This design comes from an exercise in tuning for small area on the open sky130 flow, not from production work.
The RTL was checked by simulation tests, not by an equivalence proof against the original design.
The series may have gaps, and a smaller design here may also do less where the tests do not look.

$ cat design/flow/config.mk
export PLATFORM = sky130hd
export DESIGN_NAME = CORDIC_Rotation_top
export DESIGN_NICKNAME = CORDIC_Rotation_top
export VERILOG_FILES = /design/flow/design.v
export SDC_FILE = /design/flow/constraint.sdc
export NUM_CORES = 4
export LEC_CHECK = 0
export CAP_MARGIN = 20
export CORE_MARGIN = 2
export CORE_UTILIZATION = 60
export CTS_BUF_LIST = sky130_fd_sc_hd__clkbuf_8
export CTS_CLUSTER_DIAMETER = 70
export CTS_CLUSTER_SIZE = 16
export PLACE_DENSITY = 0.75
export SLEW_MARGIN = 20
export SYNTH_HIERARCHICAL = 1
$ cat design/flow/constraint.sdc
create_clock -name core_clock -period 10.0 [get_ports {clk}]
set_input_delay 2.0000 -clock core_clock [delete_from_list [all_inputs] [get_ports {clk}]]
set_output_delay 2.0000 -clock core_clock [all_outputs]
set_load 0.01 [all_outputs]
$ cat design/flow/design.v
module quad_chk (
        input  [15:0] x_in,
        input  [15:0] y_in,
        input         neg,
        output [15:0] x_out,
        output [15:0] y_out
    );
    assign x_out = neg ? (~x_in + 16'd1) : x_in;
    assign y_out = neg ? (~y_in + 16'd1) : y_in;
endmodule
module fa_cell (
        input  a,
        input  b,
        input  c,
        output s,
        output co
    );
    assign s  = a ^ b ^ c;
    assign co = (a & b) | (c & (a ^ b));
endmodule
module micro_rot_gen (
        input  [15:1] asign,
        input  [15:1] am,
        input  [15:1] dir_in,
        output [15:1] dirs
    );
    assign dirs = asign ^ (~am & dir_in);
endmodule
module rot_block_first_stage (
        input  [15:0] x_in,
        input  [15:0] y_in,
        input         dir,
        output [15:0] x_out,
        output [15:0] y_out
    );
    wire [15:0] bx = y_in ^ {16{dir}};
    wire [15:0] by = x_in ^ {16{~dir}};
    wire [16:0] cx, cy;
    assign x_out[0] = x_in[0] ^ y_in[0];
    assign y_out[0] = y_in[0] ^ x_in[0];
    assign cx[1] = dir ? (x_in[0] | ~y_in[0]) : (x_in[0] & y_in[0]);
    assign cy[1] = dir ? (y_in[0] & x_in[0]) : (y_in[0] | ~x_in[0]);
    genvar j;
    generate
        for (j = 1; j < 16; j = j + 1) begin : bitj
            fa_cell fx (.a(x_in[j]), .b(bx[j]), .c(cx[j]), .s(x_out[j]), .co(cx[j+1]));
            fa_cell fy (.a(y_in[j]), .b(by[j]), .c(cy[j]), .s(y_out[j]), .co(cy[j+1]));
        end
    endgenerate
endmodule
module rot_block #(
        parameter W  = 22,
        parameter SH = 1,
        parameter LI = 0,
        parameter LO = 0
    ) (
        input  [W-1:LI] x_in,
        input  [W-1:LI] y_in,
        input           dir,
        output [W-1:LO] x_out,
        output [W-1:LO] y_out
    );
    localparam M = W - 1 - SH;
    localparam R = SH + 1;
    localparam L = (R >= 3) ? (R + 1) / 2 : 0;
    wire [W-1:0] xf, yf;
    generate
        if (LI > 0) begin : zx
            assign xf = {x_in, {LI{1'b0}}};
            assign yf = {y_in, {LI{1'b0}}};
        end else begin : nz
            assign xf = x_in;
            assign yf = y_in;
        end
    endgenerate
    wire [2*W-1:0] av = {yf, xf};
    wire [2*W-1:0] tv = {{{SH{xf[W-1]}}, xf[W-1:SH]}, {{SH{yf[W-1]}}, yf[W-1:SH]}};
    wire [1:0]     dv = {~dir, dir};
    wire [2*W-1:0]  sv;
    assign x_out = sv[W-1+0*W -: W-LO] ;
    assign y_out = sv[W-1+1*W -: W-LO] ;
    genvar n, j;
    generate
        for (n = 0; n < 2; n = n + 1) begin : lane
            wire [W-1:0] a = av[n*W +: W];
            wire [W-1:0] t = tv[n*W +: W];
            wire         d = dv[n];
            wire [W-1:0] b = t ^ {W{d}};
            wire [W:0]   c;
            wire [W-1:0] s;
            assign s[LO]   = a[LO] ^ t[LO];
            assign c[LO+1] = d ? (a[LO] | ~t[LO]) : (a[LO] & t[LO]);
            for (j = LO + 1; j < W; j = j + 1) begin : bitj
                wire cj;
                if (L > 0 && j == M + L) begin : skip
                    wire e = b[M];
                    assign cj = (c[M] & ((&a[M+L-1:M]) | e)) | (e & (|a[M+L-1:M]));
                end else begin : rip
                    assign cj = c[j];
                end
                if (j == W - 1 || (L > 0 && j == M + L - 1)) begin : sumonly
                    assign s[j] = a[j] ^ b[j] ^ cj;
                    assign c[j+1] = 1'b0;
                end else if (j < LI) begin : half
                    ha_cell h (.a(b[j]), .b(cj), .s(s[j]), .co(c[j+1]));
                end else begin : full
                    fa_cell f (.a(a[j]), .b(b[j]), .c(cj), .s(s[j]), .co(c[j+1]));
                end
            end
            assign sv[n*W+LO +: W-LO] = s[W-1:LO];
            if (LO > 0) begin : low
                assign s[LO-1:0] = {LO{1'b0}};
                assign sv[n*W +: LO] = {LO{1'b0}};
            end
        end
    endgenerate
endmodule
module rot_block_last_stage #(
        parameter WI = 14,
        parameter WO = 14,
        parameter [15:0] ATAN = 16'h0
    ) (
        input  [WI-1:0] r_in,
        output [WO-1:0] r_out
    );
    wire [WO-1:0] ri = r_in[WO-1:0];
    wire [WO-1:0] at = ATAN[WO-1:0];
    assign r_out = r_in[WI-1] ? ri + at : ri - at;
endmodule
module output_scale (
        input  [21:1] x_in,
        input  [21:1] y_in,
        output [15:0] x_out,
        output [15:0] y_out
    );
    wire xw_n21 = ~x_in[21];
    wire xw1 = ~x_in[8];
    wire xw2 = x_in[8];
    wire xw3 = ~x_in[9];
    wire xw4 = x_in[9];
    wire xw5, xw6;
    fa_cell u_xw5 (.a(x_in[1]), .b(x_in[4]), .c(x_in[5]), .s(xw5), .co(xw6));
    wire xw7, xw8;
    ha_cell u_xw7 (.a(x_in[7]), .b(x_in[8]), .s(xw7), .co(xw8));
    wire xw9, xw10;
    fa_cell u_xw9 (.a(x_in[2]), .b(x_in[5]), .c(x_in[6]), .s(xw9), .co(xw10));
    wire xw11, xw12;
    fa_cell u_xw11 (.a(x_in[8]), .b(x_in[9]), .c(x_in[11]), .s(xw11), .co(xw12));
    wire xw13, xw14;
    ha_cell u_xw13 (.a(x_in[12]), .b(x_in[13]), .s(xw13), .co(xw14));
    wire xw15, xw16;
    fa_cell u_xw15 (.a(x_in[3]), .b(x_in[6]), .c(x_in[7]), .s(xw15), .co(xw16));
    wire xw17, xw18;
    fa_cell u_xw17 (.a(x_in[9]), .b(x_in[10]), .c(x_in[12]), .s(xw17), .co(xw18));
    wire xw19, xw20;
    fa_cell u_xw19 (.a(x_in[13]), .b(x_in[14]), .c(x_in[16]), .s(xw19), .co(xw20));
    wire xw21, xw22;
    fa_cell u_xw21 (.a(x_in[4]), .b(x_in[7]), .c(x_in[8]), .s(xw21), .co(xw22));
    wire xw23, xw24;
    fa_cell u_xw23 (.a(x_in[10]), .b(x_in[11]), .c(x_in[13]), .s(xw23), .co(xw24));
    wire xw25, xw26;
    fa_cell u_xw25 (.a(x_in[14]), .b(x_in[15]), .c(x_in[17]), .s(xw25), .co(xw26));
    wire xw27, xw28;
    fa_cell u_xw27 (.a(x_in[5]), .b(x_in[8]), .c(x_in[9]), .s(xw27), .co(xw28));
    wire xw29, xw30;
    fa_cell u_xw29 (.a(x_in[11]), .b(x_in[12]), .c(x_in[14]), .s(xw29), .co(xw30));
    wire xw31, xw32;
    fa_cell u_xw31 (.a(x_in[15]), .b(x_in[16]), .c(x_in[18]), .s(xw31), .co(xw32));
    wire xw33, xw34;
    fa_cell u_xw33 (.a(x_in[6]), .b(x_in[9]), .c(x_in[10]), .s(xw33), .co(xw34));
    wire xw35, xw36;
    fa_cell u_xw35 (.a(x_in[12]), .b(x_in[13]), .c(x_in[15]), .s(xw35), .co(xw36));
    wire xw37, xw38;
    fa_cell u_xw37 (.a(x_in[16]), .b(x_in[17]), .c(x_in[19]), .s(xw37), .co(xw38));
    wire xw39, xw40;
    fa_cell u_xw39 (.a(x_in[7]), .b(x_in[10]), .c(x_in[11]), .s(xw39), .co(xw40));
    wire xw41, xw42;
    fa_cell u_xw41 (.a(x_in[13]), .b(x_in[14]), .c(x_in[16]), .s(xw41), .co(xw42));
    wire xw43, xw44;
    fa_cell u_xw43 (.a(x_in[17]), .b(x_in[18]), .c(x_in[20]), .s(xw43), .co(xw44));
    wire xw45, xw46;
    fa_cell u_xw45 (.a(x_in[11]), .b(x_in[12]), .c(x_in[14]), .s(xw45), .co(xw46));
    wire xw47, xw48;
    fa_cell u_xw47 (.a(x_in[15]), .b(x_in[17]), .c(x_in[18]), .s(xw47), .co(xw48));
    wire xw49, xw50;
    fa_cell u_xw49 (.a(x_in[19]), .b(xw_n21), .c(xw1), .s(xw49), .co(xw50));
    wire xw51, xw52;
    fa_cell u_xw51 (.a(x_in[12]), .b(x_in[13]), .c(x_in[15]), .s(xw51), .co(xw52));
    wire xw53, xw54;
    fa_cell u_xw53 (.a(x_in[16]), .b(x_in[18]), .c(x_in[19]), .s(xw53), .co(xw54));
    wire xw55, xw56;
    fa_cell u_xw55 (.a(x_in[20]), .b(xw3), .c(xw2), .s(xw55), .co(xw56));
    wire xw57, xw58;
    fa_cell u_xw57 (.a(x_in[10]), .b(x_in[13]), .c(x_in[14]), .s(xw57), .co(xw58));
    wire xw59, xw60;
    fa_cell u_xw59 (.a(x_in[16]), .b(x_in[17]), .c(x_in[19]), .s(xw59), .co(xw60));
    wire xw61, xw62;
    fa_cell u_xw61 (.a(x_in[20]), .b(xw_n21), .c(xw4), .s(xw61), .co(xw62));
    wire xw63, xw64;
    fa_cell u_xw63 (.a(x_in[11]), .b(x_in[14]), .c(x_in[15]), .s(xw63), .co(xw64));
    wire xw65, xw66;
    fa_cell u_xw65 (.a(x_in[17]), .b(x_in[18]), .c(x_in[20]), .s(xw65), .co(xw66));
    wire xw67, xw68;
    fa_cell u_xw67 (.a(x_in[12]), .b(x_in[15]), .c(x_in[16]), .s(xw67), .co(xw68));
    wire xw69 = ~x_in[13];
    wire xw70 = x_in[13];
    wire xw71, xw72;
    fa_cell u_xw71 (.a(x_in[10]), .b(x_in[11]), .c(x_in[12]), .s(xw71), .co(xw72));
    wire xw73, xw74;
    fa_cell u_xw73 (.a(x_in[15]), .b(xw9), .c(xw11), .s(xw73), .co(xw74));
    wire xw75, xw76;
    ha_cell u_xw75 (.a(xw13), .b(xw6), .s(xw75), .co(xw76));
    wire xw77, xw78;
    fa_cell u_xw77 (.a(xw15), .b(xw17), .c(xw19), .s(xw77), .co(xw78));
    wire xw79, xw80;
    fa_cell u_xw79 (.a(xw10), .b(xw12), .c(xw14), .s(xw79), .co(xw80));
    wire xw81, xw82;
    fa_cell u_xw81 (.a(xw21), .b(xw23), .c(xw25), .s(xw81), .co(xw82));
    wire xw83, xw84;
    fa_cell u_xw83 (.a(xw16), .b(xw18), .c(xw20), .s(xw83), .co(xw84));
    wire xw85, xw86;
    fa_cell u_xw85 (.a(xw27), .b(xw29), .c(xw31), .s(xw85), .co(xw86));
    wire xw87, xw88;
    fa_cell u_xw87 (.a(xw22), .b(xw24), .c(xw26), .s(xw87), .co(xw88));
    wire xw89, xw90;
    fa_cell u_xw89 (.a(xw33), .b(xw35), .c(xw37), .s(xw89), .co(xw90));
    wire xw91, xw92;
    fa_cell u_xw91 (.a(xw28), .b(xw30), .c(xw32), .s(xw91), .co(xw92));
    wire xw93, xw94;
    fa_cell u_xw93 (.a(xw39), .b(xw41), .c(xw43), .s(xw93), .co(xw94));
    wire xw95, xw96;
    fa_cell u_xw95 (.a(xw34), .b(xw36), .c(xw38), .s(xw95), .co(xw96));
    wire xw97, xw98;
    fa_cell u_xw97 (.a(xw45), .b(xw47), .c(xw49), .s(xw97), .co(xw98));
    wire xw99, xw100;
    fa_cell u_xw99 (.a(xw40), .b(xw42), .c(xw44), .s(xw99), .co(xw100));
    wire xw101, xw102;
    fa_cell u_xw101 (.a(xw51), .b(xw53), .c(xw55), .s(xw101), .co(xw102));
    wire xw103, xw104;
    fa_cell u_xw103 (.a(xw46), .b(xw48), .c(xw50), .s(xw103), .co(xw104));
    wire xw105, xw106;
    fa_cell u_xw105 (.a(xw57), .b(xw59), .c(xw61), .s(xw105), .co(xw106));
    wire xw107, xw108;
    fa_cell u_xw107 (.a(xw52), .b(xw54), .c(xw56), .s(xw107), .co(xw108));
    wire xw109, xw110;
    fa_cell u_xw109 (.a(xw_n21), .b(xw63), .c(xw65), .s(xw109), .co(xw110));
    wire xw111, xw112;
    fa_cell u_xw111 (.a(xw58), .b(xw60), .c(xw62), .s(xw111), .co(xw112));
    wire xw113, xw114;
    fa_cell u_xw113 (.a(x_in[18]), .b(x_in[19]), .c(xw_n21), .s(xw113), .co(xw114));
    wire xw115, xw116;
    fa_cell u_xw115 (.a(xw67), .b(xw64), .c(xw66), .s(xw115), .co(xw116));
    wire xw117, xw118;
    fa_cell u_xw117 (.a(x_in[16]), .b(x_in[17]), .c(x_in[19]), .s(xw117), .co(xw118));
    wire xw119, xw120;
    fa_cell u_xw119 (.a(x_in[20]), .b(xw69), .c(xw68), .s(xw119), .co(xw120));
    wire xw121, xw122;
    fa_cell u_xw121 (.a(x_in[14]), .b(x_in[17]), .c(x_in[18]), .s(xw121), .co(xw122));
    wire xw123, xw124;
    fa_cell u_xw123 (.a(x_in[20]), .b(xw_n21), .c(xw70), .s(xw123), .co(xw124));
    wire xw125, xw126;
    fa_cell u_xw125 (.a(x_in[15]), .b(x_in[18]), .c(x_in[19]), .s(xw125), .co(xw126));
    wire xw127 = ~x_in[16];
    wire xw128 = x_in[16];
    wire xw129, xw130;
    ha_cell u_xw129 (.a(x_in[14]), .b(xw5), .s(xw129), .co(xw130));
    wire xw131, xw132;
    fa_cell u_xw131 (.a(xw8), .b(xw73), .c(xw75), .s(xw131), .co(xw132));
    wire xw133, xw134;
    fa_cell u_xw133 (.a(xw77), .b(xw79), .c(xw74), .s(xw133), .co(xw134));
    wire xw135, xw136;
    fa_cell u_xw135 (.a(xw81), .b(xw83), .c(xw78), .s(xw135), .co(xw136));
    wire xw137, xw138;
    fa_cell u_xw137 (.a(xw85), .b(xw87), .c(xw82), .s(xw137), .co(xw138));
    wire xw139, xw140;
    fa_cell u_xw139 (.a(xw89), .b(xw91), .c(xw86), .s(xw139), .co(xw140));
    wire xw141, xw142;
    fa_cell u_xw141 (.a(xw93), .b(xw95), .c(xw90), .s(xw141), .co(xw142));
    wire xw143, xw144;
    fa_cell u_xw143 (.a(xw97), .b(xw99), .c(xw94), .s(xw143), .co(xw144));
    wire xw145, xw146;
    fa_cell u_xw145 (.a(xw101), .b(xw103), .c(xw98), .s(xw145), .co(xw146));
    wire xw147, xw148;
    fa_cell u_xw147 (.a(xw105), .b(xw107), .c(xw102), .s(xw147), .co(xw148));
    wire xw149, xw150;
    fa_cell u_xw149 (.a(xw109), .b(xw111), .c(xw106), .s(xw149), .co(xw150));
    wire xw151, xw152;
    fa_cell u_xw151 (.a(xw113), .b(xw115), .c(xw110), .s(xw151), .co(xw152));
    wire xw153, xw154;
    fa_cell u_xw153 (.a(xw117), .b(xw119), .c(xw114), .s(xw153), .co(xw154));
    wire xw155, xw156;
    fa_cell u_xw155 (.a(xw121), .b(xw123), .c(xw118), .s(xw155), .co(xw156));
    wire xw157, xw158;
    fa_cell u_xw157 (.a(xw_n21), .b(xw125), .c(xw122), .s(xw157), .co(xw158));
    wire xw159, xw160;
    fa_cell u_xw159 (.a(x_in[19]), .b(x_in[20]), .c(xw127), .s(xw159), .co(xw160));
    wire xw161, xw162;
    fa_cell u_xw161 (.a(x_in[17]), .b(x_in[20]), .c(xw_n21), .s(xw161), .co(xw162));
    wire xw163, xw164;
    ha_cell u_xw163 (.a(xw7), .b(xw71), .s(xw163), .co(xw164));
    wire xw165, xw166;
    fa_cell u_xw165 (.a(xw72), .b(xw131), .c(xw130), .s(xw165), .co(xw166));
    wire xw167, xw168;
    fa_cell u_xw167 (.a(xw76), .b(xw133), .c(xw132), .s(xw167), .co(xw168));
    wire xw169, xw170;
    fa_cell u_xw169 (.a(xw80), .b(xw135), .c(xw134), .s(xw169), .co(xw170));
    wire xw171, xw172;
    fa_cell u_xw171 (.a(xw84), .b(xw137), .c(xw136), .s(xw171), .co(xw172));
    wire xw173, xw174;
    fa_cell u_xw173 (.a(xw88), .b(xw139), .c(xw138), .s(xw173), .co(xw174));
    wire xw175, xw176;
    fa_cell u_xw175 (.a(xw92), .b(xw141), .c(xw140), .s(xw175), .co(xw176));
    wire xw177, xw178;
    fa_cell u_xw177 (.a(xw96), .b(xw143), .c(xw142), .s(xw177), .co(xw178));
    wire xw179, xw180;
    fa_cell u_xw179 (.a(xw100), .b(xw145), .c(xw144), .s(xw179), .co(xw180));
    wire xw181, xw182;
    fa_cell u_xw181 (.a(xw104), .b(xw147), .c(xw146), .s(xw181), .co(xw182));
    wire xw183, xw184;
    fa_cell u_xw183 (.a(xw108), .b(xw149), .c(xw148), .s(xw183), .co(xw184));
    wire xw185, xw186;
    fa_cell u_xw185 (.a(xw112), .b(xw151), .c(xw150), .s(xw185), .co(xw186));
    wire xw187, xw188;
    fa_cell u_xw187 (.a(xw116), .b(xw153), .c(xw152), .s(xw187), .co(xw188));
    wire xw189, xw190;
    fa_cell u_xw189 (.a(xw120), .b(xw155), .c(xw154), .s(xw189), .co(xw190));
    wire xw191, xw192;
    fa_cell u_xw191 (.a(xw124), .b(xw157), .c(xw156), .s(xw191), .co(xw192));
    wire xw193, xw194;
    fa_cell u_xw193 (.a(xw126), .b(xw159), .c(xw158), .s(xw193), .co(xw194));
    wire xw195, xw196;
    fa_cell u_xw195 (.a(xw128), .b(xw161), .c(xw160), .s(xw195), .co(xw196));
    wire xw197, xw198;
    fa_cell u_xw197 (.a(x_in[18]), .b(xw_n21), .c(xw162), .s(xw197), .co(xw198));
    wire xw199 = ~x_in[19];
    wire xw200 = x_in[19];
    wire xw201 = ~x_in[20];
    wire xw202 = x_in[20];
    wire xw203 = xw129 & xw163;
    wire xw204 = (xw165 & xw164) | (xw203 & (xw165 ^ xw164));
    wire xw205 = (xw167 & xw166) | (xw204 & (xw167 ^ xw166));
    wire xw206 = (xw169 & xw168) | (xw205 & (xw169 ^ xw168));
    wire xw207 = (xw171 & xw170) | (xw206 & (xw171 ^ xw170));
    wire xw208 = (xw173 & xw172) | (xw207 & (xw173 ^ xw172));
    wire xw209, xw210;
    fa_cell u_xw209 (.a(xw175), .b(xw174), .c(xw208), .s(xw209), .co(xw210));
    wire xw211, xw212;
    fa_cell u_xw211 (.a(xw177), .b(xw176), .c(xw210), .s(xw211), .co(xw212));
    wire xw213, xw214;
    fa_cell u_xw213 (.a(xw179), .b(xw178), .c(xw212), .s(xw213), .co(xw214));
    wire xw215, xw216;
    fa_cell u_xw215 (.a(xw181), .b(xw180), .c(xw214), .s(xw215), .co(xw216));
    wire xw217, xw218;
    fa_cell u_xw217 (.a(xw183), .b(xw182), .c(xw216), .s(xw217), .co(xw218));
    wire xw219, xw220;
    fa_cell u_xw219 (.a(xw185), .b(xw184), .c(xw218), .s(xw219), .co(xw220));
    wire xw221, xw222;
    fa_cell u_xw221 (.a(xw187), .b(xw186), .c(xw220), .s(xw221), .co(xw222));
    wire xw223, xw224;
    fa_cell u_xw223 (.a(xw189), .b(xw188), .c(xw222), .s(xw223), .co(xw224));
    wire xw225, xw226;
    fa_cell u_xw225 (.a(xw191), .b(xw190), .c(xw224), .s(xw225), .co(xw226));
    wire xw227, xw228;
    fa_cell u_xw227 (.a(xw193), .b(xw192), .c(xw226), .s(xw227), .co(xw228));
    wire [5:0] xwhi = {1'b1, xw_n21, xw201, xw199, xw197, xw195} + {1'b0, xw202, xw200, xw198, xw196, xw194} + xw228;
    wire yw_n21 = ~y_in[21];
    wire yw1 = ~y_in[8];
    wire yw2 = y_in[8];
    wire yw3 = ~y_in[9];
    wire yw4 = y_in[9];
    wire yw5, yw6;
    fa_cell u_yw5 (.a(y_in[1]), .b(y_in[4]), .c(y_in[5]), .s(yw5), .co(yw6));
    wire yw7, yw8;
    ha_cell u_yw7 (.a(y_in[7]), .b(y_in[8]), .s(yw7), .co(yw8));
    wire yw9, yw10;
    fa_cell u_yw9 (.a(y_in[2]), .b(y_in[5]), .c(y_in[6]), .s(yw9), .co(yw10));
    wire yw11, yw12;
    fa_cell u_yw11 (.a(y_in[8]), .b(y_in[9]), .c(y_in[11]), .s(yw11), .co(yw12));
    wire yw13, yw14;
    ha_cell u_yw13 (.a(y_in[12]), .b(y_in[13]), .s(yw13), .co(yw14));
    wire yw15, yw16;
    fa_cell u_yw15 (.a(y_in[3]), .b(y_in[6]), .c(y_in[7]), .s(yw15), .co(yw16));
    wire yw17, yw18;
    fa_cell u_yw17 (.a(y_in[9]), .b(y_in[10]), .c(y_in[12]), .s(yw17), .co(yw18));
    wire yw19, yw20;
    fa_cell u_yw19 (.a(y_in[13]), .b(y_in[14]), .c(y_in[16]), .s(yw19), .co(yw20));
    wire yw21, yw22;
    fa_cell u_yw21 (.a(y_in[4]), .b(y_in[7]), .c(y_in[8]), .s(yw21), .co(yw22));
    wire yw23, yw24;
    fa_cell u_yw23 (.a(y_in[10]), .b(y_in[11]), .c(y_in[13]), .s(yw23), .co(yw24));
    wire yw25, yw26;
    fa_cell u_yw25 (.a(y_in[14]), .b(y_in[15]), .c(y_in[17]), .s(yw25), .co(yw26));
    wire yw27, yw28;
    fa_cell u_yw27 (.a(y_in[5]), .b(y_in[8]), .c(y_in[9]), .s(yw27), .co(yw28));
    wire yw29, yw30;
    fa_cell u_yw29 (.a(y_in[11]), .b(y_in[12]), .c(y_in[14]), .s(yw29), .co(yw30));
    wire yw31, yw32;
    fa_cell u_yw31 (.a(y_in[15]), .b(y_in[16]), .c(y_in[18]), .s(yw31), .co(yw32));
    wire yw33, yw34;
    fa_cell u_yw33 (.a(y_in[6]), .b(y_in[9]), .c(y_in[10]), .s(yw33), .co(yw34));
    wire yw35, yw36;
    fa_cell u_yw35 (.a(y_in[12]), .b(y_in[13]), .c(y_in[15]), .s(yw35), .co(yw36));
    wire yw37, yw38;
    fa_cell u_yw37 (.a(y_in[16]), .b(y_in[17]), .c(y_in[19]), .s(yw37), .co(yw38));
    wire yw39, yw40;
    fa_cell u_yw39 (.a(y_in[7]), .b(y_in[10]), .c(y_in[11]), .s(yw39), .co(yw40));
    wire yw41, yw42;
    fa_cell u_yw41 (.a(y_in[13]), .b(y_in[14]), .c(y_in[16]), .s(yw41), .co(yw42));
    wire yw43, yw44;
    fa_cell u_yw43 (.a(y_in[17]), .b(y_in[18]), .c(y_in[20]), .s(yw43), .co(yw44));
    wire yw45, yw46;
    fa_cell u_yw45 (.a(y_in[11]), .b(y_in[12]), .c(y_in[14]), .s(yw45), .co(yw46));
    wire yw47, yw48;
    fa_cell u_yw47 (.a(y_in[15]), .b(y_in[17]), .c(y_in[18]), .s(yw47), .co(yw48));
    wire yw49, yw50;
    fa_cell u_yw49 (.a(y_in[19]), .b(yw_n21), .c(yw1), .s(yw49), .co(yw50));
    wire yw51, yw52;
    fa_cell u_yw51 (.a(y_in[12]), .b(y_in[13]), .c(y_in[15]), .s(yw51), .co(yw52));
    wire yw53, yw54;
    fa_cell u_yw53 (.a(y_in[16]), .b(y_in[18]), .c(y_in[19]), .s(yw53), .co(yw54));
    wire yw55, yw56;
    fa_cell u_yw55 (.a(y_in[20]), .b(yw3), .c(yw2), .s(yw55), .co(yw56));
    wire yw57, yw58;
    fa_cell u_yw57 (.a(y_in[10]), .b(y_in[13]), .c(y_in[14]), .s(yw57), .co(yw58));
    wire yw59, yw60;
    fa_cell u_yw59 (.a(y_in[16]), .b(y_in[17]), .c(y_in[19]), .s(yw59), .co(yw60));
    wire yw61, yw62;
    fa_cell u_yw61 (.a(y_in[20]), .b(yw_n21), .c(yw4), .s(yw61), .co(yw62));
    wire yw63, yw64;
    fa_cell u_yw63 (.a(y_in[11]), .b(y_in[14]), .c(y_in[15]), .s(yw63), .co(yw64));
    wire yw65, yw66;
    fa_cell u_yw65 (.a(y_in[17]), .b(y_in[18]), .c(y_in[20]), .s(yw65), .co(yw66));
    wire yw67, yw68;
    fa_cell u_yw67 (.a(y_in[12]), .b(y_in[15]), .c(y_in[16]), .s(yw67), .co(yw68));
    wire yw69 = ~y_in[13];
    wire yw70 = y_in[13];
    wire yw71, yw72;
    fa_cell u_yw71 (.a(y_in[10]), .b(y_in[11]), .c(y_in[12]), .s(yw71), .co(yw72));
    wire yw73, yw74;
    fa_cell u_yw73 (.a(y_in[15]), .b(yw9), .c(yw11), .s(yw73), .co(yw74));
    wire yw75, yw76;
    ha_cell u_yw75 (.a(yw13), .b(yw6), .s(yw75), .co(yw76));
    wire yw77, yw78;
    fa_cell u_yw77 (.a(yw15), .b(yw17), .c(yw19), .s(yw77), .co(yw78));
    wire yw79, yw80;
    fa_cell u_yw79 (.a(yw10), .b(yw12), .c(yw14), .s(yw79), .co(yw80));
    wire yw81, yw82;
    fa_cell u_yw81 (.a(yw21), .b(yw23), .c(yw25), .s(yw81), .co(yw82));
    wire yw83, yw84;
    fa_cell u_yw83 (.a(yw16), .b(yw18), .c(yw20), .s(yw83), .co(yw84));
    wire yw85, yw86;
    fa_cell u_yw85 (.a(yw27), .b(yw29), .c(yw31), .s(yw85), .co(yw86));
    wire yw87, yw88;
    fa_cell u_yw87 (.a(yw22), .b(yw24), .c(yw26), .s(yw87), .co(yw88));
    wire yw89, yw90;
    fa_cell u_yw89 (.a(yw33), .b(yw35), .c(yw37), .s(yw89), .co(yw90));
    wire yw91, yw92;
    fa_cell u_yw91 (.a(yw28), .b(yw30), .c(yw32), .s(yw91), .co(yw92));
    wire yw93, yw94;
    fa_cell u_yw93 (.a(yw39), .b(yw41), .c(yw43), .s(yw93), .co(yw94));
    wire yw95, yw96;
    fa_cell u_yw95 (.a(yw34), .b(yw36), .c(yw38), .s(yw95), .co(yw96));
    wire yw97, yw98;
    fa_cell u_yw97 (.a(yw45), .b(yw47), .c(yw49), .s(yw97), .co(yw98));
    wire yw99, yw100;
    fa_cell u_yw99 (.a(yw40), .b(yw42), .c(yw44), .s(yw99), .co(yw100));
    wire yw101, yw102;
    fa_cell u_yw101 (.a(yw51), .b(yw53), .c(yw55), .s(yw101), .co(yw102));
    wire yw103, yw104;
    fa_cell u_yw103 (.a(yw46), .b(yw48), .c(yw50), .s(yw103), .co(yw104));
    wire yw105, yw106;
    fa_cell u_yw105 (.a(yw57), .b(yw59), .c(yw61), .s(yw105), .co(yw106));
    wire yw107, yw108;
    fa_cell u_yw107 (.a(yw52), .b(yw54), .c(yw56), .s(yw107), .co(yw108));
    wire yw109, yw110;
    fa_cell u_yw109 (.a(yw_n21), .b(yw63), .c(yw65), .s(yw109), .co(yw110));
    wire yw111, yw112;
    fa_cell u_yw111 (.a(yw58), .b(yw60), .c(yw62), .s(yw111), .co(yw112));
    wire yw113, yw114;
    fa_cell u_yw113 (.a(y_in[18]), .b(y_in[19]), .c(yw_n21), .s(yw113), .co(yw114));
    wire yw115, yw116;
    fa_cell u_yw115 (.a(yw67), .b(yw64), .c(yw66), .s(yw115), .co(yw116));
    wire yw117, yw118;
    fa_cell u_yw117 (.a(y_in[16]), .b(y_in[17]), .c(y_in[19]), .s(yw117), .co(yw118));
    wire yw119, yw120;
    fa_cell u_yw119 (.a(y_in[20]), .b(yw69), .c(yw68), .s(yw119), .co(yw120));
    wire yw121, yw122;
    fa_cell u_yw121 (.a(y_in[14]), .b(y_in[17]), .c(y_in[18]), .s(yw121), .co(yw122));
    wire yw123, yw124;
    fa_cell u_yw123 (.a(y_in[20]), .b(yw_n21), .c(yw70), .s(yw123), .co(yw124));
    wire yw125, yw126;
    fa_cell u_yw125 (.a(y_in[15]), .b(y_in[18]), .c(y_in[19]), .s(yw125), .co(yw126));
    wire yw127 = ~y_in[16];
    wire yw128 = y_in[16];
    wire yw129, yw130;
    ha_cell u_yw129 (.a(y_in[14]), .b(yw5), .s(yw129), .co(yw130));
    wire yw131, yw132;
    fa_cell u_yw131 (.a(yw8), .b(yw73), .c(yw75), .s(yw131), .co(yw132));
    wire yw133, yw134;
    fa_cell u_yw133 (.a(yw77), .b(yw79), .c(yw74), .s(yw133), .co(yw134));
    wire yw135, yw136;
    fa_cell u_yw135 (.a(yw81), .b(yw83), .c(yw78), .s(yw135), .co(yw136));
    wire yw137, yw138;
    fa_cell u_yw137 (.a(yw85), .b(yw87), .c(yw82), .s(yw137), .co(yw138));
    wire yw139, yw140;
    fa_cell u_yw139 (.a(yw89), .b(yw91), .c(yw86), .s(yw139), .co(yw140));
    wire yw141, yw142;
    fa_cell u_yw141 (.a(yw93), .b(yw95), .c(yw90), .s(yw141), .co(yw142));
    wire yw143, yw144;
    fa_cell u_yw143 (.a(yw97), .b(yw99), .c(yw94), .s(yw143), .co(yw144));
    wire yw145, yw146;
    fa_cell u_yw145 (.a(yw101), .b(yw103), .c(yw98), .s(yw145), .co(yw146));
    wire yw147, yw148;
    fa_cell u_yw147 (.a(yw105), .b(yw107), .c(yw102), .s(yw147), .co(yw148));
    wire yw149, yw150;
    fa_cell u_yw149 (.a(yw109), .b(yw111), .c(yw106), .s(yw149), .co(yw150));
    wire yw151, yw152;
    fa_cell u_yw151 (.a(yw113), .b(yw115), .c(yw110), .s(yw151), .co(yw152));
    wire yw153, yw154;
    fa_cell u_yw153 (.a(yw117), .b(yw119), .c(yw114), .s(yw153), .co(yw154));
    wire yw155, yw156;
    fa_cell u_yw155 (.a(yw121), .b(yw123), .c(yw118), .s(yw155), .co(yw156));
    wire yw157, yw158;
    fa_cell u_yw157 (.a(yw_n21), .b(yw125), .c(yw122), .s(yw157), .co(yw158));
    wire yw159, yw160;
    fa_cell u_yw159 (.a(y_in[19]), .b(y_in[20]), .c(yw127), .s(yw159), .co(yw160));
    wire yw161, yw162;
    fa_cell u_yw161 (.a(y_in[17]), .b(y_in[20]), .c(yw_n21), .s(yw161), .co(yw162));
    wire yw163, yw164;
    ha_cell u_yw163 (.a(yw7), .b(yw71), .s(yw163), .co(yw164));
    wire yw165, yw166;
    fa_cell u_yw165 (.a(yw72), .b(yw131), .c(yw130), .s(yw165), .co(yw166));
    wire yw167, yw168;
    fa_cell u_yw167 (.a(yw76), .b(yw133), .c(yw132), .s(yw167), .co(yw168));
    wire yw169, yw170;
    fa_cell u_yw169 (.a(yw80), .b(yw135), .c(yw134), .s(yw169), .co(yw170));
    wire yw171, yw172;
    fa_cell u_yw171 (.a(yw84), .b(yw137), .c(yw136), .s(yw171), .co(yw172));
    wire yw173, yw174;
    fa_cell u_yw173 (.a(yw88), .b(yw139), .c(yw138), .s(yw173), .co(yw174));
    wire yw175, yw176;
    fa_cell u_yw175 (.a(yw92), .b(yw141), .c(yw140), .s(yw175), .co(yw176));
    wire yw177, yw178;
    fa_cell u_yw177 (.a(yw96), .b(yw143), .c(yw142), .s(yw177), .co(yw178));
    wire yw179, yw180;
    fa_cell u_yw179 (.a(yw100), .b(yw145), .c(yw144), .s(yw179), .co(yw180));
    wire yw181, yw182;
    fa_cell u_yw181 (.a(yw104), .b(yw147), .c(yw146), .s(yw181), .co(yw182));
    wire yw183, yw184;
    fa_cell u_yw183 (.a(yw108), .b(yw149), .c(yw148), .s(yw183), .co(yw184));
    wire yw185, yw186;
    fa_cell u_yw185 (.a(yw112), .b(yw151), .c(yw150), .s(yw185), .co(yw186));
    wire yw187, yw188;
    fa_cell u_yw187 (.a(yw116), .b(yw153), .c(yw152), .s(yw187), .co(yw188));
    wire yw189, yw190;
    fa_cell u_yw189 (.a(yw120), .b(yw155), .c(yw154), .s(yw189), .co(yw190));
    wire yw191, yw192;
    fa_cell u_yw191 (.a(yw124), .b(yw157), .c(yw156), .s(yw191), .co(yw192));
    wire yw193, yw194;
    fa_cell u_yw193 (.a(yw126), .b(yw159), .c(yw158), .s(yw193), .co(yw194));
    wire yw195, yw196;
    fa_cell u_yw195 (.a(yw128), .b(yw161), .c(yw160), .s(yw195), .co(yw196));
    wire yw197, yw198;
    fa_cell u_yw197 (.a(y_in[18]), .b(yw_n21), .c(yw162), .s(yw197), .co(yw198));
    wire yw199 = ~y_in[19];
    wire yw200 = y_in[19];
    wire yw201 = ~y_in[20];
    wire yw202 = y_in[20];
    wire yw203 = yw129 & yw163;
    wire yw204 = (yw165 & yw164) | (yw203 & (yw165 ^ yw164));
    wire yw205 = (yw167 & yw166) | (yw204 & (yw167 ^ yw166));
    wire yw206 = (yw169 & yw168) | (yw205 & (yw169 ^ yw168));
    wire yw207 = (yw171 & yw170) | (yw206 & (yw171 ^ yw170));
    wire yw208 = (yw173 & yw172) | (yw207 & (yw173 ^ yw172));
    wire yw209, yw210;
    fa_cell u_yw209 (.a(yw175), .b(yw174), .c(yw208), .s(yw209), .co(yw210));
    wire yw211, yw212;
    fa_cell u_yw211 (.a(yw177), .b(yw176), .c(yw210), .s(yw211), .co(yw212));
    wire yw213, yw214;
    fa_cell u_yw213 (.a(yw179), .b(yw178), .c(yw212), .s(yw213), .co(yw214));
    wire yw215, yw216;
    fa_cell u_yw215 (.a(yw181), .b(yw180), .c(yw214), .s(yw215), .co(yw216));
    wire yw217, yw218;
    fa_cell u_yw217 (.a(yw183), .b(yw182), .c(yw216), .s(yw217), .co(yw218));
    wire yw219, yw220;
    fa_cell u_yw219 (.a(yw185), .b(yw184), .c(yw218), .s(yw219), .co(yw220));
    wire yw221, yw222;
    fa_cell u_yw221 (.a(yw187), .b(yw186), .c(yw220), .s(yw221), .co(yw222));
    wire yw223, yw224;
    fa_cell u_yw223 (.a(yw189), .b(yw188), .c(yw222), .s(yw223), .co(yw224));
    wire yw225, yw226;
    fa_cell u_yw225 (.a(yw191), .b(yw190), .c(yw224), .s(yw225), .co(yw226));
    wire yw227, yw228;
    fa_cell u_yw227 (.a(yw193), .b(yw192), .c(yw226), .s(yw227), .co(yw228));
    wire [5:0] ywhi = {1'b1, yw_n21, yw201, yw199, yw197, yw195} + {1'b0, yw202, yw200, yw198, yw196, yw194} + yw228;
    assign x_out = {xwhi[5], xwhi[4], xwhi[3], xwhi[2], xwhi[1], xwhi[0], xw227, xw225, xw223, xw221, xw219, xw217, xw215, xw213, xw211, xw209};
    assign y_out = {ywhi[5], ywhi[4], ywhi[3], ywhi[2], ywhi[1], ywhi[0], yw227, yw225, yw223, yw221, yw219, yw217, yw215, yw213, yw211, yw209};
endmodule
module ha_cell (
        input  a,
        input  b,
        output s,
        output co
    );
    assign s  = a ^ b;
    assign co = a & b;
endmodule
module CORDIC_Rotation_top #(
        parameter DATA_WIDTH = 16,
        parameter CORDIC_WIDTH = 22,
        parameter ANGLE_WIDTH = 16,
        parameter CORDIC_STAGES = 16
    ) (
        input clk,
        input nreset,
        input enable_in,
        input angle_microRot_n,
        input signed [DATA_WIDTH-1:0] x_in,
        input signed [DATA_WIDTH-1:0] y_in,
        input signed [ANGLE_WIDTH-1:0] angle_in,
        input [CORDIC_STAGES-1:0] microRot_dir_in,
        input microRot_vld,
        input [1:0] quad_in,
        output signed [DATA_WIDTH-1:0] x_out,
        output signed [DATA_WIDTH-1:0] y_out,
        output output_valid_o,
        output rot_active_o
    );
    localparam W = 22;
    wire [1:0] quad = angle_microRot_n ? angle_in[15:14] : {quad_in[1], quad_in[1] ^ quad_in[0]};
    wire       neg  = quad[1] ^ quad[0];
    wire       dir0 = angle_microRot_n ? angle_in[14] : (microRot_dir_in[0] ^ quad[0]);
    wire [15:0] xq, yq;
    quad_chk qc (.x_in(x_in), .y_in(y_in), .neg(neg), .x_out(xq), .y_out(yq));
    wire [15:0] x1, y1;
    rot_block_first_stage s0 (.x_in(xq), .y_in(yq), .dir(dir0), .x_out(x1), .y_out(y1));
    wire [13:0] r0 = {angle_microRot_n ? ~angle_in[13] : quad[0], angle_in[12:0]};
    reg [16:1] v;
    reg        v17, v18;
    always @(posedge clk or negedge nreset) begin
        if (~nreset) begin
            v   <= 16'd0;
            v17 <= 1'b0;
            v18 <= 1'b0;
        end else begin
            v   <= {v[15:1], enable_in};
            v17 <= v[16];
            v18 <= v17;
        end
    end
    assign rot_active_o   = v[1];
    assign output_valid_o = v18;
    reg [15:1] am;
    always @(posedge clk) am <= {am[14:1], angle_microRot_n};
    localparam [4*14-1:0] WR = {4'd4,4'd4,4'd4,4'd5,4'd6,4'd7,4'd8,4'd9,4'd10,4'd11,4'd12,4'd13,4'd14,4'd14};
    localparam [16*14-1:0] AT = {16'h0001,16'h0002,16'h0005,16'h000A,16'h0014,16'h0028,16'h0051,
                                 16'h00A2,16'h0145,16'h028B,16'h0511,16'h09FB,16'h12E4,16'h2000};
    wire [15:1] asign;
    reg  [13:0] rr0;
    always @(posedge clk) rr0 <= r0;
    wire [14*14-1:0] rv;
    assign rv[13:0] = rr0;
    assign asign[1] = rr0[13];
    genvar i;
    generate
        for (i = 1; i < 14; i = i + 1) begin : res
            localparam WI = WR[4*(i-1) +: 4];
            localparam WO = WR[4*i +: 4];
            wire [WO-1:0] rn;
            rot_block_last_stage #(.WI(WI), .WO(WO), .ATAN(AT[16*i +: 16])) st (
                .r_in(rv[14*(i-1) +: WI]), .r_out(rn)
            );
            reg [WO-1:0] rr;
            always @(posedge clk) rr <= {am[i] ? rn[WO-1] : rv[14*(i-1)+WI-1], rn[WO-2:0]};
            assign rv[14*i +: 14] = {{(14-WO){1'b0}}, rr};
            assign asign[i+1] = rr[WO-1];
        end
    endgenerate
    reg s14;
    always @(posedge clk) s14 <= asign[14];
    assign asign[15] = s14;
    wire [15:0] dirs;
    assign dirs[0] = dir0;
    micro_rot_gen mrg (.asign(asign), .am(am), .dir_in(microRot_dir_in[15:1]), .dirs(dirs[15:1]));
    wire [W*17-1:0] xs, ys;
    reg [15:0] x1r, y1r;
    always @(posedge clk) begin
        x1r <= x1;
        y1r <= {y1[15:1], x1[0]};
    end
    assign xs[W*1 +: W] = {x1r, 6'd0};
    assign ys[W*1 +: W] = {y1r, 6'd0};
    genvar k;
    generate
        for (k = 1; k < 16; k = k + 1) begin : stg
            localparam LI = (k == 1) ? 6 : (k == 2) ? 5 : (k == 3) ? 3 : 0;
            localparam LO = (LI > k) ? LI - k : 0;
            wire [W-1:LO] xn, yn;
            rot_block #(.W(W), .SH(k), .LI(LI), .LO(LO)) rb (
                .x_in(xs[W*k+LI +: W-LI]), .y_in(ys[W*k+LI +: W-LI]), .dir(dirs[k]),
                .x_out(xn), .y_out(yn)
            );
            reg [W-1:LO] xr, yr;
            always @(posedge clk) begin
                xr <= xn;
                yr <= (LO < LI) ? {yn[W-1:LO+1], xn[LO]} : yn;
            end
            if (LO > 0) begin : pad
                assign xs[W*(k+1) +: W] = {xr, {LO{1'b0}}};
                assign ys[W*(k+1) +: W] = {yr, {LO{1'b0}}};
            end else begin : nopad
                assign xs[W*(k+1) +: W] = xr;
                assign ys[W*(k+1) +: W] = yr;
            end
        end
    endgenerate
    wire [15:0] xo, yo;
    output_scale sc (.x_in(xs[W*16+1 +: W-1]), .y_in(ys[W*16+1 +: W-1]), .x_out(xo), .y_out(yo));
    reg [15:0] xor_q, yor_q;
    always @(posedge clk or negedge nreset) begin
        if (~nreset) begin
            xor_q <= 16'd0;
            yor_q <= 16'd0;
        end else if (v[16]) begin
            xor_q <= xo;
            yor_q <= yo;
        end
    end
    assign x_out = xor_q;
    assign y_out = yor_q;
endmodule
$ cat design/flow/run.sh
#!/bin/bash
# synth_recipe.tcl (not shown) runs the flow's synth.tcl, then flattens the netlist and writes it again
# the make line also repeats each setting of config.mk as NAME=value (left out here)
make -C /OpenROAD-flow-scripts/flow DESIGN_CONFIG=/design/flow/config.mk WORK_HOME=/design/flow/orfs CLKGATE_MAP_FILE= SYNTH_SCRIPT=/design/flow/synth_recipe.tcl finish
**Run 1: local utilization**

(1.5 px per um) 28 x 28 tiles, from black (low) to pale yellow (high), 0 to 100% covered.
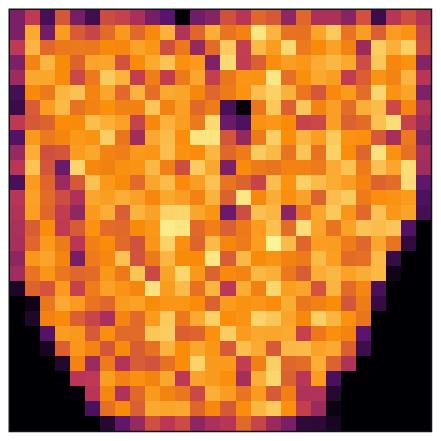
tiles over 75% full = 39%
mean over tiles = 61%
emptiest ninth of the die = bottom right
nearly empty tiles = 11%

**Run 1: the clock tree on the layout**

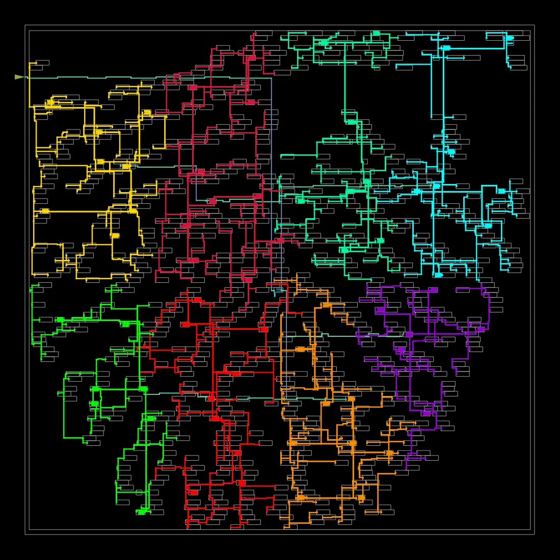
num sequential: 854
Root Driver: clkbuf_8
htree depth: 3
Sinks on Clock Net: 854
total CTS buffers: 66

==> out/qor.csv, run 1 <==
metric,value,unit
Tightest Pin Transition,1011,ps
buffer count from post-CTS setup fixing,0,
multi-input logic area,0.02770,mm2
CP Depth,24,
Hold Crit Class,reg -> reg,
CP max-delay cell,clkdlybuf4s50_1,
max-cap viol count,0,
Layout area overhead,6.677,%
Setup crit end,stg[5].yr[21],
"commonest non-fill, non-tap cell in the layout",dfxtp_1,
met1 usage in global routing,24.52,%
Non-Filler Instances,4253,
largest net degree at the start of global routing,51,
status,no timing/DRC/antenna violations,
multi-input gates,2116,
r2r setup slk,860,ps
setup slack after layout,153.6,ps
FP Rows,101,
diode count,1,
required time of the critical path,10570,ps
hold depth,0,
Rel. slew slack,32.26,%
post-cts sizing count,0,
R2R Path End,xor_q[14],
vias in the first global route,25651,
peak per-stage delay on the critical path,560,ps
Top Registers,"stg.yr (321), stg.xr (318), res.rr (104)",
Syn Nets,4114,
sequential share of cell area,35.43,%
vias per cell,5.209,
largest class,multi-input combinational cells,
Largest Register,stg.yr,
post-route clock period utilization,98.46,%
kind of cell adding the most delay to the critical path,adder cells,
Setup Viol. Count Final,0,
die area,0.07872,mm2
register area,0.01735,mm2
initial core utilization,60.53,%
Clock buf/inv share,2.195,%
drt first pass iters,4,
total congestion overflow,0,
Crit Path Max Fanout,5,
Ports,105,
core box area,0.07582,mm2
clock buf count,69,
CP Buf/Inv Count,1,
Placed Cells,4167,
**Run 1: clock wires, drivers and flops**

(3 px per um)
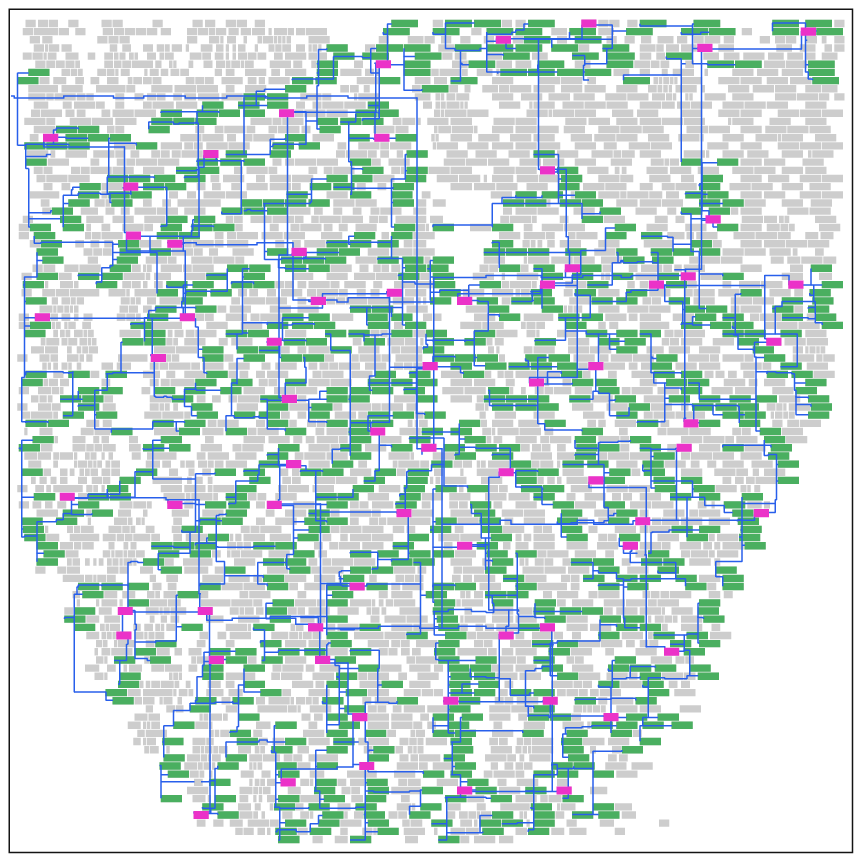
flip-flops -> green  # count 854
clock drivers -> magenta  # count 66
clock wires -> blue  # length 9,060 um
routed clock nets = 67

**Run 1: nets reached from selected ports**

(2 px per um)
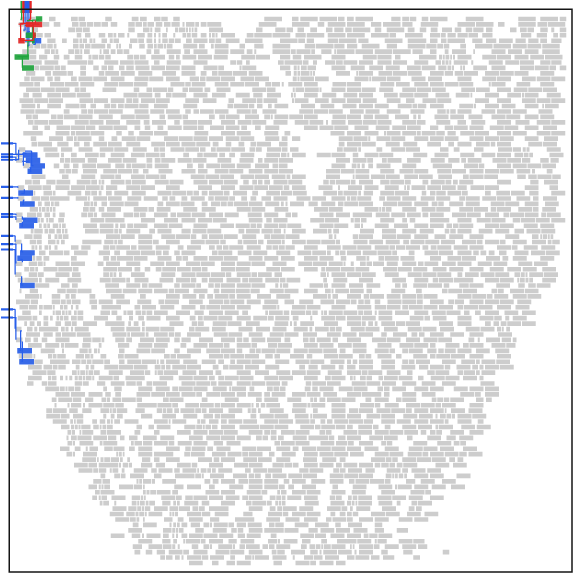

==> run 2: changes to the inputs <==
==> design/flow/flow/run.sh (new file) <==
#!/bin/bash
set -o pipefail
bash standard.sh BUFFER_PORTS_ARGS="-buffer_cell sky130_fd_sc_hd__buf_1" finish > standard_flow.log 2>&1
==> design/flow/standard.sh (new file) <==
#!/bin/bash
# synth_recipe.tcl (not shown) runs the flow's synth.tcl, then flattens the netlist and writes it again
# the make line also repeats each setting of config.mk as NAME=value (left out here)
make -C /OpenROAD-flow-scripts/flow DESIGN_CONFIG=/design/flow/config.mk WORK_HOME=/design/flow/orfs CLKGATE_MAP_FILE= SYNTH_SCRIPT=/design/flow/synth_recipe.tcl "${@:-finish}"
--- a/design/flow/config.mk
+++ b/design/flow/config.mk
@@ -7,10 +7,10 @@
 export LEC_CHECK = 0
 export CAP_MARGIN = 20
 export CORE_MARGIN = 2
-export CORE_UTILIZATION = 60
+export CORE_UTILIZATION = 75
 export CTS_BUF_LIST = sky130_fd_sc_hd__clkbuf_8
 export CTS_CLUSTER_DIAMETER = 70
 export CTS_CLUSTER_SIZE = 16
-export PLACE_DENSITY = 0.75
+export PLACE_DENSITY = 0.85
 export SLEW_MARGIN = 20
 export SYNTH_HIERARCHICAL = 1
removed: design/flow/run.sh
**Run 2: nets reached from selected ports**

(2 px per um)
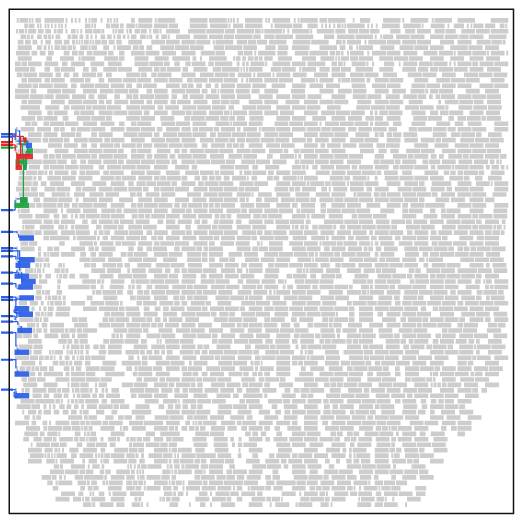
`angle_microRot_n` -> green  # bits 1, direction input, end cells 6, buffers 1, wire 53.3 um
`angle_in` -> blue  # bits 16, direction input, end cells 16, buffers 16, wire 175 um
`quad_in` -> red  # bits 2, direction input, end cells 3, buffers 2, wire 46.9 um
PortBufs: 103
Ports: 105

**Run 2: the clock tree on the layout**

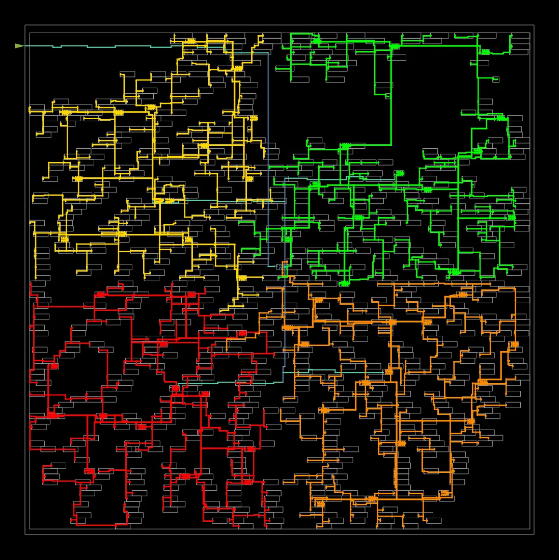
htree depth: 2
total CTS buffers: 60

==> out/qor.csv, run 2 <==
metric,value,unit,change
"commonest non-fill, non-tap cell in the layout",dfxtp_1,,
required time of the critical path,10590,ps,+20 ps
status,no timing/DRC/antenna violations,,
Crit Path Max Fanout,5,,unchanged
vias per cell,5.594,,+7.4%
num sequential,854,,unchanged
total congestion overflow,0,,unchanged
Layout area overhead,4.335,%,
Hold Crit Class,reg -> reg,,
r2r setup slk,800,ps,-60 ps
Die H,251.4,um,
die area,0.06319,mm2,-20%
FP Rows,90,,-11%
post-cts sizing count,0,,unchanged
clock buf count,61,,-12%
drt first pass iters,5,,+1
sequential share of cell area,36.23,%,+0.80 points
Largest Register,stg.yr,,
Sinks on Clock Net,854,,unchanged
buffer count from post-CTS setup fixing,0,,unchanged
setup slack after layout,405.7,ps,+252.2 ps
Syn Nets,4114,,unchanged
Clock buf/inv share,1.952,%,-0.24 points
hold depth,0,,unchanged
CP Buf/Inv Count,1,,unchanged
register area,0.01735,mm2,unchanged
Rel. slew slack,27.13,%,-5.1 points
Tightest Pin Transition,1088,ps,+76.62 ps
Top Registers,"stg.yr (321), stg.xr (318), res.rr (104)",,
kind of cell adding the most delay to the critical path,adder cells,,
CP Depth,24,,unchanged
CP max-delay cell,fa_1,,
peak per-stage delay on the critical path,420,ps,-140 ps
RSZ-0062 raised after global routing,no,,
max-cap viol count,0,,unchanged
Root Driver,clkbuf_8,,
largest net degree at the start of global routing,51,,unchanged
R2R Path End,xor_q[14],,
post-route clock period utilization,95.94,%,-2.5 points
vias in the first global route,26286,,+2.5%
**Run 2: local utilization**

(1.5 px per um) 25 x 25 tiles, from black (low) to pale yellow (high), 0 to 100% covered.
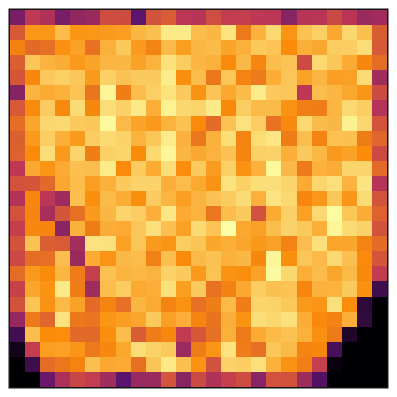
emptiest ninth of the die = bottom right
fullest tile = 100%
mean over tiles = 74%
nearly empty tiles = 2.7%
tiles over 75% full = 64%
core box area: 0.06047 mm2
Util after Layout: 79.18%

**Run 2: signal wires on met2**

(1.5 px per um)
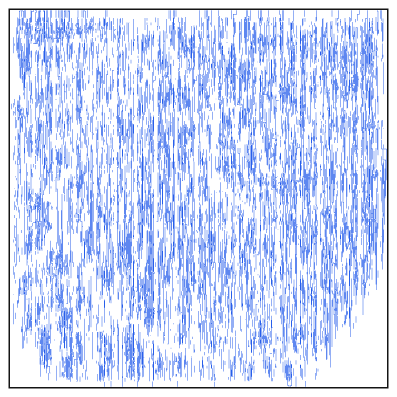

==> run 3: changes to the inputs <==
==> design/flow/flow/run.sh (replaced) <==
#!/bin/bash
set -o pipefail
CTS="-sink_clustering_enable -repair_clock_nets -sink_clustering_size 16 -sink_clustering_max_diameter 70 -buf_list sky130_fd_sc_hd__clkbuf_8 -dont_use_dummy_load"
bash standard.sh \
    BUFFER_PORTS_ARGS="-buffer_cell sky130_fd_sc_hd__buf_1" \
    CTS_ARGS="$CTS" \
    RECOVER_POWER=100 \
    POST_GLOBAL_ROUTE_TCL="$PWD/flow/post_grt.tcl" \
    finish > standard_flow.log 2>&1
==> design/flow/flow/post_grt.tcl (new file) <==
# After the power recovery at the end of global routing: repair max slew / max capacitance /
# fanout again (the recovery may have downsized drivers of high-fanout nets such as the
# reset), then re-route the changed nets and rewrite the route guides.
global_route -start_incremental
repair_design_helper
detailed_placement
global_route -end_incremental
estimate_parasitics -global_routing
write_guides $::env(RESULTS_DIR)/route.guide
--- a/design/flow/config.mk
+++ b/design/flow/config.mk
@@ -7,10 +7,10 @@
 export LEC_CHECK = 0
 export CAP_MARGIN = 20
 export CORE_MARGIN = 2
-export CORE_UTILIZATION = 75
+export CORE_UTILIZATION = 85
 export CTS_BUF_LIST = sky130_fd_sc_hd__clkbuf_8
 export CTS_CLUSTER_DIAMETER = 70
 export CTS_CLUSTER_SIZE = 16
-export PLACE_DENSITY = 0.85
+export PLACE_DENSITY = 0.92
 export SLEW_MARGIN = 20
 export SYNTH_HIERARCHICAL = 1
**Run 3: signal wires on met2**

(1.5 px per um)
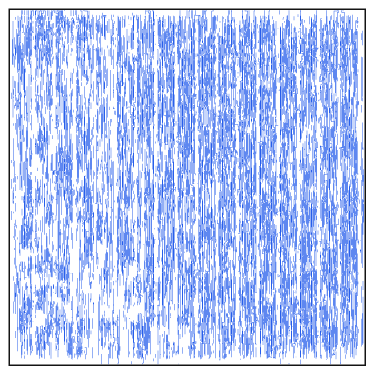
longest straight run = 75.5 um
wire length on this layer = 56.4 mm
share of all routed wire = 54%
nets with wire on the layer = 3,972
main direction = vertical

**Run 3: the clock tree on the layout**

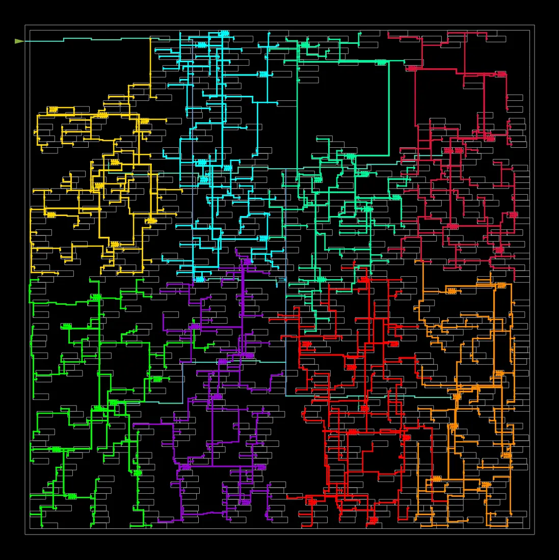
total CTS buffers: 66
htree depth: 3

==> out/qor.csv, run 3 <==
metric,value,unit,change
vias in the first global route,28861,,+9.8%
Root Driver,clkbuf_8,,
Die H,236.4,um,-6.0%
Util after Layout,88.32,%,+9.1 points
Layout area overhead,3.157,%,
largest net degree at the start of global routing,51,,unchanged
PortBufs,103,,unchanged
"commonest non-fill, non-tap cell in the layout",dfxtp_1,,
Tightest Pin Transition,1239,ps,+151.0 ps
FP Rows,85,,-5.6%
first-pass GRT wire length,159.2,mm,
WHS,271.1,ps,
R2R Path End,xor_q[14],,
sequential share of cell area,36.64,%,+0.41 points
clock period minus worst slack,9912,ps,
drt first pass iters,9,,+4
clock buf count,66,,+8.2%
register area,0.01735,mm2,unchanged
kind of cell adding the most delay to the critical path,adder cells,,
required time of the critical path,10580,ps,about the same
die area,0.05587,mm2,-12%
r2r setup slk,450,ps,-350 ps
CP Depth,22,,-8.3%
Ports,105,,unchanged
Clock buf/inv share,1.919,%,-0.033 points
Non-Filler Instances,3948,,
max-cap viol count,0,,unchanged
worst reg2reg path depth,26,,
CP max-delay cell,xnor2_1,,
Crit Path Max Fanout,6,,+1
peak per-stage delay on the critical path,860,ps,+440 ps
post-layout net count,4226,,
Rel. slew slack,16.82,%,-10 points
CP Buf/Inv Count,1,,unchanged
status,no timing/DRC/antenna violations,,
post-route clock period utilization,99.12,%,+3.2 points
core box area,0.05360,mm2,-11%
setup slack after layout,87.73,ps,-318.0 ps
Syn Nets,4114,,unchanged
post-cts sizing count,0,,unchanged
GR peak layer,met2,,
Hold Crit Class,reg -> reg,,
Sinks on Clock Net,854,,unchanged
**Run 3: clock wires, drivers and flops**

(3 px per um)
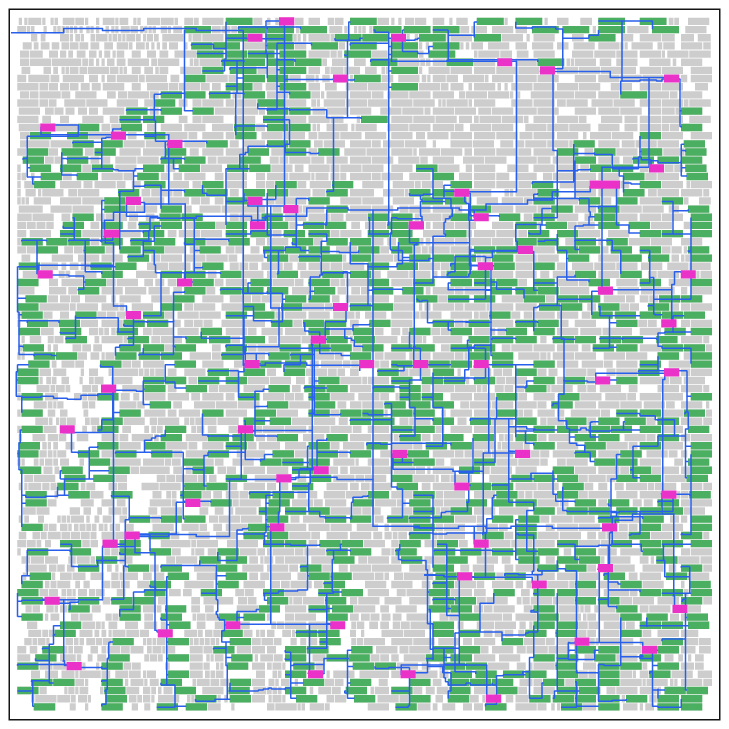
clock wires -> blue  # length 9,140 um
flip-flops -> green  # count 854
clock drivers -> magenta  # count 66
routed clock nets = 67
flops lie = spread over the die

**Run 3: nets reached from selected ports**

(2 px per um)
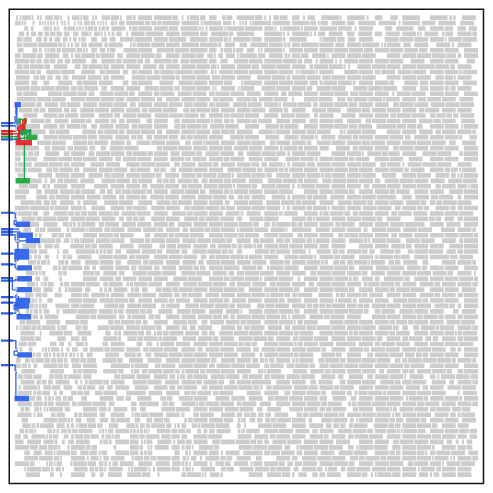

==> run 4: changes to the inputs <==
--- a/design/flow/config.mk
+++ b/design/flow/config.mk
@@ -7,10 +7,10 @@
 export LEC_CHECK = 0
 export CAP_MARGIN = 20
 export CORE_MARGIN = 2
-export CORE_UTILIZATION = 85
+export CORE_UTILIZATION = 75
 export CTS_BUF_LIST = sky130_fd_sc_hd__clkbuf_8
 export CTS_CLUSTER_DIAMETER = 70
 export CTS_CLUSTER_SIZE = 16
-export PLACE_DENSITY = 0.92
+export PLACE_DENSITY = 0.85
 export SLEW_MARGIN = 20
 export SYNTH_HIERARCHICAL = 1
**Run 4: nets reached from selected ports**

(2 px per um)
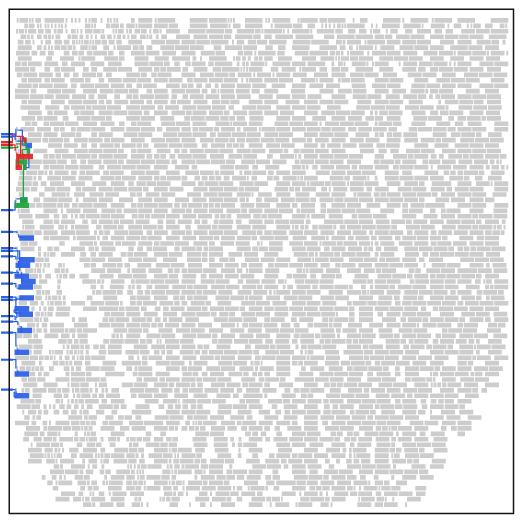
`angle_in` -> blue  # bits 16, direction input, end cells 16, buffers 16, wire 176 um
`quad_in` -> red  # bits 2, direction input, end cells 3, buffers 2, wire 46.9 um
`angle_microRot_n` -> green  # bits 1, direction input, end cells 6, buffers 1, wire 53.5 um

**Run 4: signal wires on met2**

(1.5 px per um)
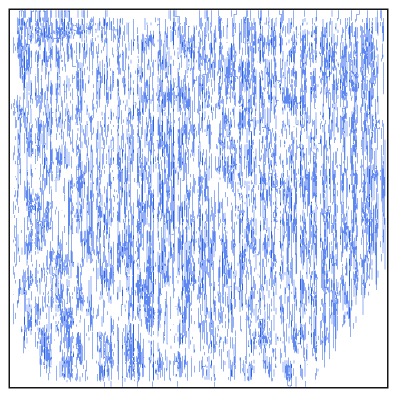
share of all routed wire = 56%
longest straight run = 97.3 um

**Run 4: local utilization**

(1.5 px per um) 25 x 25 tiles, from black (low) to pale yellow (high), 0 to 100% covered.
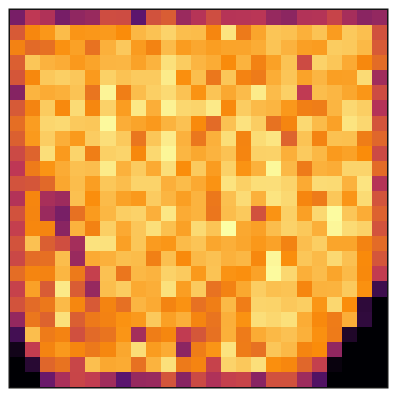
tiles over 75% full = 61%
mean over tiles = 73%
nearly empty tiles = 2.7%
fullest tile = 100%

==> out/qor.csv, run 4 <==
metric,value,unit,change
Layout area overhead,3.236,%,about the same
Util after Layout,78.35,%,-10 points
post-route clock period utilization,97.08,%,-2.0 points
peak per-stage delay on the critical path,540,ps,-320 ps
"commonest non-fill, non-tap cell in the layout",dfxtp_1,,
post-layout net count,4225,,-0.024%
sequential share of cell area,36.62,%,about the same
WHS,334.3,ps,+63.28 ps
Ports,105,,unchanged
max-cap viol count,0,,unchanged
Die H,251.4,um,+6.3%
CP Buf/Inv Count,2,,+1
required time of the critical path,10560,ps,-20 ps
r2r setup slk,830,ps,+380 ps
Root Driver,clkbuf_8,,
CP max-delay cell,xnor2_1,,
Clock buf/inv share,1.743,%,-0.18 points
worst reg2reg path depth,26,,unchanged
core box area,0.06047,mm2,+13%
status,no timing/DRC/antenna violations,,
drt first pass iters,5,,-4
**Run 4: the clock tree on the layout**

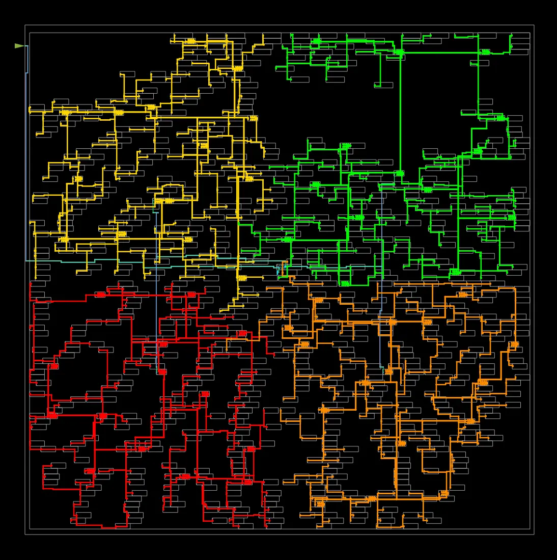

==> run 5: changes to the inputs <==
--- a/design/flow/config.mk
+++ b/design/flow/config.mk
@@ -11,6 +11,8 @@
 export CTS_BUF_LIST = sky130_fd_sc_hd__clkbuf_8
 export CTS_CLUSTER_DIAMETER = 70
 export CTS_CLUSTER_SIZE = 16
+export GPL_ROUTABILITY_DRIVEN = 0
+export GPL_TIMING_DRIVEN = 0
 export PLACE_DENSITY = 0.85
 export SLEW_MARGIN = 20
 export SYNTH_HIERARCHICAL = 1
**Run 5: the clock tree on the layout**

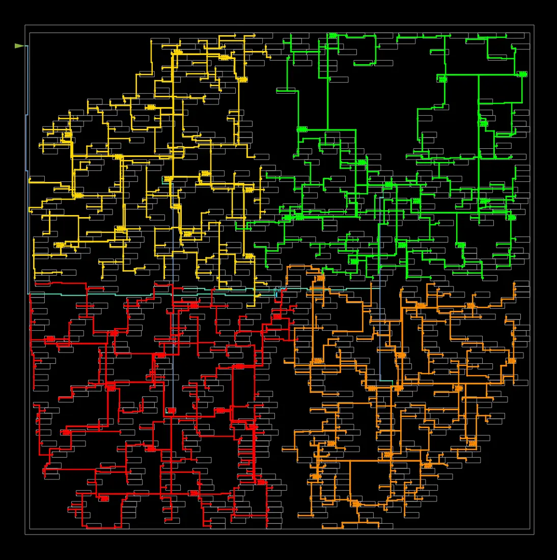
htree depth: 2
total CTS buffers: 61

**Run 5: nets reached from selected ports**

(2 px per um)
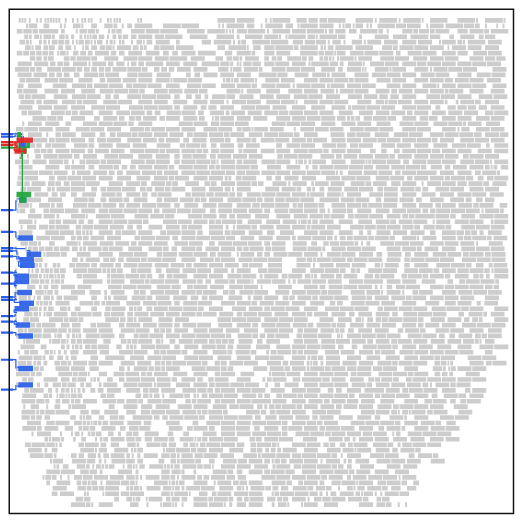
`angle_in` -> blue  # bits 16, direction input, end cells 16, buffers 16, wire 140 um
`quad_in` -> red  # bits 2, direction input, end cells 3, buffers 2, wire 34.0 um
`angle_microRot_n` -> green  # bits 1, direction input, end cells 6, buffers 1, wire 56.6 um

**Run 5: signal wires on met2**

(1.5 px per um)
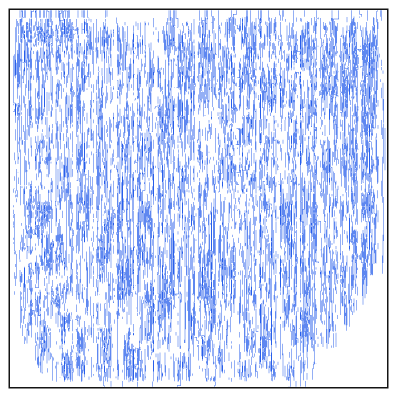
nets with wire on the layer = 3,900
main direction = vertical

==> out/qor.csv, run 5 <==
metric,value,unit,change
"commonest non-fill, non-tap cell in the layout",dfxtp_1,,
drt first pass iters,5,,unchanged
Root Driver,clkbuf_8,,
Placed Cells,4032,,
DP Worst Slack,-518.2,ps,
required time of the critical path,10600,ps,+40 ps
setup slack after layout,243.8,ps,
CP arrival,10360,ps,
status,no timing/DRC/antenna violations,,
HP Start,v[15],,
Util after Layout,79.20,%,+0.84 points
max-cap viol count,0,,unchanged
worst reg2reg path depth,26,,unchanged
critical path class,in -> reg,,
Layout area overhead,4.348,%,
Syn. warnings,7,,
max frequency,102.5,MHz,
post-cts sizing count,0,,
Ports,105,,unchanged
FP Rows,90,,
CP Buf/Inv Count,3,,+1
WHS,314.8,ps,-19.53 ps
core box area,0.06047,mm2,unchanged
num sequential,854,,
r2r setup slk,720,ps,-110 ps
Clock buf/inv share,1.753,%,+0.010 points
multi-input gates,2116,,
post-route clock period utilization,97.56,%,+0.48 points
Die H,251.4,um,unchanged
sequential share of cell area,36.22,%,-0.39 points
post-layout net count,4287,,+1.5%
Syn Nets,4114,,
CP max-delay cell,fa_1,,
most frequent cells in the layout,"dfxtp_1 (804), fa_1 (796), xnor2_1 (349)",,
peak per-stage delay on the critical path,430,ps,-110 ps
**Run 5: local utilization**

(1.5 px per um) 25 x 25 tiles, from black (low) to pale yellow (high), 0 to 100% covered.
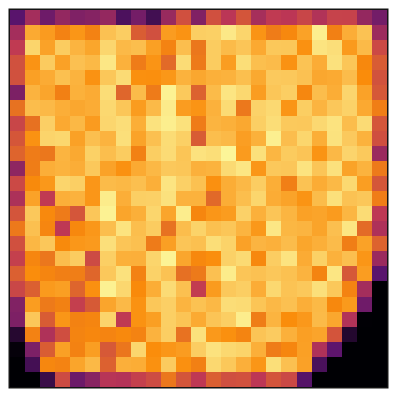

==> run 6: changes to the inputs <==
==> design/flow/flow/run.sh (replaced) <==
#!/bin/bash
set -o pipefail
CTS="-sink_clustering_enable -repair_clock_nets -sink_clustering_size 20 -sink_clustering_max_diameter 70 -buf_list sky130_fd_sc_hd__clkbuf_8 -dont_use_dummy_load"
bash standard.sh \
    BUFFER_PORTS_ARGS="-buffer_cell sky130_fd_sc_hd__buf_1" \
    CTS_ARGS="$CTS" \
    RECOVER_POWER=100 \
    POST_GLOBAL_ROUTE_TCL="$PWD/flow/post_grt.tcl" \
    finish > standard_flow.log 2>&1
--- a/design/flow/config.mk
+++ b/design/flow/config.mk
@@ -11,8 +11,6 @@
 export CTS_BUF_LIST = sky130_fd_sc_hd__clkbuf_8
 export CTS_CLUSTER_DIAMETER = 70
 export CTS_CLUSTER_SIZE = 16
-export GPL_ROUTABILITY_DRIVEN = 0
-export GPL_TIMING_DRIVEN = 0
 export PLACE_DENSITY = 0.85
 export SLEW_MARGIN = 20
 export SYNTH_HIERARCHICAL = 1
**Run 6: local utilization**

(1.5 px per um) 25 x 25 tiles, from black (low) to pale yellow (high), 0 to 100% covered.
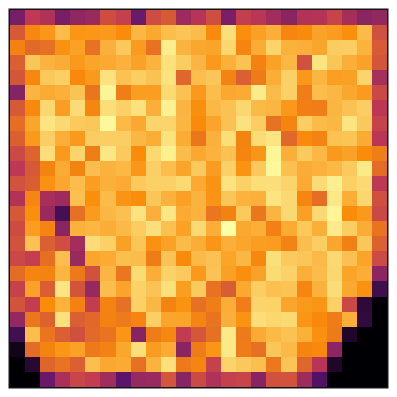
nearly empty tiles = 2.7%
mean over tiles = 73%
tiles over 75% full = 62%
fullest tile = 100%

**Run 6: the clock tree on the layout**

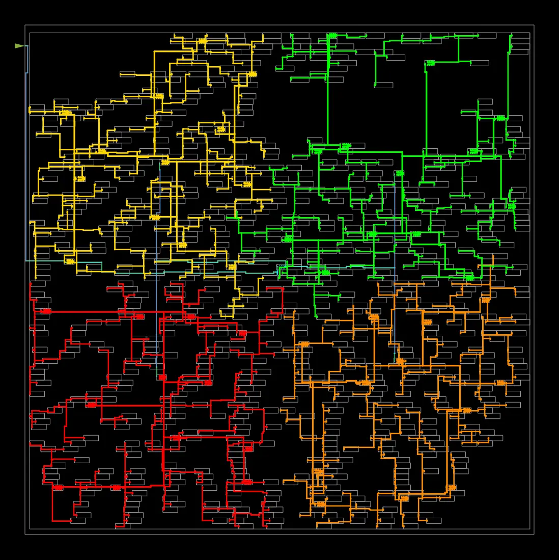
total CTS buffers: 51

**Run 6: signal wires on met2**

(1.5 px per um)
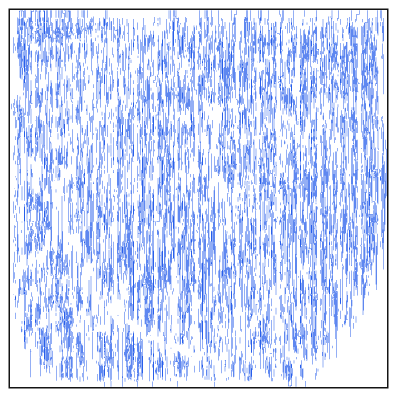
main direction = vertical
nets with wire on the layer = 3,866
share of all routed wire = 56%

==> out/qor.csv, run 6 <==
metric,value,unit,change
status,no timing/DRC/antenna violations,,
setup slack after layout,261.3,ps,+17.55 ps
worst reg2reg path depth,26,,unchanged
DP Worst Slack,-362.8,ps,+155.4 ps
Root Driver,clkbuf_8,,
WHS,310.2,ps,-4.579 ps
num sequential,854,,unchanged
post-cts sizing count,0,,unchanged
peak per-stage delay on the critical path,550,ps,+120 ps
most frequent cells in the layout,"dfxtp_1 (804), fa_1 (796), xnor2_1 (345)",,
"commonest non-fill, non-tap cell in the layout",dfxtp_1,,
max frequency,102.7,MHz,+0.18%
Syn. warnings,7,,unchanged
core box area,0.06047,mm2,unchanged
drt first pass iters,5,,unchanged
CP Buf/Inv Count,2,,-1
Syn Nets,4114,,unchanged
Ports,105,,unchanged
required time of the critical path,10560,ps,-40 ps
sequential share of cell area,36.72,%,+0.50 points
Layout area overhead,2.942,%,
critical path class,in -> reg,,
Die H,251.4,um,unchanged
post-layout net count,4215,,-1.7%
CP max-delay cell,xnor2_1,,
**Run 6: nets reached from selected ports**

(2 px per um)
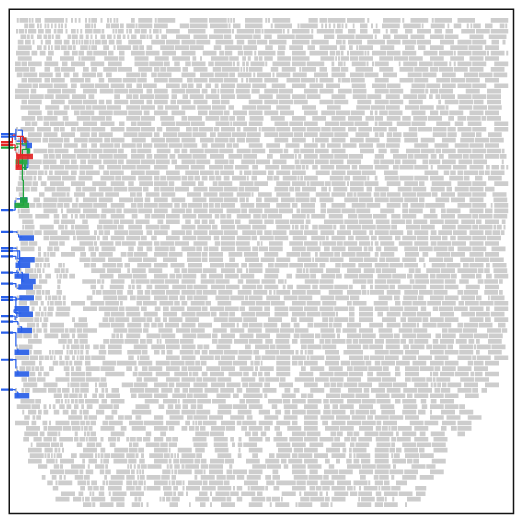

==> run 7: changes to the inputs <==
--- a/design/flow/design.v
+++ b/design/flow/design.v
@@ -123,9 +123,32 @@
         input  [WI-1:0] r_in,
         output [WO-1:0] r_out
     );
+    function integer lsb1(input [15:0] v);
+        integer n;
+        begin
+            lsb1 = 16;
+            for (n = 15; n >= 0; n = n - 1)
+                if (v[n]) lsb1 = n;
+        end
+    endfunction
+    localparam Z = lsb1(ATAN);
+    wire          s  = r_in[WI-1];
     wire [WO-1:0] ri = r_in[WO-1:0];
-    wire [WO-1:0] at = ATAN[WO-1:0];
-    assign r_out = r_in[WI-1] ? ri + at : ri - at;
+    wire [WO-1:0] b  = ATAN[WO-1:0] ^ {WO{~s}};
+    wire [WO:0]   c;
+    assign c[Z] = ~s;
+    genvar j;
+    generate
+        for (j = 0; j < WO; j = j + 1) begin : bitj
+            if (j < Z) begin : pass
+                assign r_out[j] = ri[j];
+            end else if (j == WO - 1) begin : top
+                assign r_out[j] = ri[j] ^ b[j] ^ c[j];
+            end else begin : full
+                fa_cell f (.a(ri[j]), .b(b[j]), .c(c[j]), .s(r_out[j]), .co(c[j+1]));
+            end
+        end
+    endgenerate
 endmodule
 module output_scale (
         input  [21:1] x_in,
==> design/flow/flow/run.sh (replaced) <==
#!/bin/bash
set -o pipefail
CTS="-sink_clustering_enable -repair_clock_nets -sink_clustering_size 18 -sink_clustering_max_diameter 70 -buf_list sky130_fd_sc_hd__clkbuf_8 -dont_use_dummy_load"
bash standard.sh \
    BUFFER_PORTS_ARGS="-buffer_cell sky130_fd_sc_hd__buf_1" \
    CTS_ARGS="$CTS" \
    RECOVER_POWER=100 \
    POST_GLOBAL_ROUTE_TCL="$PWD/flow/post_grt.tcl" \
    finish > standard_flow.log 2>&1
**Run 7: nets reached from selected ports**

(2 px per um)
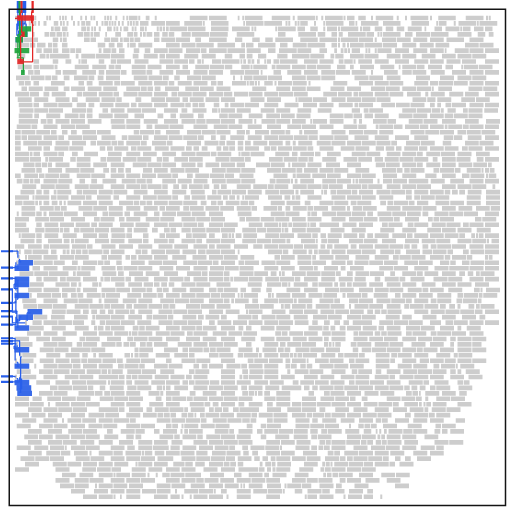
`angle_in` -> blue  # bits 16, direction input, end cells 16, buffers 16, wire 230 um
`quad_in` -> red  # bits 2, direction input, end cells 3, buffers 2, wire 71.2 um
`angle_microRot_n` -> green  # bits 1, direction input, end cells 6, buffers 1, wire 54.4 um

**Run 7: clock wires, drivers and flops**

(3 px per um)
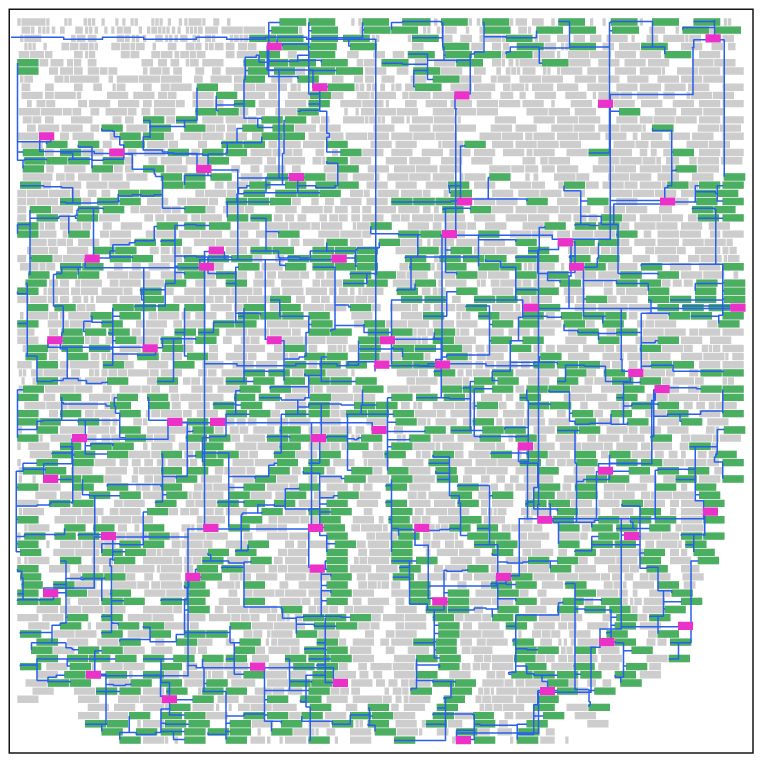
clock drivers -> magenta  # count 56
flip-flops -> green  # count 854
clock wires -> blue  # length 8,450 um
flops lie = spread over the die

==> out/qor.csv, run 7 <==
metric,value,unit,change
critical path class,in -> reg,,
Sinks on Clock Net,854,,
Startpoint Class,input port,,
most frequent cells in the layout,"fa_1 (868), dfxtp_1 (804), xnor2_1 (287)",,
"commonest non-fill, non-tap cell in the layout",fa_1,,
Syn Nets,3809,,-7.4%
"CTS clk-pin slew, worst paths",100,ps,
WHS,329.7,ps,+19.42 ps
HPWL after DPL,60.24,mm,
Ports,105,,unchanged
Layout area overhead,3.561,%,
Die W,247.4,um,
core box area,0.05880,mm2,-2.8%
Critical path origin,microRot_dir_in[4],,
post-cts sizing count,0,,unchanged
drt initial violations,785,,
sequential share of cell area,37.69,%,+0.97 points
post-layout net count,3916,,-7.1%
final setup skew,86.65,ps,
setup slack after layout,379.9,ps,+118.6 ps
required time of the critical path,10590,ps,+30 ps
clock buf count,56,,
num sequential,854,,unchanged
CP Buf/Inv Count,1,,-1
worst reg2reg path depth,26,,unchanged
Setup Viol. Count Final,0,,
HP Start,res[8].rr[0],,
Clock Path Buffers,3,,
Hold Path Sink,res[9].rr[0],,
max frequency,103.9,MHz,+1.2%
nonclk buf count,142,,
Die H,247.4,um,-1.6%
worst skew pair latency,710,ps,
GR peak layer,met2,,
CP arrival,10210,ps,
initial antenna violation count,1,,
Syn. warnings,7,,unchanged
FP Rows,89,,
status,no timing/DRC/antenna violations,,
peak per-stage delay on the critical path,440,ps,-110 ps
Non-Filler Instances,3713,,
Filler cells,3400,,
DP Worst Slack,-321.4,ps,+41.41 ps
drt first pass iters,4,,-1
CP max-delay cell,fa_1,,
Root Driver,clkbuf_8,,
clock period minus worst slack,9620,ps,
**Run 7: the clock tree on the layout**

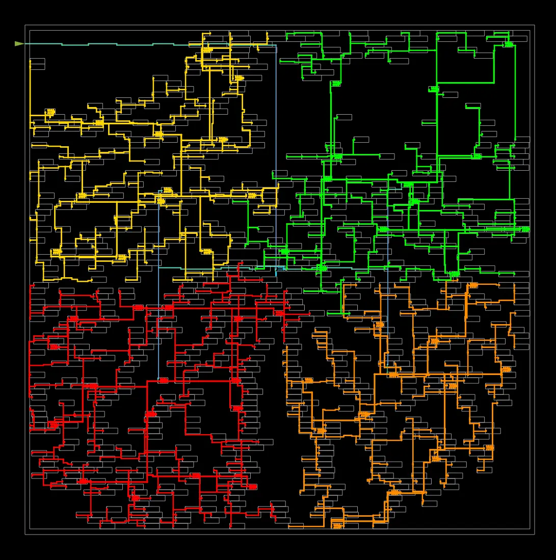
total CTS buffers: 56

**Run 7: local utilization**

(1.5 px per um) 25 x 25 tiles, from black (low) to pale yellow (high), 0 to 100% covered.
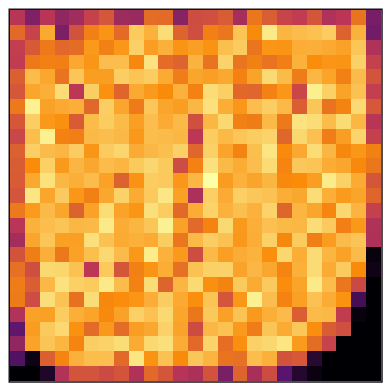

==> run 8: changes to the inputs <==
==> design/flow/flow/run.sh (replaced) <==
#!/bin/bash
set -o pipefail
CTS="-sink_clustering_enable -repair_clock_nets -sink_clustering_size 10 -sink_clustering_max_diameter 50 -buf_list sky130_fd_sc_hd__clkbuf_4 -dont_use_dummy_load"
bash standard.sh \
    BUFFER_PORTS_ARGS="-buffer_cell sky130_fd_sc_hd__buf_1" \
    CTS_ARGS="$CTS" \
    RECOVER_POWER=100 \
    POST_GLOBAL_ROUTE_TCL="$PWD/flow/post_grt.tcl" \
    finish > standard_flow.log 2>&1
**Run 8: local utilization**

(1.5 px per um) 25 x 25 tiles, from black (low) to pale yellow (high), 0 to 100% covered.
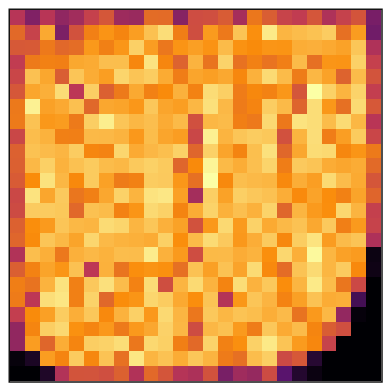
nearly empty tiles = 3.2%
fullest tile = 100%
emptiest ninth of the die = bottom right
tiles over 75% full = 61%
mean over tiles = 74%

**Run 8: signal wires on met2**

(1.5 px per um)
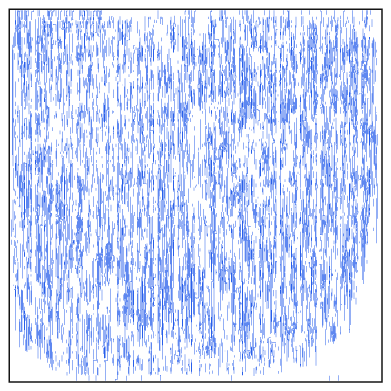
wire length on this layer = 40.9 mm
main direction = vertical
share of all routed wire = 56%
nets with wire on the layer = 3,606
longest straight run = 105 um

**Run 8: the clock tree on the layout**

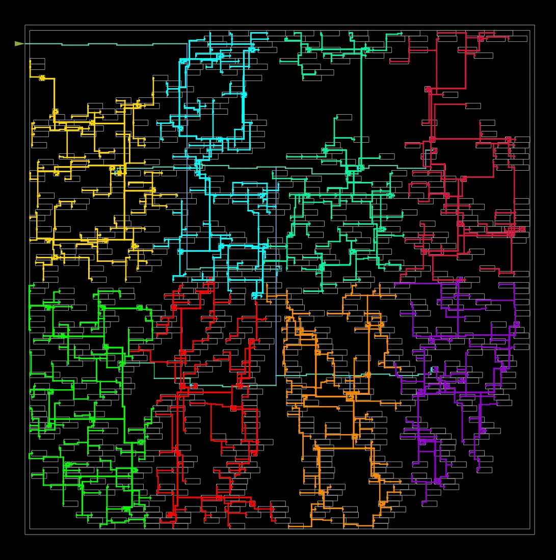
htree depth: 3
total CTS buffers: 99
Root Driver: clkbuf_4

==> out/qor.csv, run 8 <==
metric,value,unit,change
status,no timing/DRC/antenna violations,,
CP arrival,10430,ps,+220 ps
Syn Nets,3809,,unchanged
CP max-delay cell,xnor2_1,,
Syn. warnings,7,,unchanged
worst reg2reg path depth,26,,unchanged
HPWL after DPL,60.24,mm,unchanged
core box area,0.05880,mm2,unchanged
final setup skew,91.09,ps,+4.447 ps
worst skew pair latency,880,ps,+170 ps
initial antenna violation count,2,,+1
Sinks on Clock Net,854,,unchanged
most frequent cells in the layout,"fa_1 (868), dfxtp_1 (804), xnor2_1 (288)",,
Setup Viol. Count Final,0,,unchanged
required time of the critical path,10780,ps,+190 ps
Die W,247.4,um,unchanged
clock period minus worst slack,9647,ps,+27.38 ps
Ports,105,,unchanged
CP Buf/Inv Count,1,,unchanged
setup slack after layout,352.5,ps,-27.38 ps
Die H,247.4,um,unchanged
num sequential,854,,unchanged
max frequency,103.7,MHz,-0.28%
drt first pass iters,5,,+1
**Run 8: clock wires, drivers and flops**

(3 px per um)
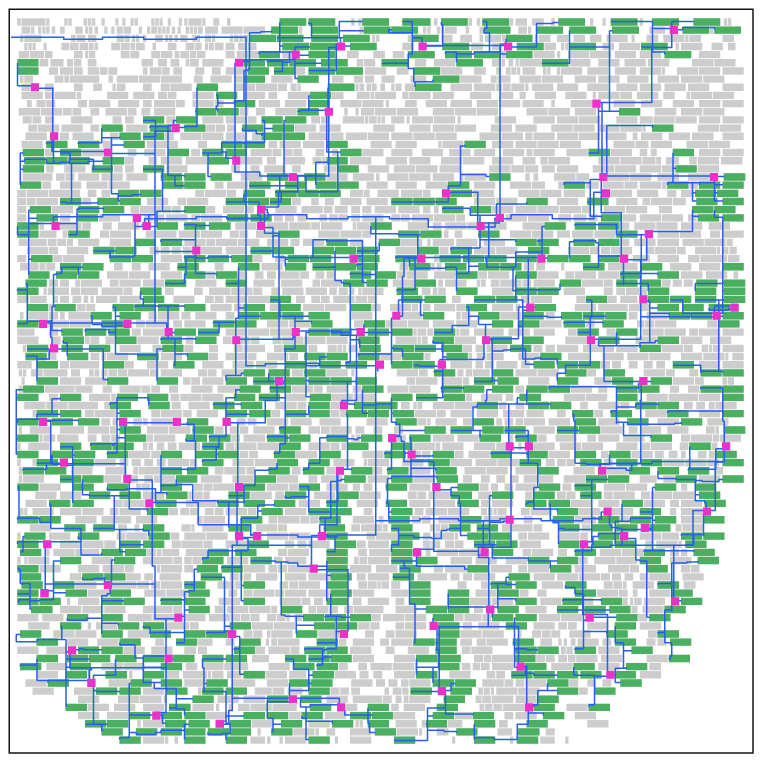

==> run 9: changes to the inputs <==
==> design/flow/flow/run.sh (replaced) <==
#!/bin/bash
set -o pipefail
CTS="-sink_clustering_enable -repair_clock_nets -sink_clustering_size 16 -sink_clustering_max_diameter 70 -buf_list sky130_fd_sc_hd__clkbuf_8 -dont_use_dummy_load"
bash standard.sh \
    BUFFER_PORTS_ARGS="-buffer_cell sky130_fd_sc_hd__buf_1" \
    CTS_ARGS="$CTS" \
    RECOVER_POWER=100 \
    POST_GLOBAL_ROUTE_TCL="$PWD/flow/post_grt.tcl" \
    finish > standard_flow.log 2>&1
**Run 9: clock wires, drivers and flops**

(3 px per um)
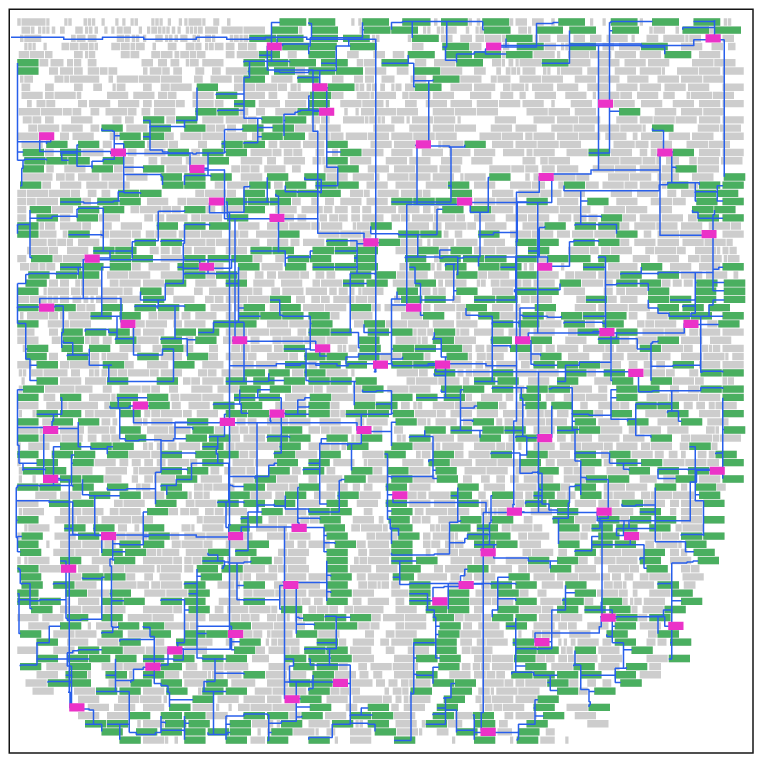
flip-flops -> green  # count 854
clock wires -> blue  # length 8,610 um
clock drivers -> magenta  # count 61
flops lie = spread over the die
routed clock nets = 62

**Run 9: nets reached from selected ports**

(2 px per um)
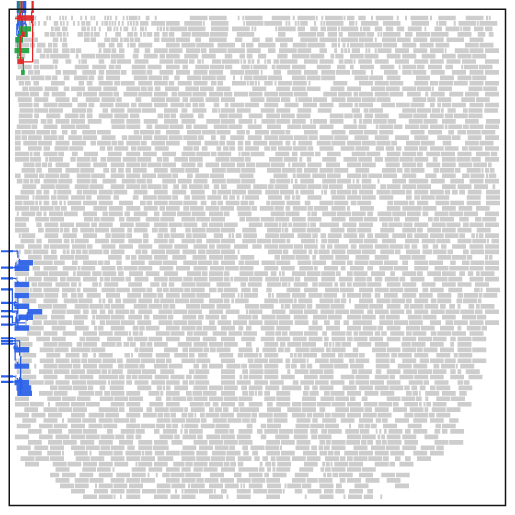
`angle_in` -> blue  # bits 16, direction input, end cells 16, buffers 16, wire 214 um
`angle_microRot_n` -> green  # bits 1, direction input, end cells 6, buffers 1, wire 54.4 um
`quad_in` -> red  # bits 2, direction input, end cells 3, buffers 2, wire 71.2 um

==> out/qor.csv, run 9 <==
metric,value,unit,change
GR peak layer,met2,,
Syn. warnings,7,,unchanged
"CTS clk-pin slew, worst paths",100,ps,
layout cells sized above 1,6.621,%,
final setup skew,65.25,ps,-25.85 ps
Ports,105,,unchanged
CP Buf/Inv Count,1,,unchanged
setup slack after layout,418.4,ps,+65.89 ps
Sinks on Clock Net,854,,unchanged
via count,20288,,
clock period minus worst slack,9582,ps,-65.89 ps
num sequential,854,,unchanged
most frequent cells in the layout,"fa_1 (868), dfxtp_1 (804), xnor2_1 (287)",,
CP max-delay cell,fa_1,,
worst reg2reg path depth,26,,unchanged
CP arrival,10200,ps,-230 ps
drt first pass iters,5,,unchanged
nonclk buf count,143,,
Fin. Hold Viols,0,,
required time of the critical path,10620,ps,-160 ps
worst skew pair latency,720,ps,-160 ps
Non-Filler Instances,3719,,
final slew viol count,0,,
Die W,247.4,um,unchanged
initial antenna violation count,1,,-1
Syn Nets,3809,,unchanged
Die H,247.4,um,unchanged
Root Driver,clkbuf_8,,
register area,0.01735,mm2,
status,no timing/DRC/antenna violations,,
vias per cell,5.455,,
Setup Viol. Count Final,0,,unchanged
max frequency,104.4,MHz,+0.69%
r2r setup slk,800,ps,
routed wire length per instance,19.70,um,
htree depth,2,,-1
**Run 9: local utilization**

(1.5 px per um) 25 x 25 tiles, from black (low) to pale yellow (high), 0 to 100% covered.
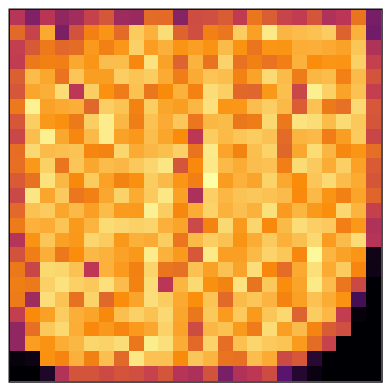
tiles over 75% full = 62%
fullest tile = 100%
nearly empty tiles = 3.2%
Util after Layout: 78.41%
initial core utilization: 75.59%
core box area: 0.05880 mm2

**Run 9: the clock tree on the layout**

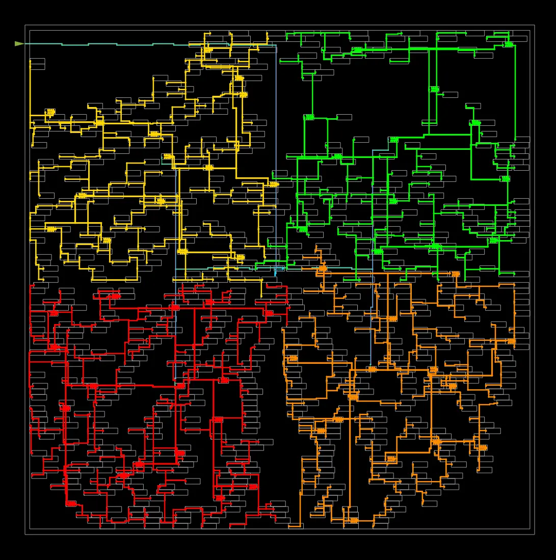

==> run 10: changes to the inputs <==
--- a/design/flow/config.mk
+++ b/design/flow/config.mk
@@ -7,10 +7,10 @@
 export LEC_CHECK = 0
 export CAP_MARGIN = 20
 export CORE_MARGIN = 2
-export CORE_UTILIZATION = 75
+export CORE_UTILIZATION = 80
 export CTS_BUF_LIST = sky130_fd_sc_hd__clkbuf_8
 export CTS_CLUSTER_DIAMETER = 70
 export CTS_CLUSTER_SIZE = 16
-export PLACE_DENSITY = 0.85
+export PLACE_DENSITY = 0.88
 export SLEW_MARGIN = 20
 export SYNTH_HIERARCHICAL = 1
**Run 10: the clock tree on the layout**

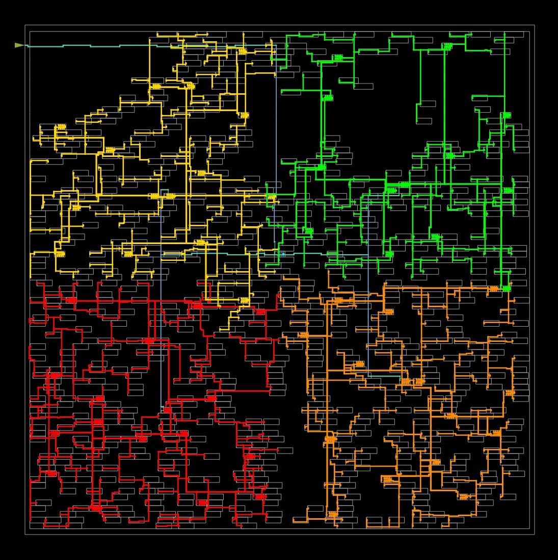
total CTS buffers: 61
Root Driver: clkbuf_8
htree depth: 2

**Run 10: clock wires, drivers and flops**

(3 px per um)
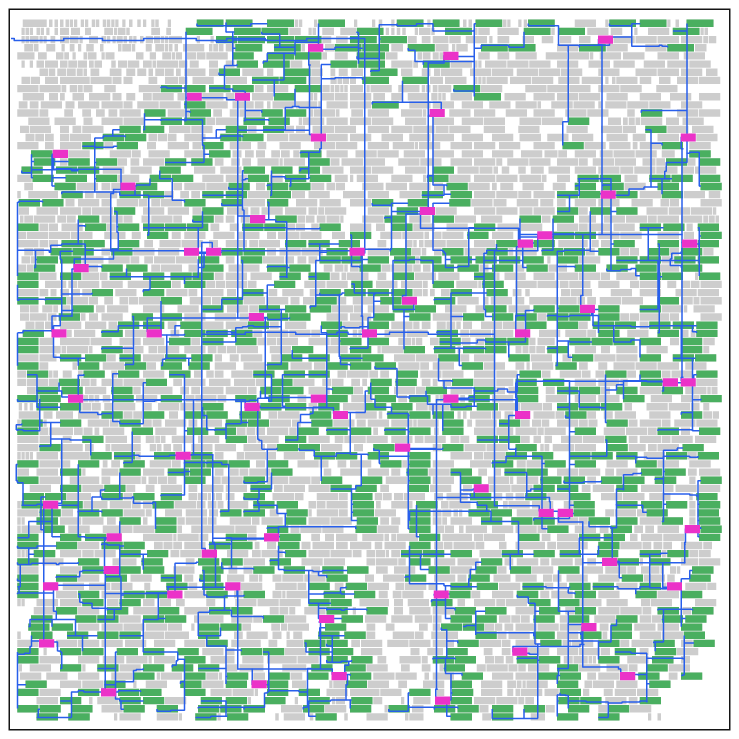
flip-flops -> green  # count 854
clock wires -> blue  # length 8,550 um
clock drivers -> magenta  # count 61
flops lie = spread over the die

==> out/qor.csv, run 10 <==
metric,value,unit,change
worst skew pair latency,710,ps,about the same
Syn Nets,3809,,unchanged
status,no timing/DRC/antenna violations,,
final slew viol count,0,,unchanged
Syn Inst Count,2834,,
GR peak layer,met2,,
setup slack after layout,312.0,ps,-106.5 ps
Syn. warnings,7,,unchanged
initial antenna violation count,0,,-1
Ports,105,,unchanged
max-cap viol count,0,,
Fin. Hold Viols,0,,unchanged
most frequent cells in the layout,"fa_1 (868), dfxtp_1 (804), xnor2_1 (287)",,
final wirelength,79.51,mm,
CP max-delay cell,fa_1,,
nonclk buf count,141,,-1.4%
required time of the critical path,10610,ps,about the same
vias per cell,5.583,,+2.3%
Synth Area per Inst,15.68,um2,
clock period minus worst slack,9688,ps,+106.5 ps
max frequency,103.2,MHz,-1.1%
CP Buf/Inv Count,2,,+1
num sequential,854,,unchanged
Die W,239.7,um,-3.1%
Non-Filler Instances,3691,,-0.75%
via count,20606,,+1.6%
R2R Path End,yor_q[14],,
r2r setup slk,880,ps,+80 ps
final setup skew,44.06,ps,-21.18 ps
routed wire length per instance,21.54,um,+9.4%
Die H,239.7,um,-3.1%
GP Congestion,0.8377,,
worst reg2reg path depth,26,,unchanged
"CTS clk-pin slew, worst paths",100,ps,about the same
Setup Viol. Count Final,0,,unchanged
CP arrival,10290,ps,+90 ps
drt first pass iters,5,,unchanged
**Run 10: local utilization**

(1.5 px per um) 24 x 24 tiles, from black (low) to pale yellow (high), 0 to 100% covered.
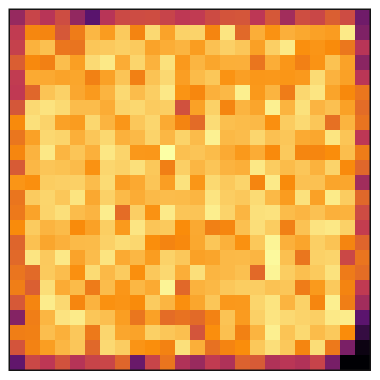
tiles over 75% full = 71%
nearly empty tiles = 0.30%
fullest tile = 100%
mean over tiles = 79%
Util after Layout: 83.78%
core box area: 0.05499 mm2
initial core utilization: 80.83%

[what the ideal ports hide]
The results above use ideal ports. As a check the final layouts listed here were re-extracted and re-timed, cells and wires unchanged.
Step 1 (the two cells are an assumption about what drives the block):
set clk [get_ports {clk}]
set_driving_cell -lib_cell sky130_fd_sc_hd__clkbuf_16 $clk
set_driving_cell -lib_cell sky130_fd_sc_hd__buf_2 [delete_from_list [all_inputs] $clk]
Step 2 times the ports against the registers' clock, not the clock port: input delays grow and output delays shrink by t, the midpoint of the rising clock arrivals with the driver on.
Three values: no drivers, after step 1, after step 2; two values: the first two.
run | t, ns | setup WS [ns] | worst setup path after step 2 | slew at the worst register clock pin (ns)
run 1 | 0.734 | 0.154 / 0.192 / -0.542 | input to register | 0.10 / 0.10
run 2 | 0.775 | 0.406 / 0.430 / -0.345 | input to register | 0.11 / 0.11
run 3 | 0.732 | 0.088 / 0.117 / -0.615 | input to register | 0.12 / 0.12
run 4 | 0.734 | 0.292 / 0.324 / -0.410 | input to register | 0.10 / 0.10
run 5 | 0.752 | 0.244 / 0.278 / -0.475 | input to register | 0.10 / 0.10
run 6 | 0.723 | 0.261 / 0.292 / -0.430 | input to register | 0.12 / 0.12
run 7 | 0.726 | 0.380 / 0.405 / -0.321 | input to register | 0.12 / 0.12
run 8 | 0.896 | 0.353 / 0.386 / -0.510 | input to register | 0.12 / 0.12
run 9 | 0.750 | 0.418 / 0.451 / -0.299 | input to register | 0.10 / 0.10
run 10 | 0.751 | 0.312 / 0.340 / -0.411 | input to register | 0.10 / 0.10
Met with ideal ports but missed after step 2: setup timing in every run listed. The setup slack of run 8, which loses most, moves by +0.033 ns with the drivers and by -0.863 ns with both steps.
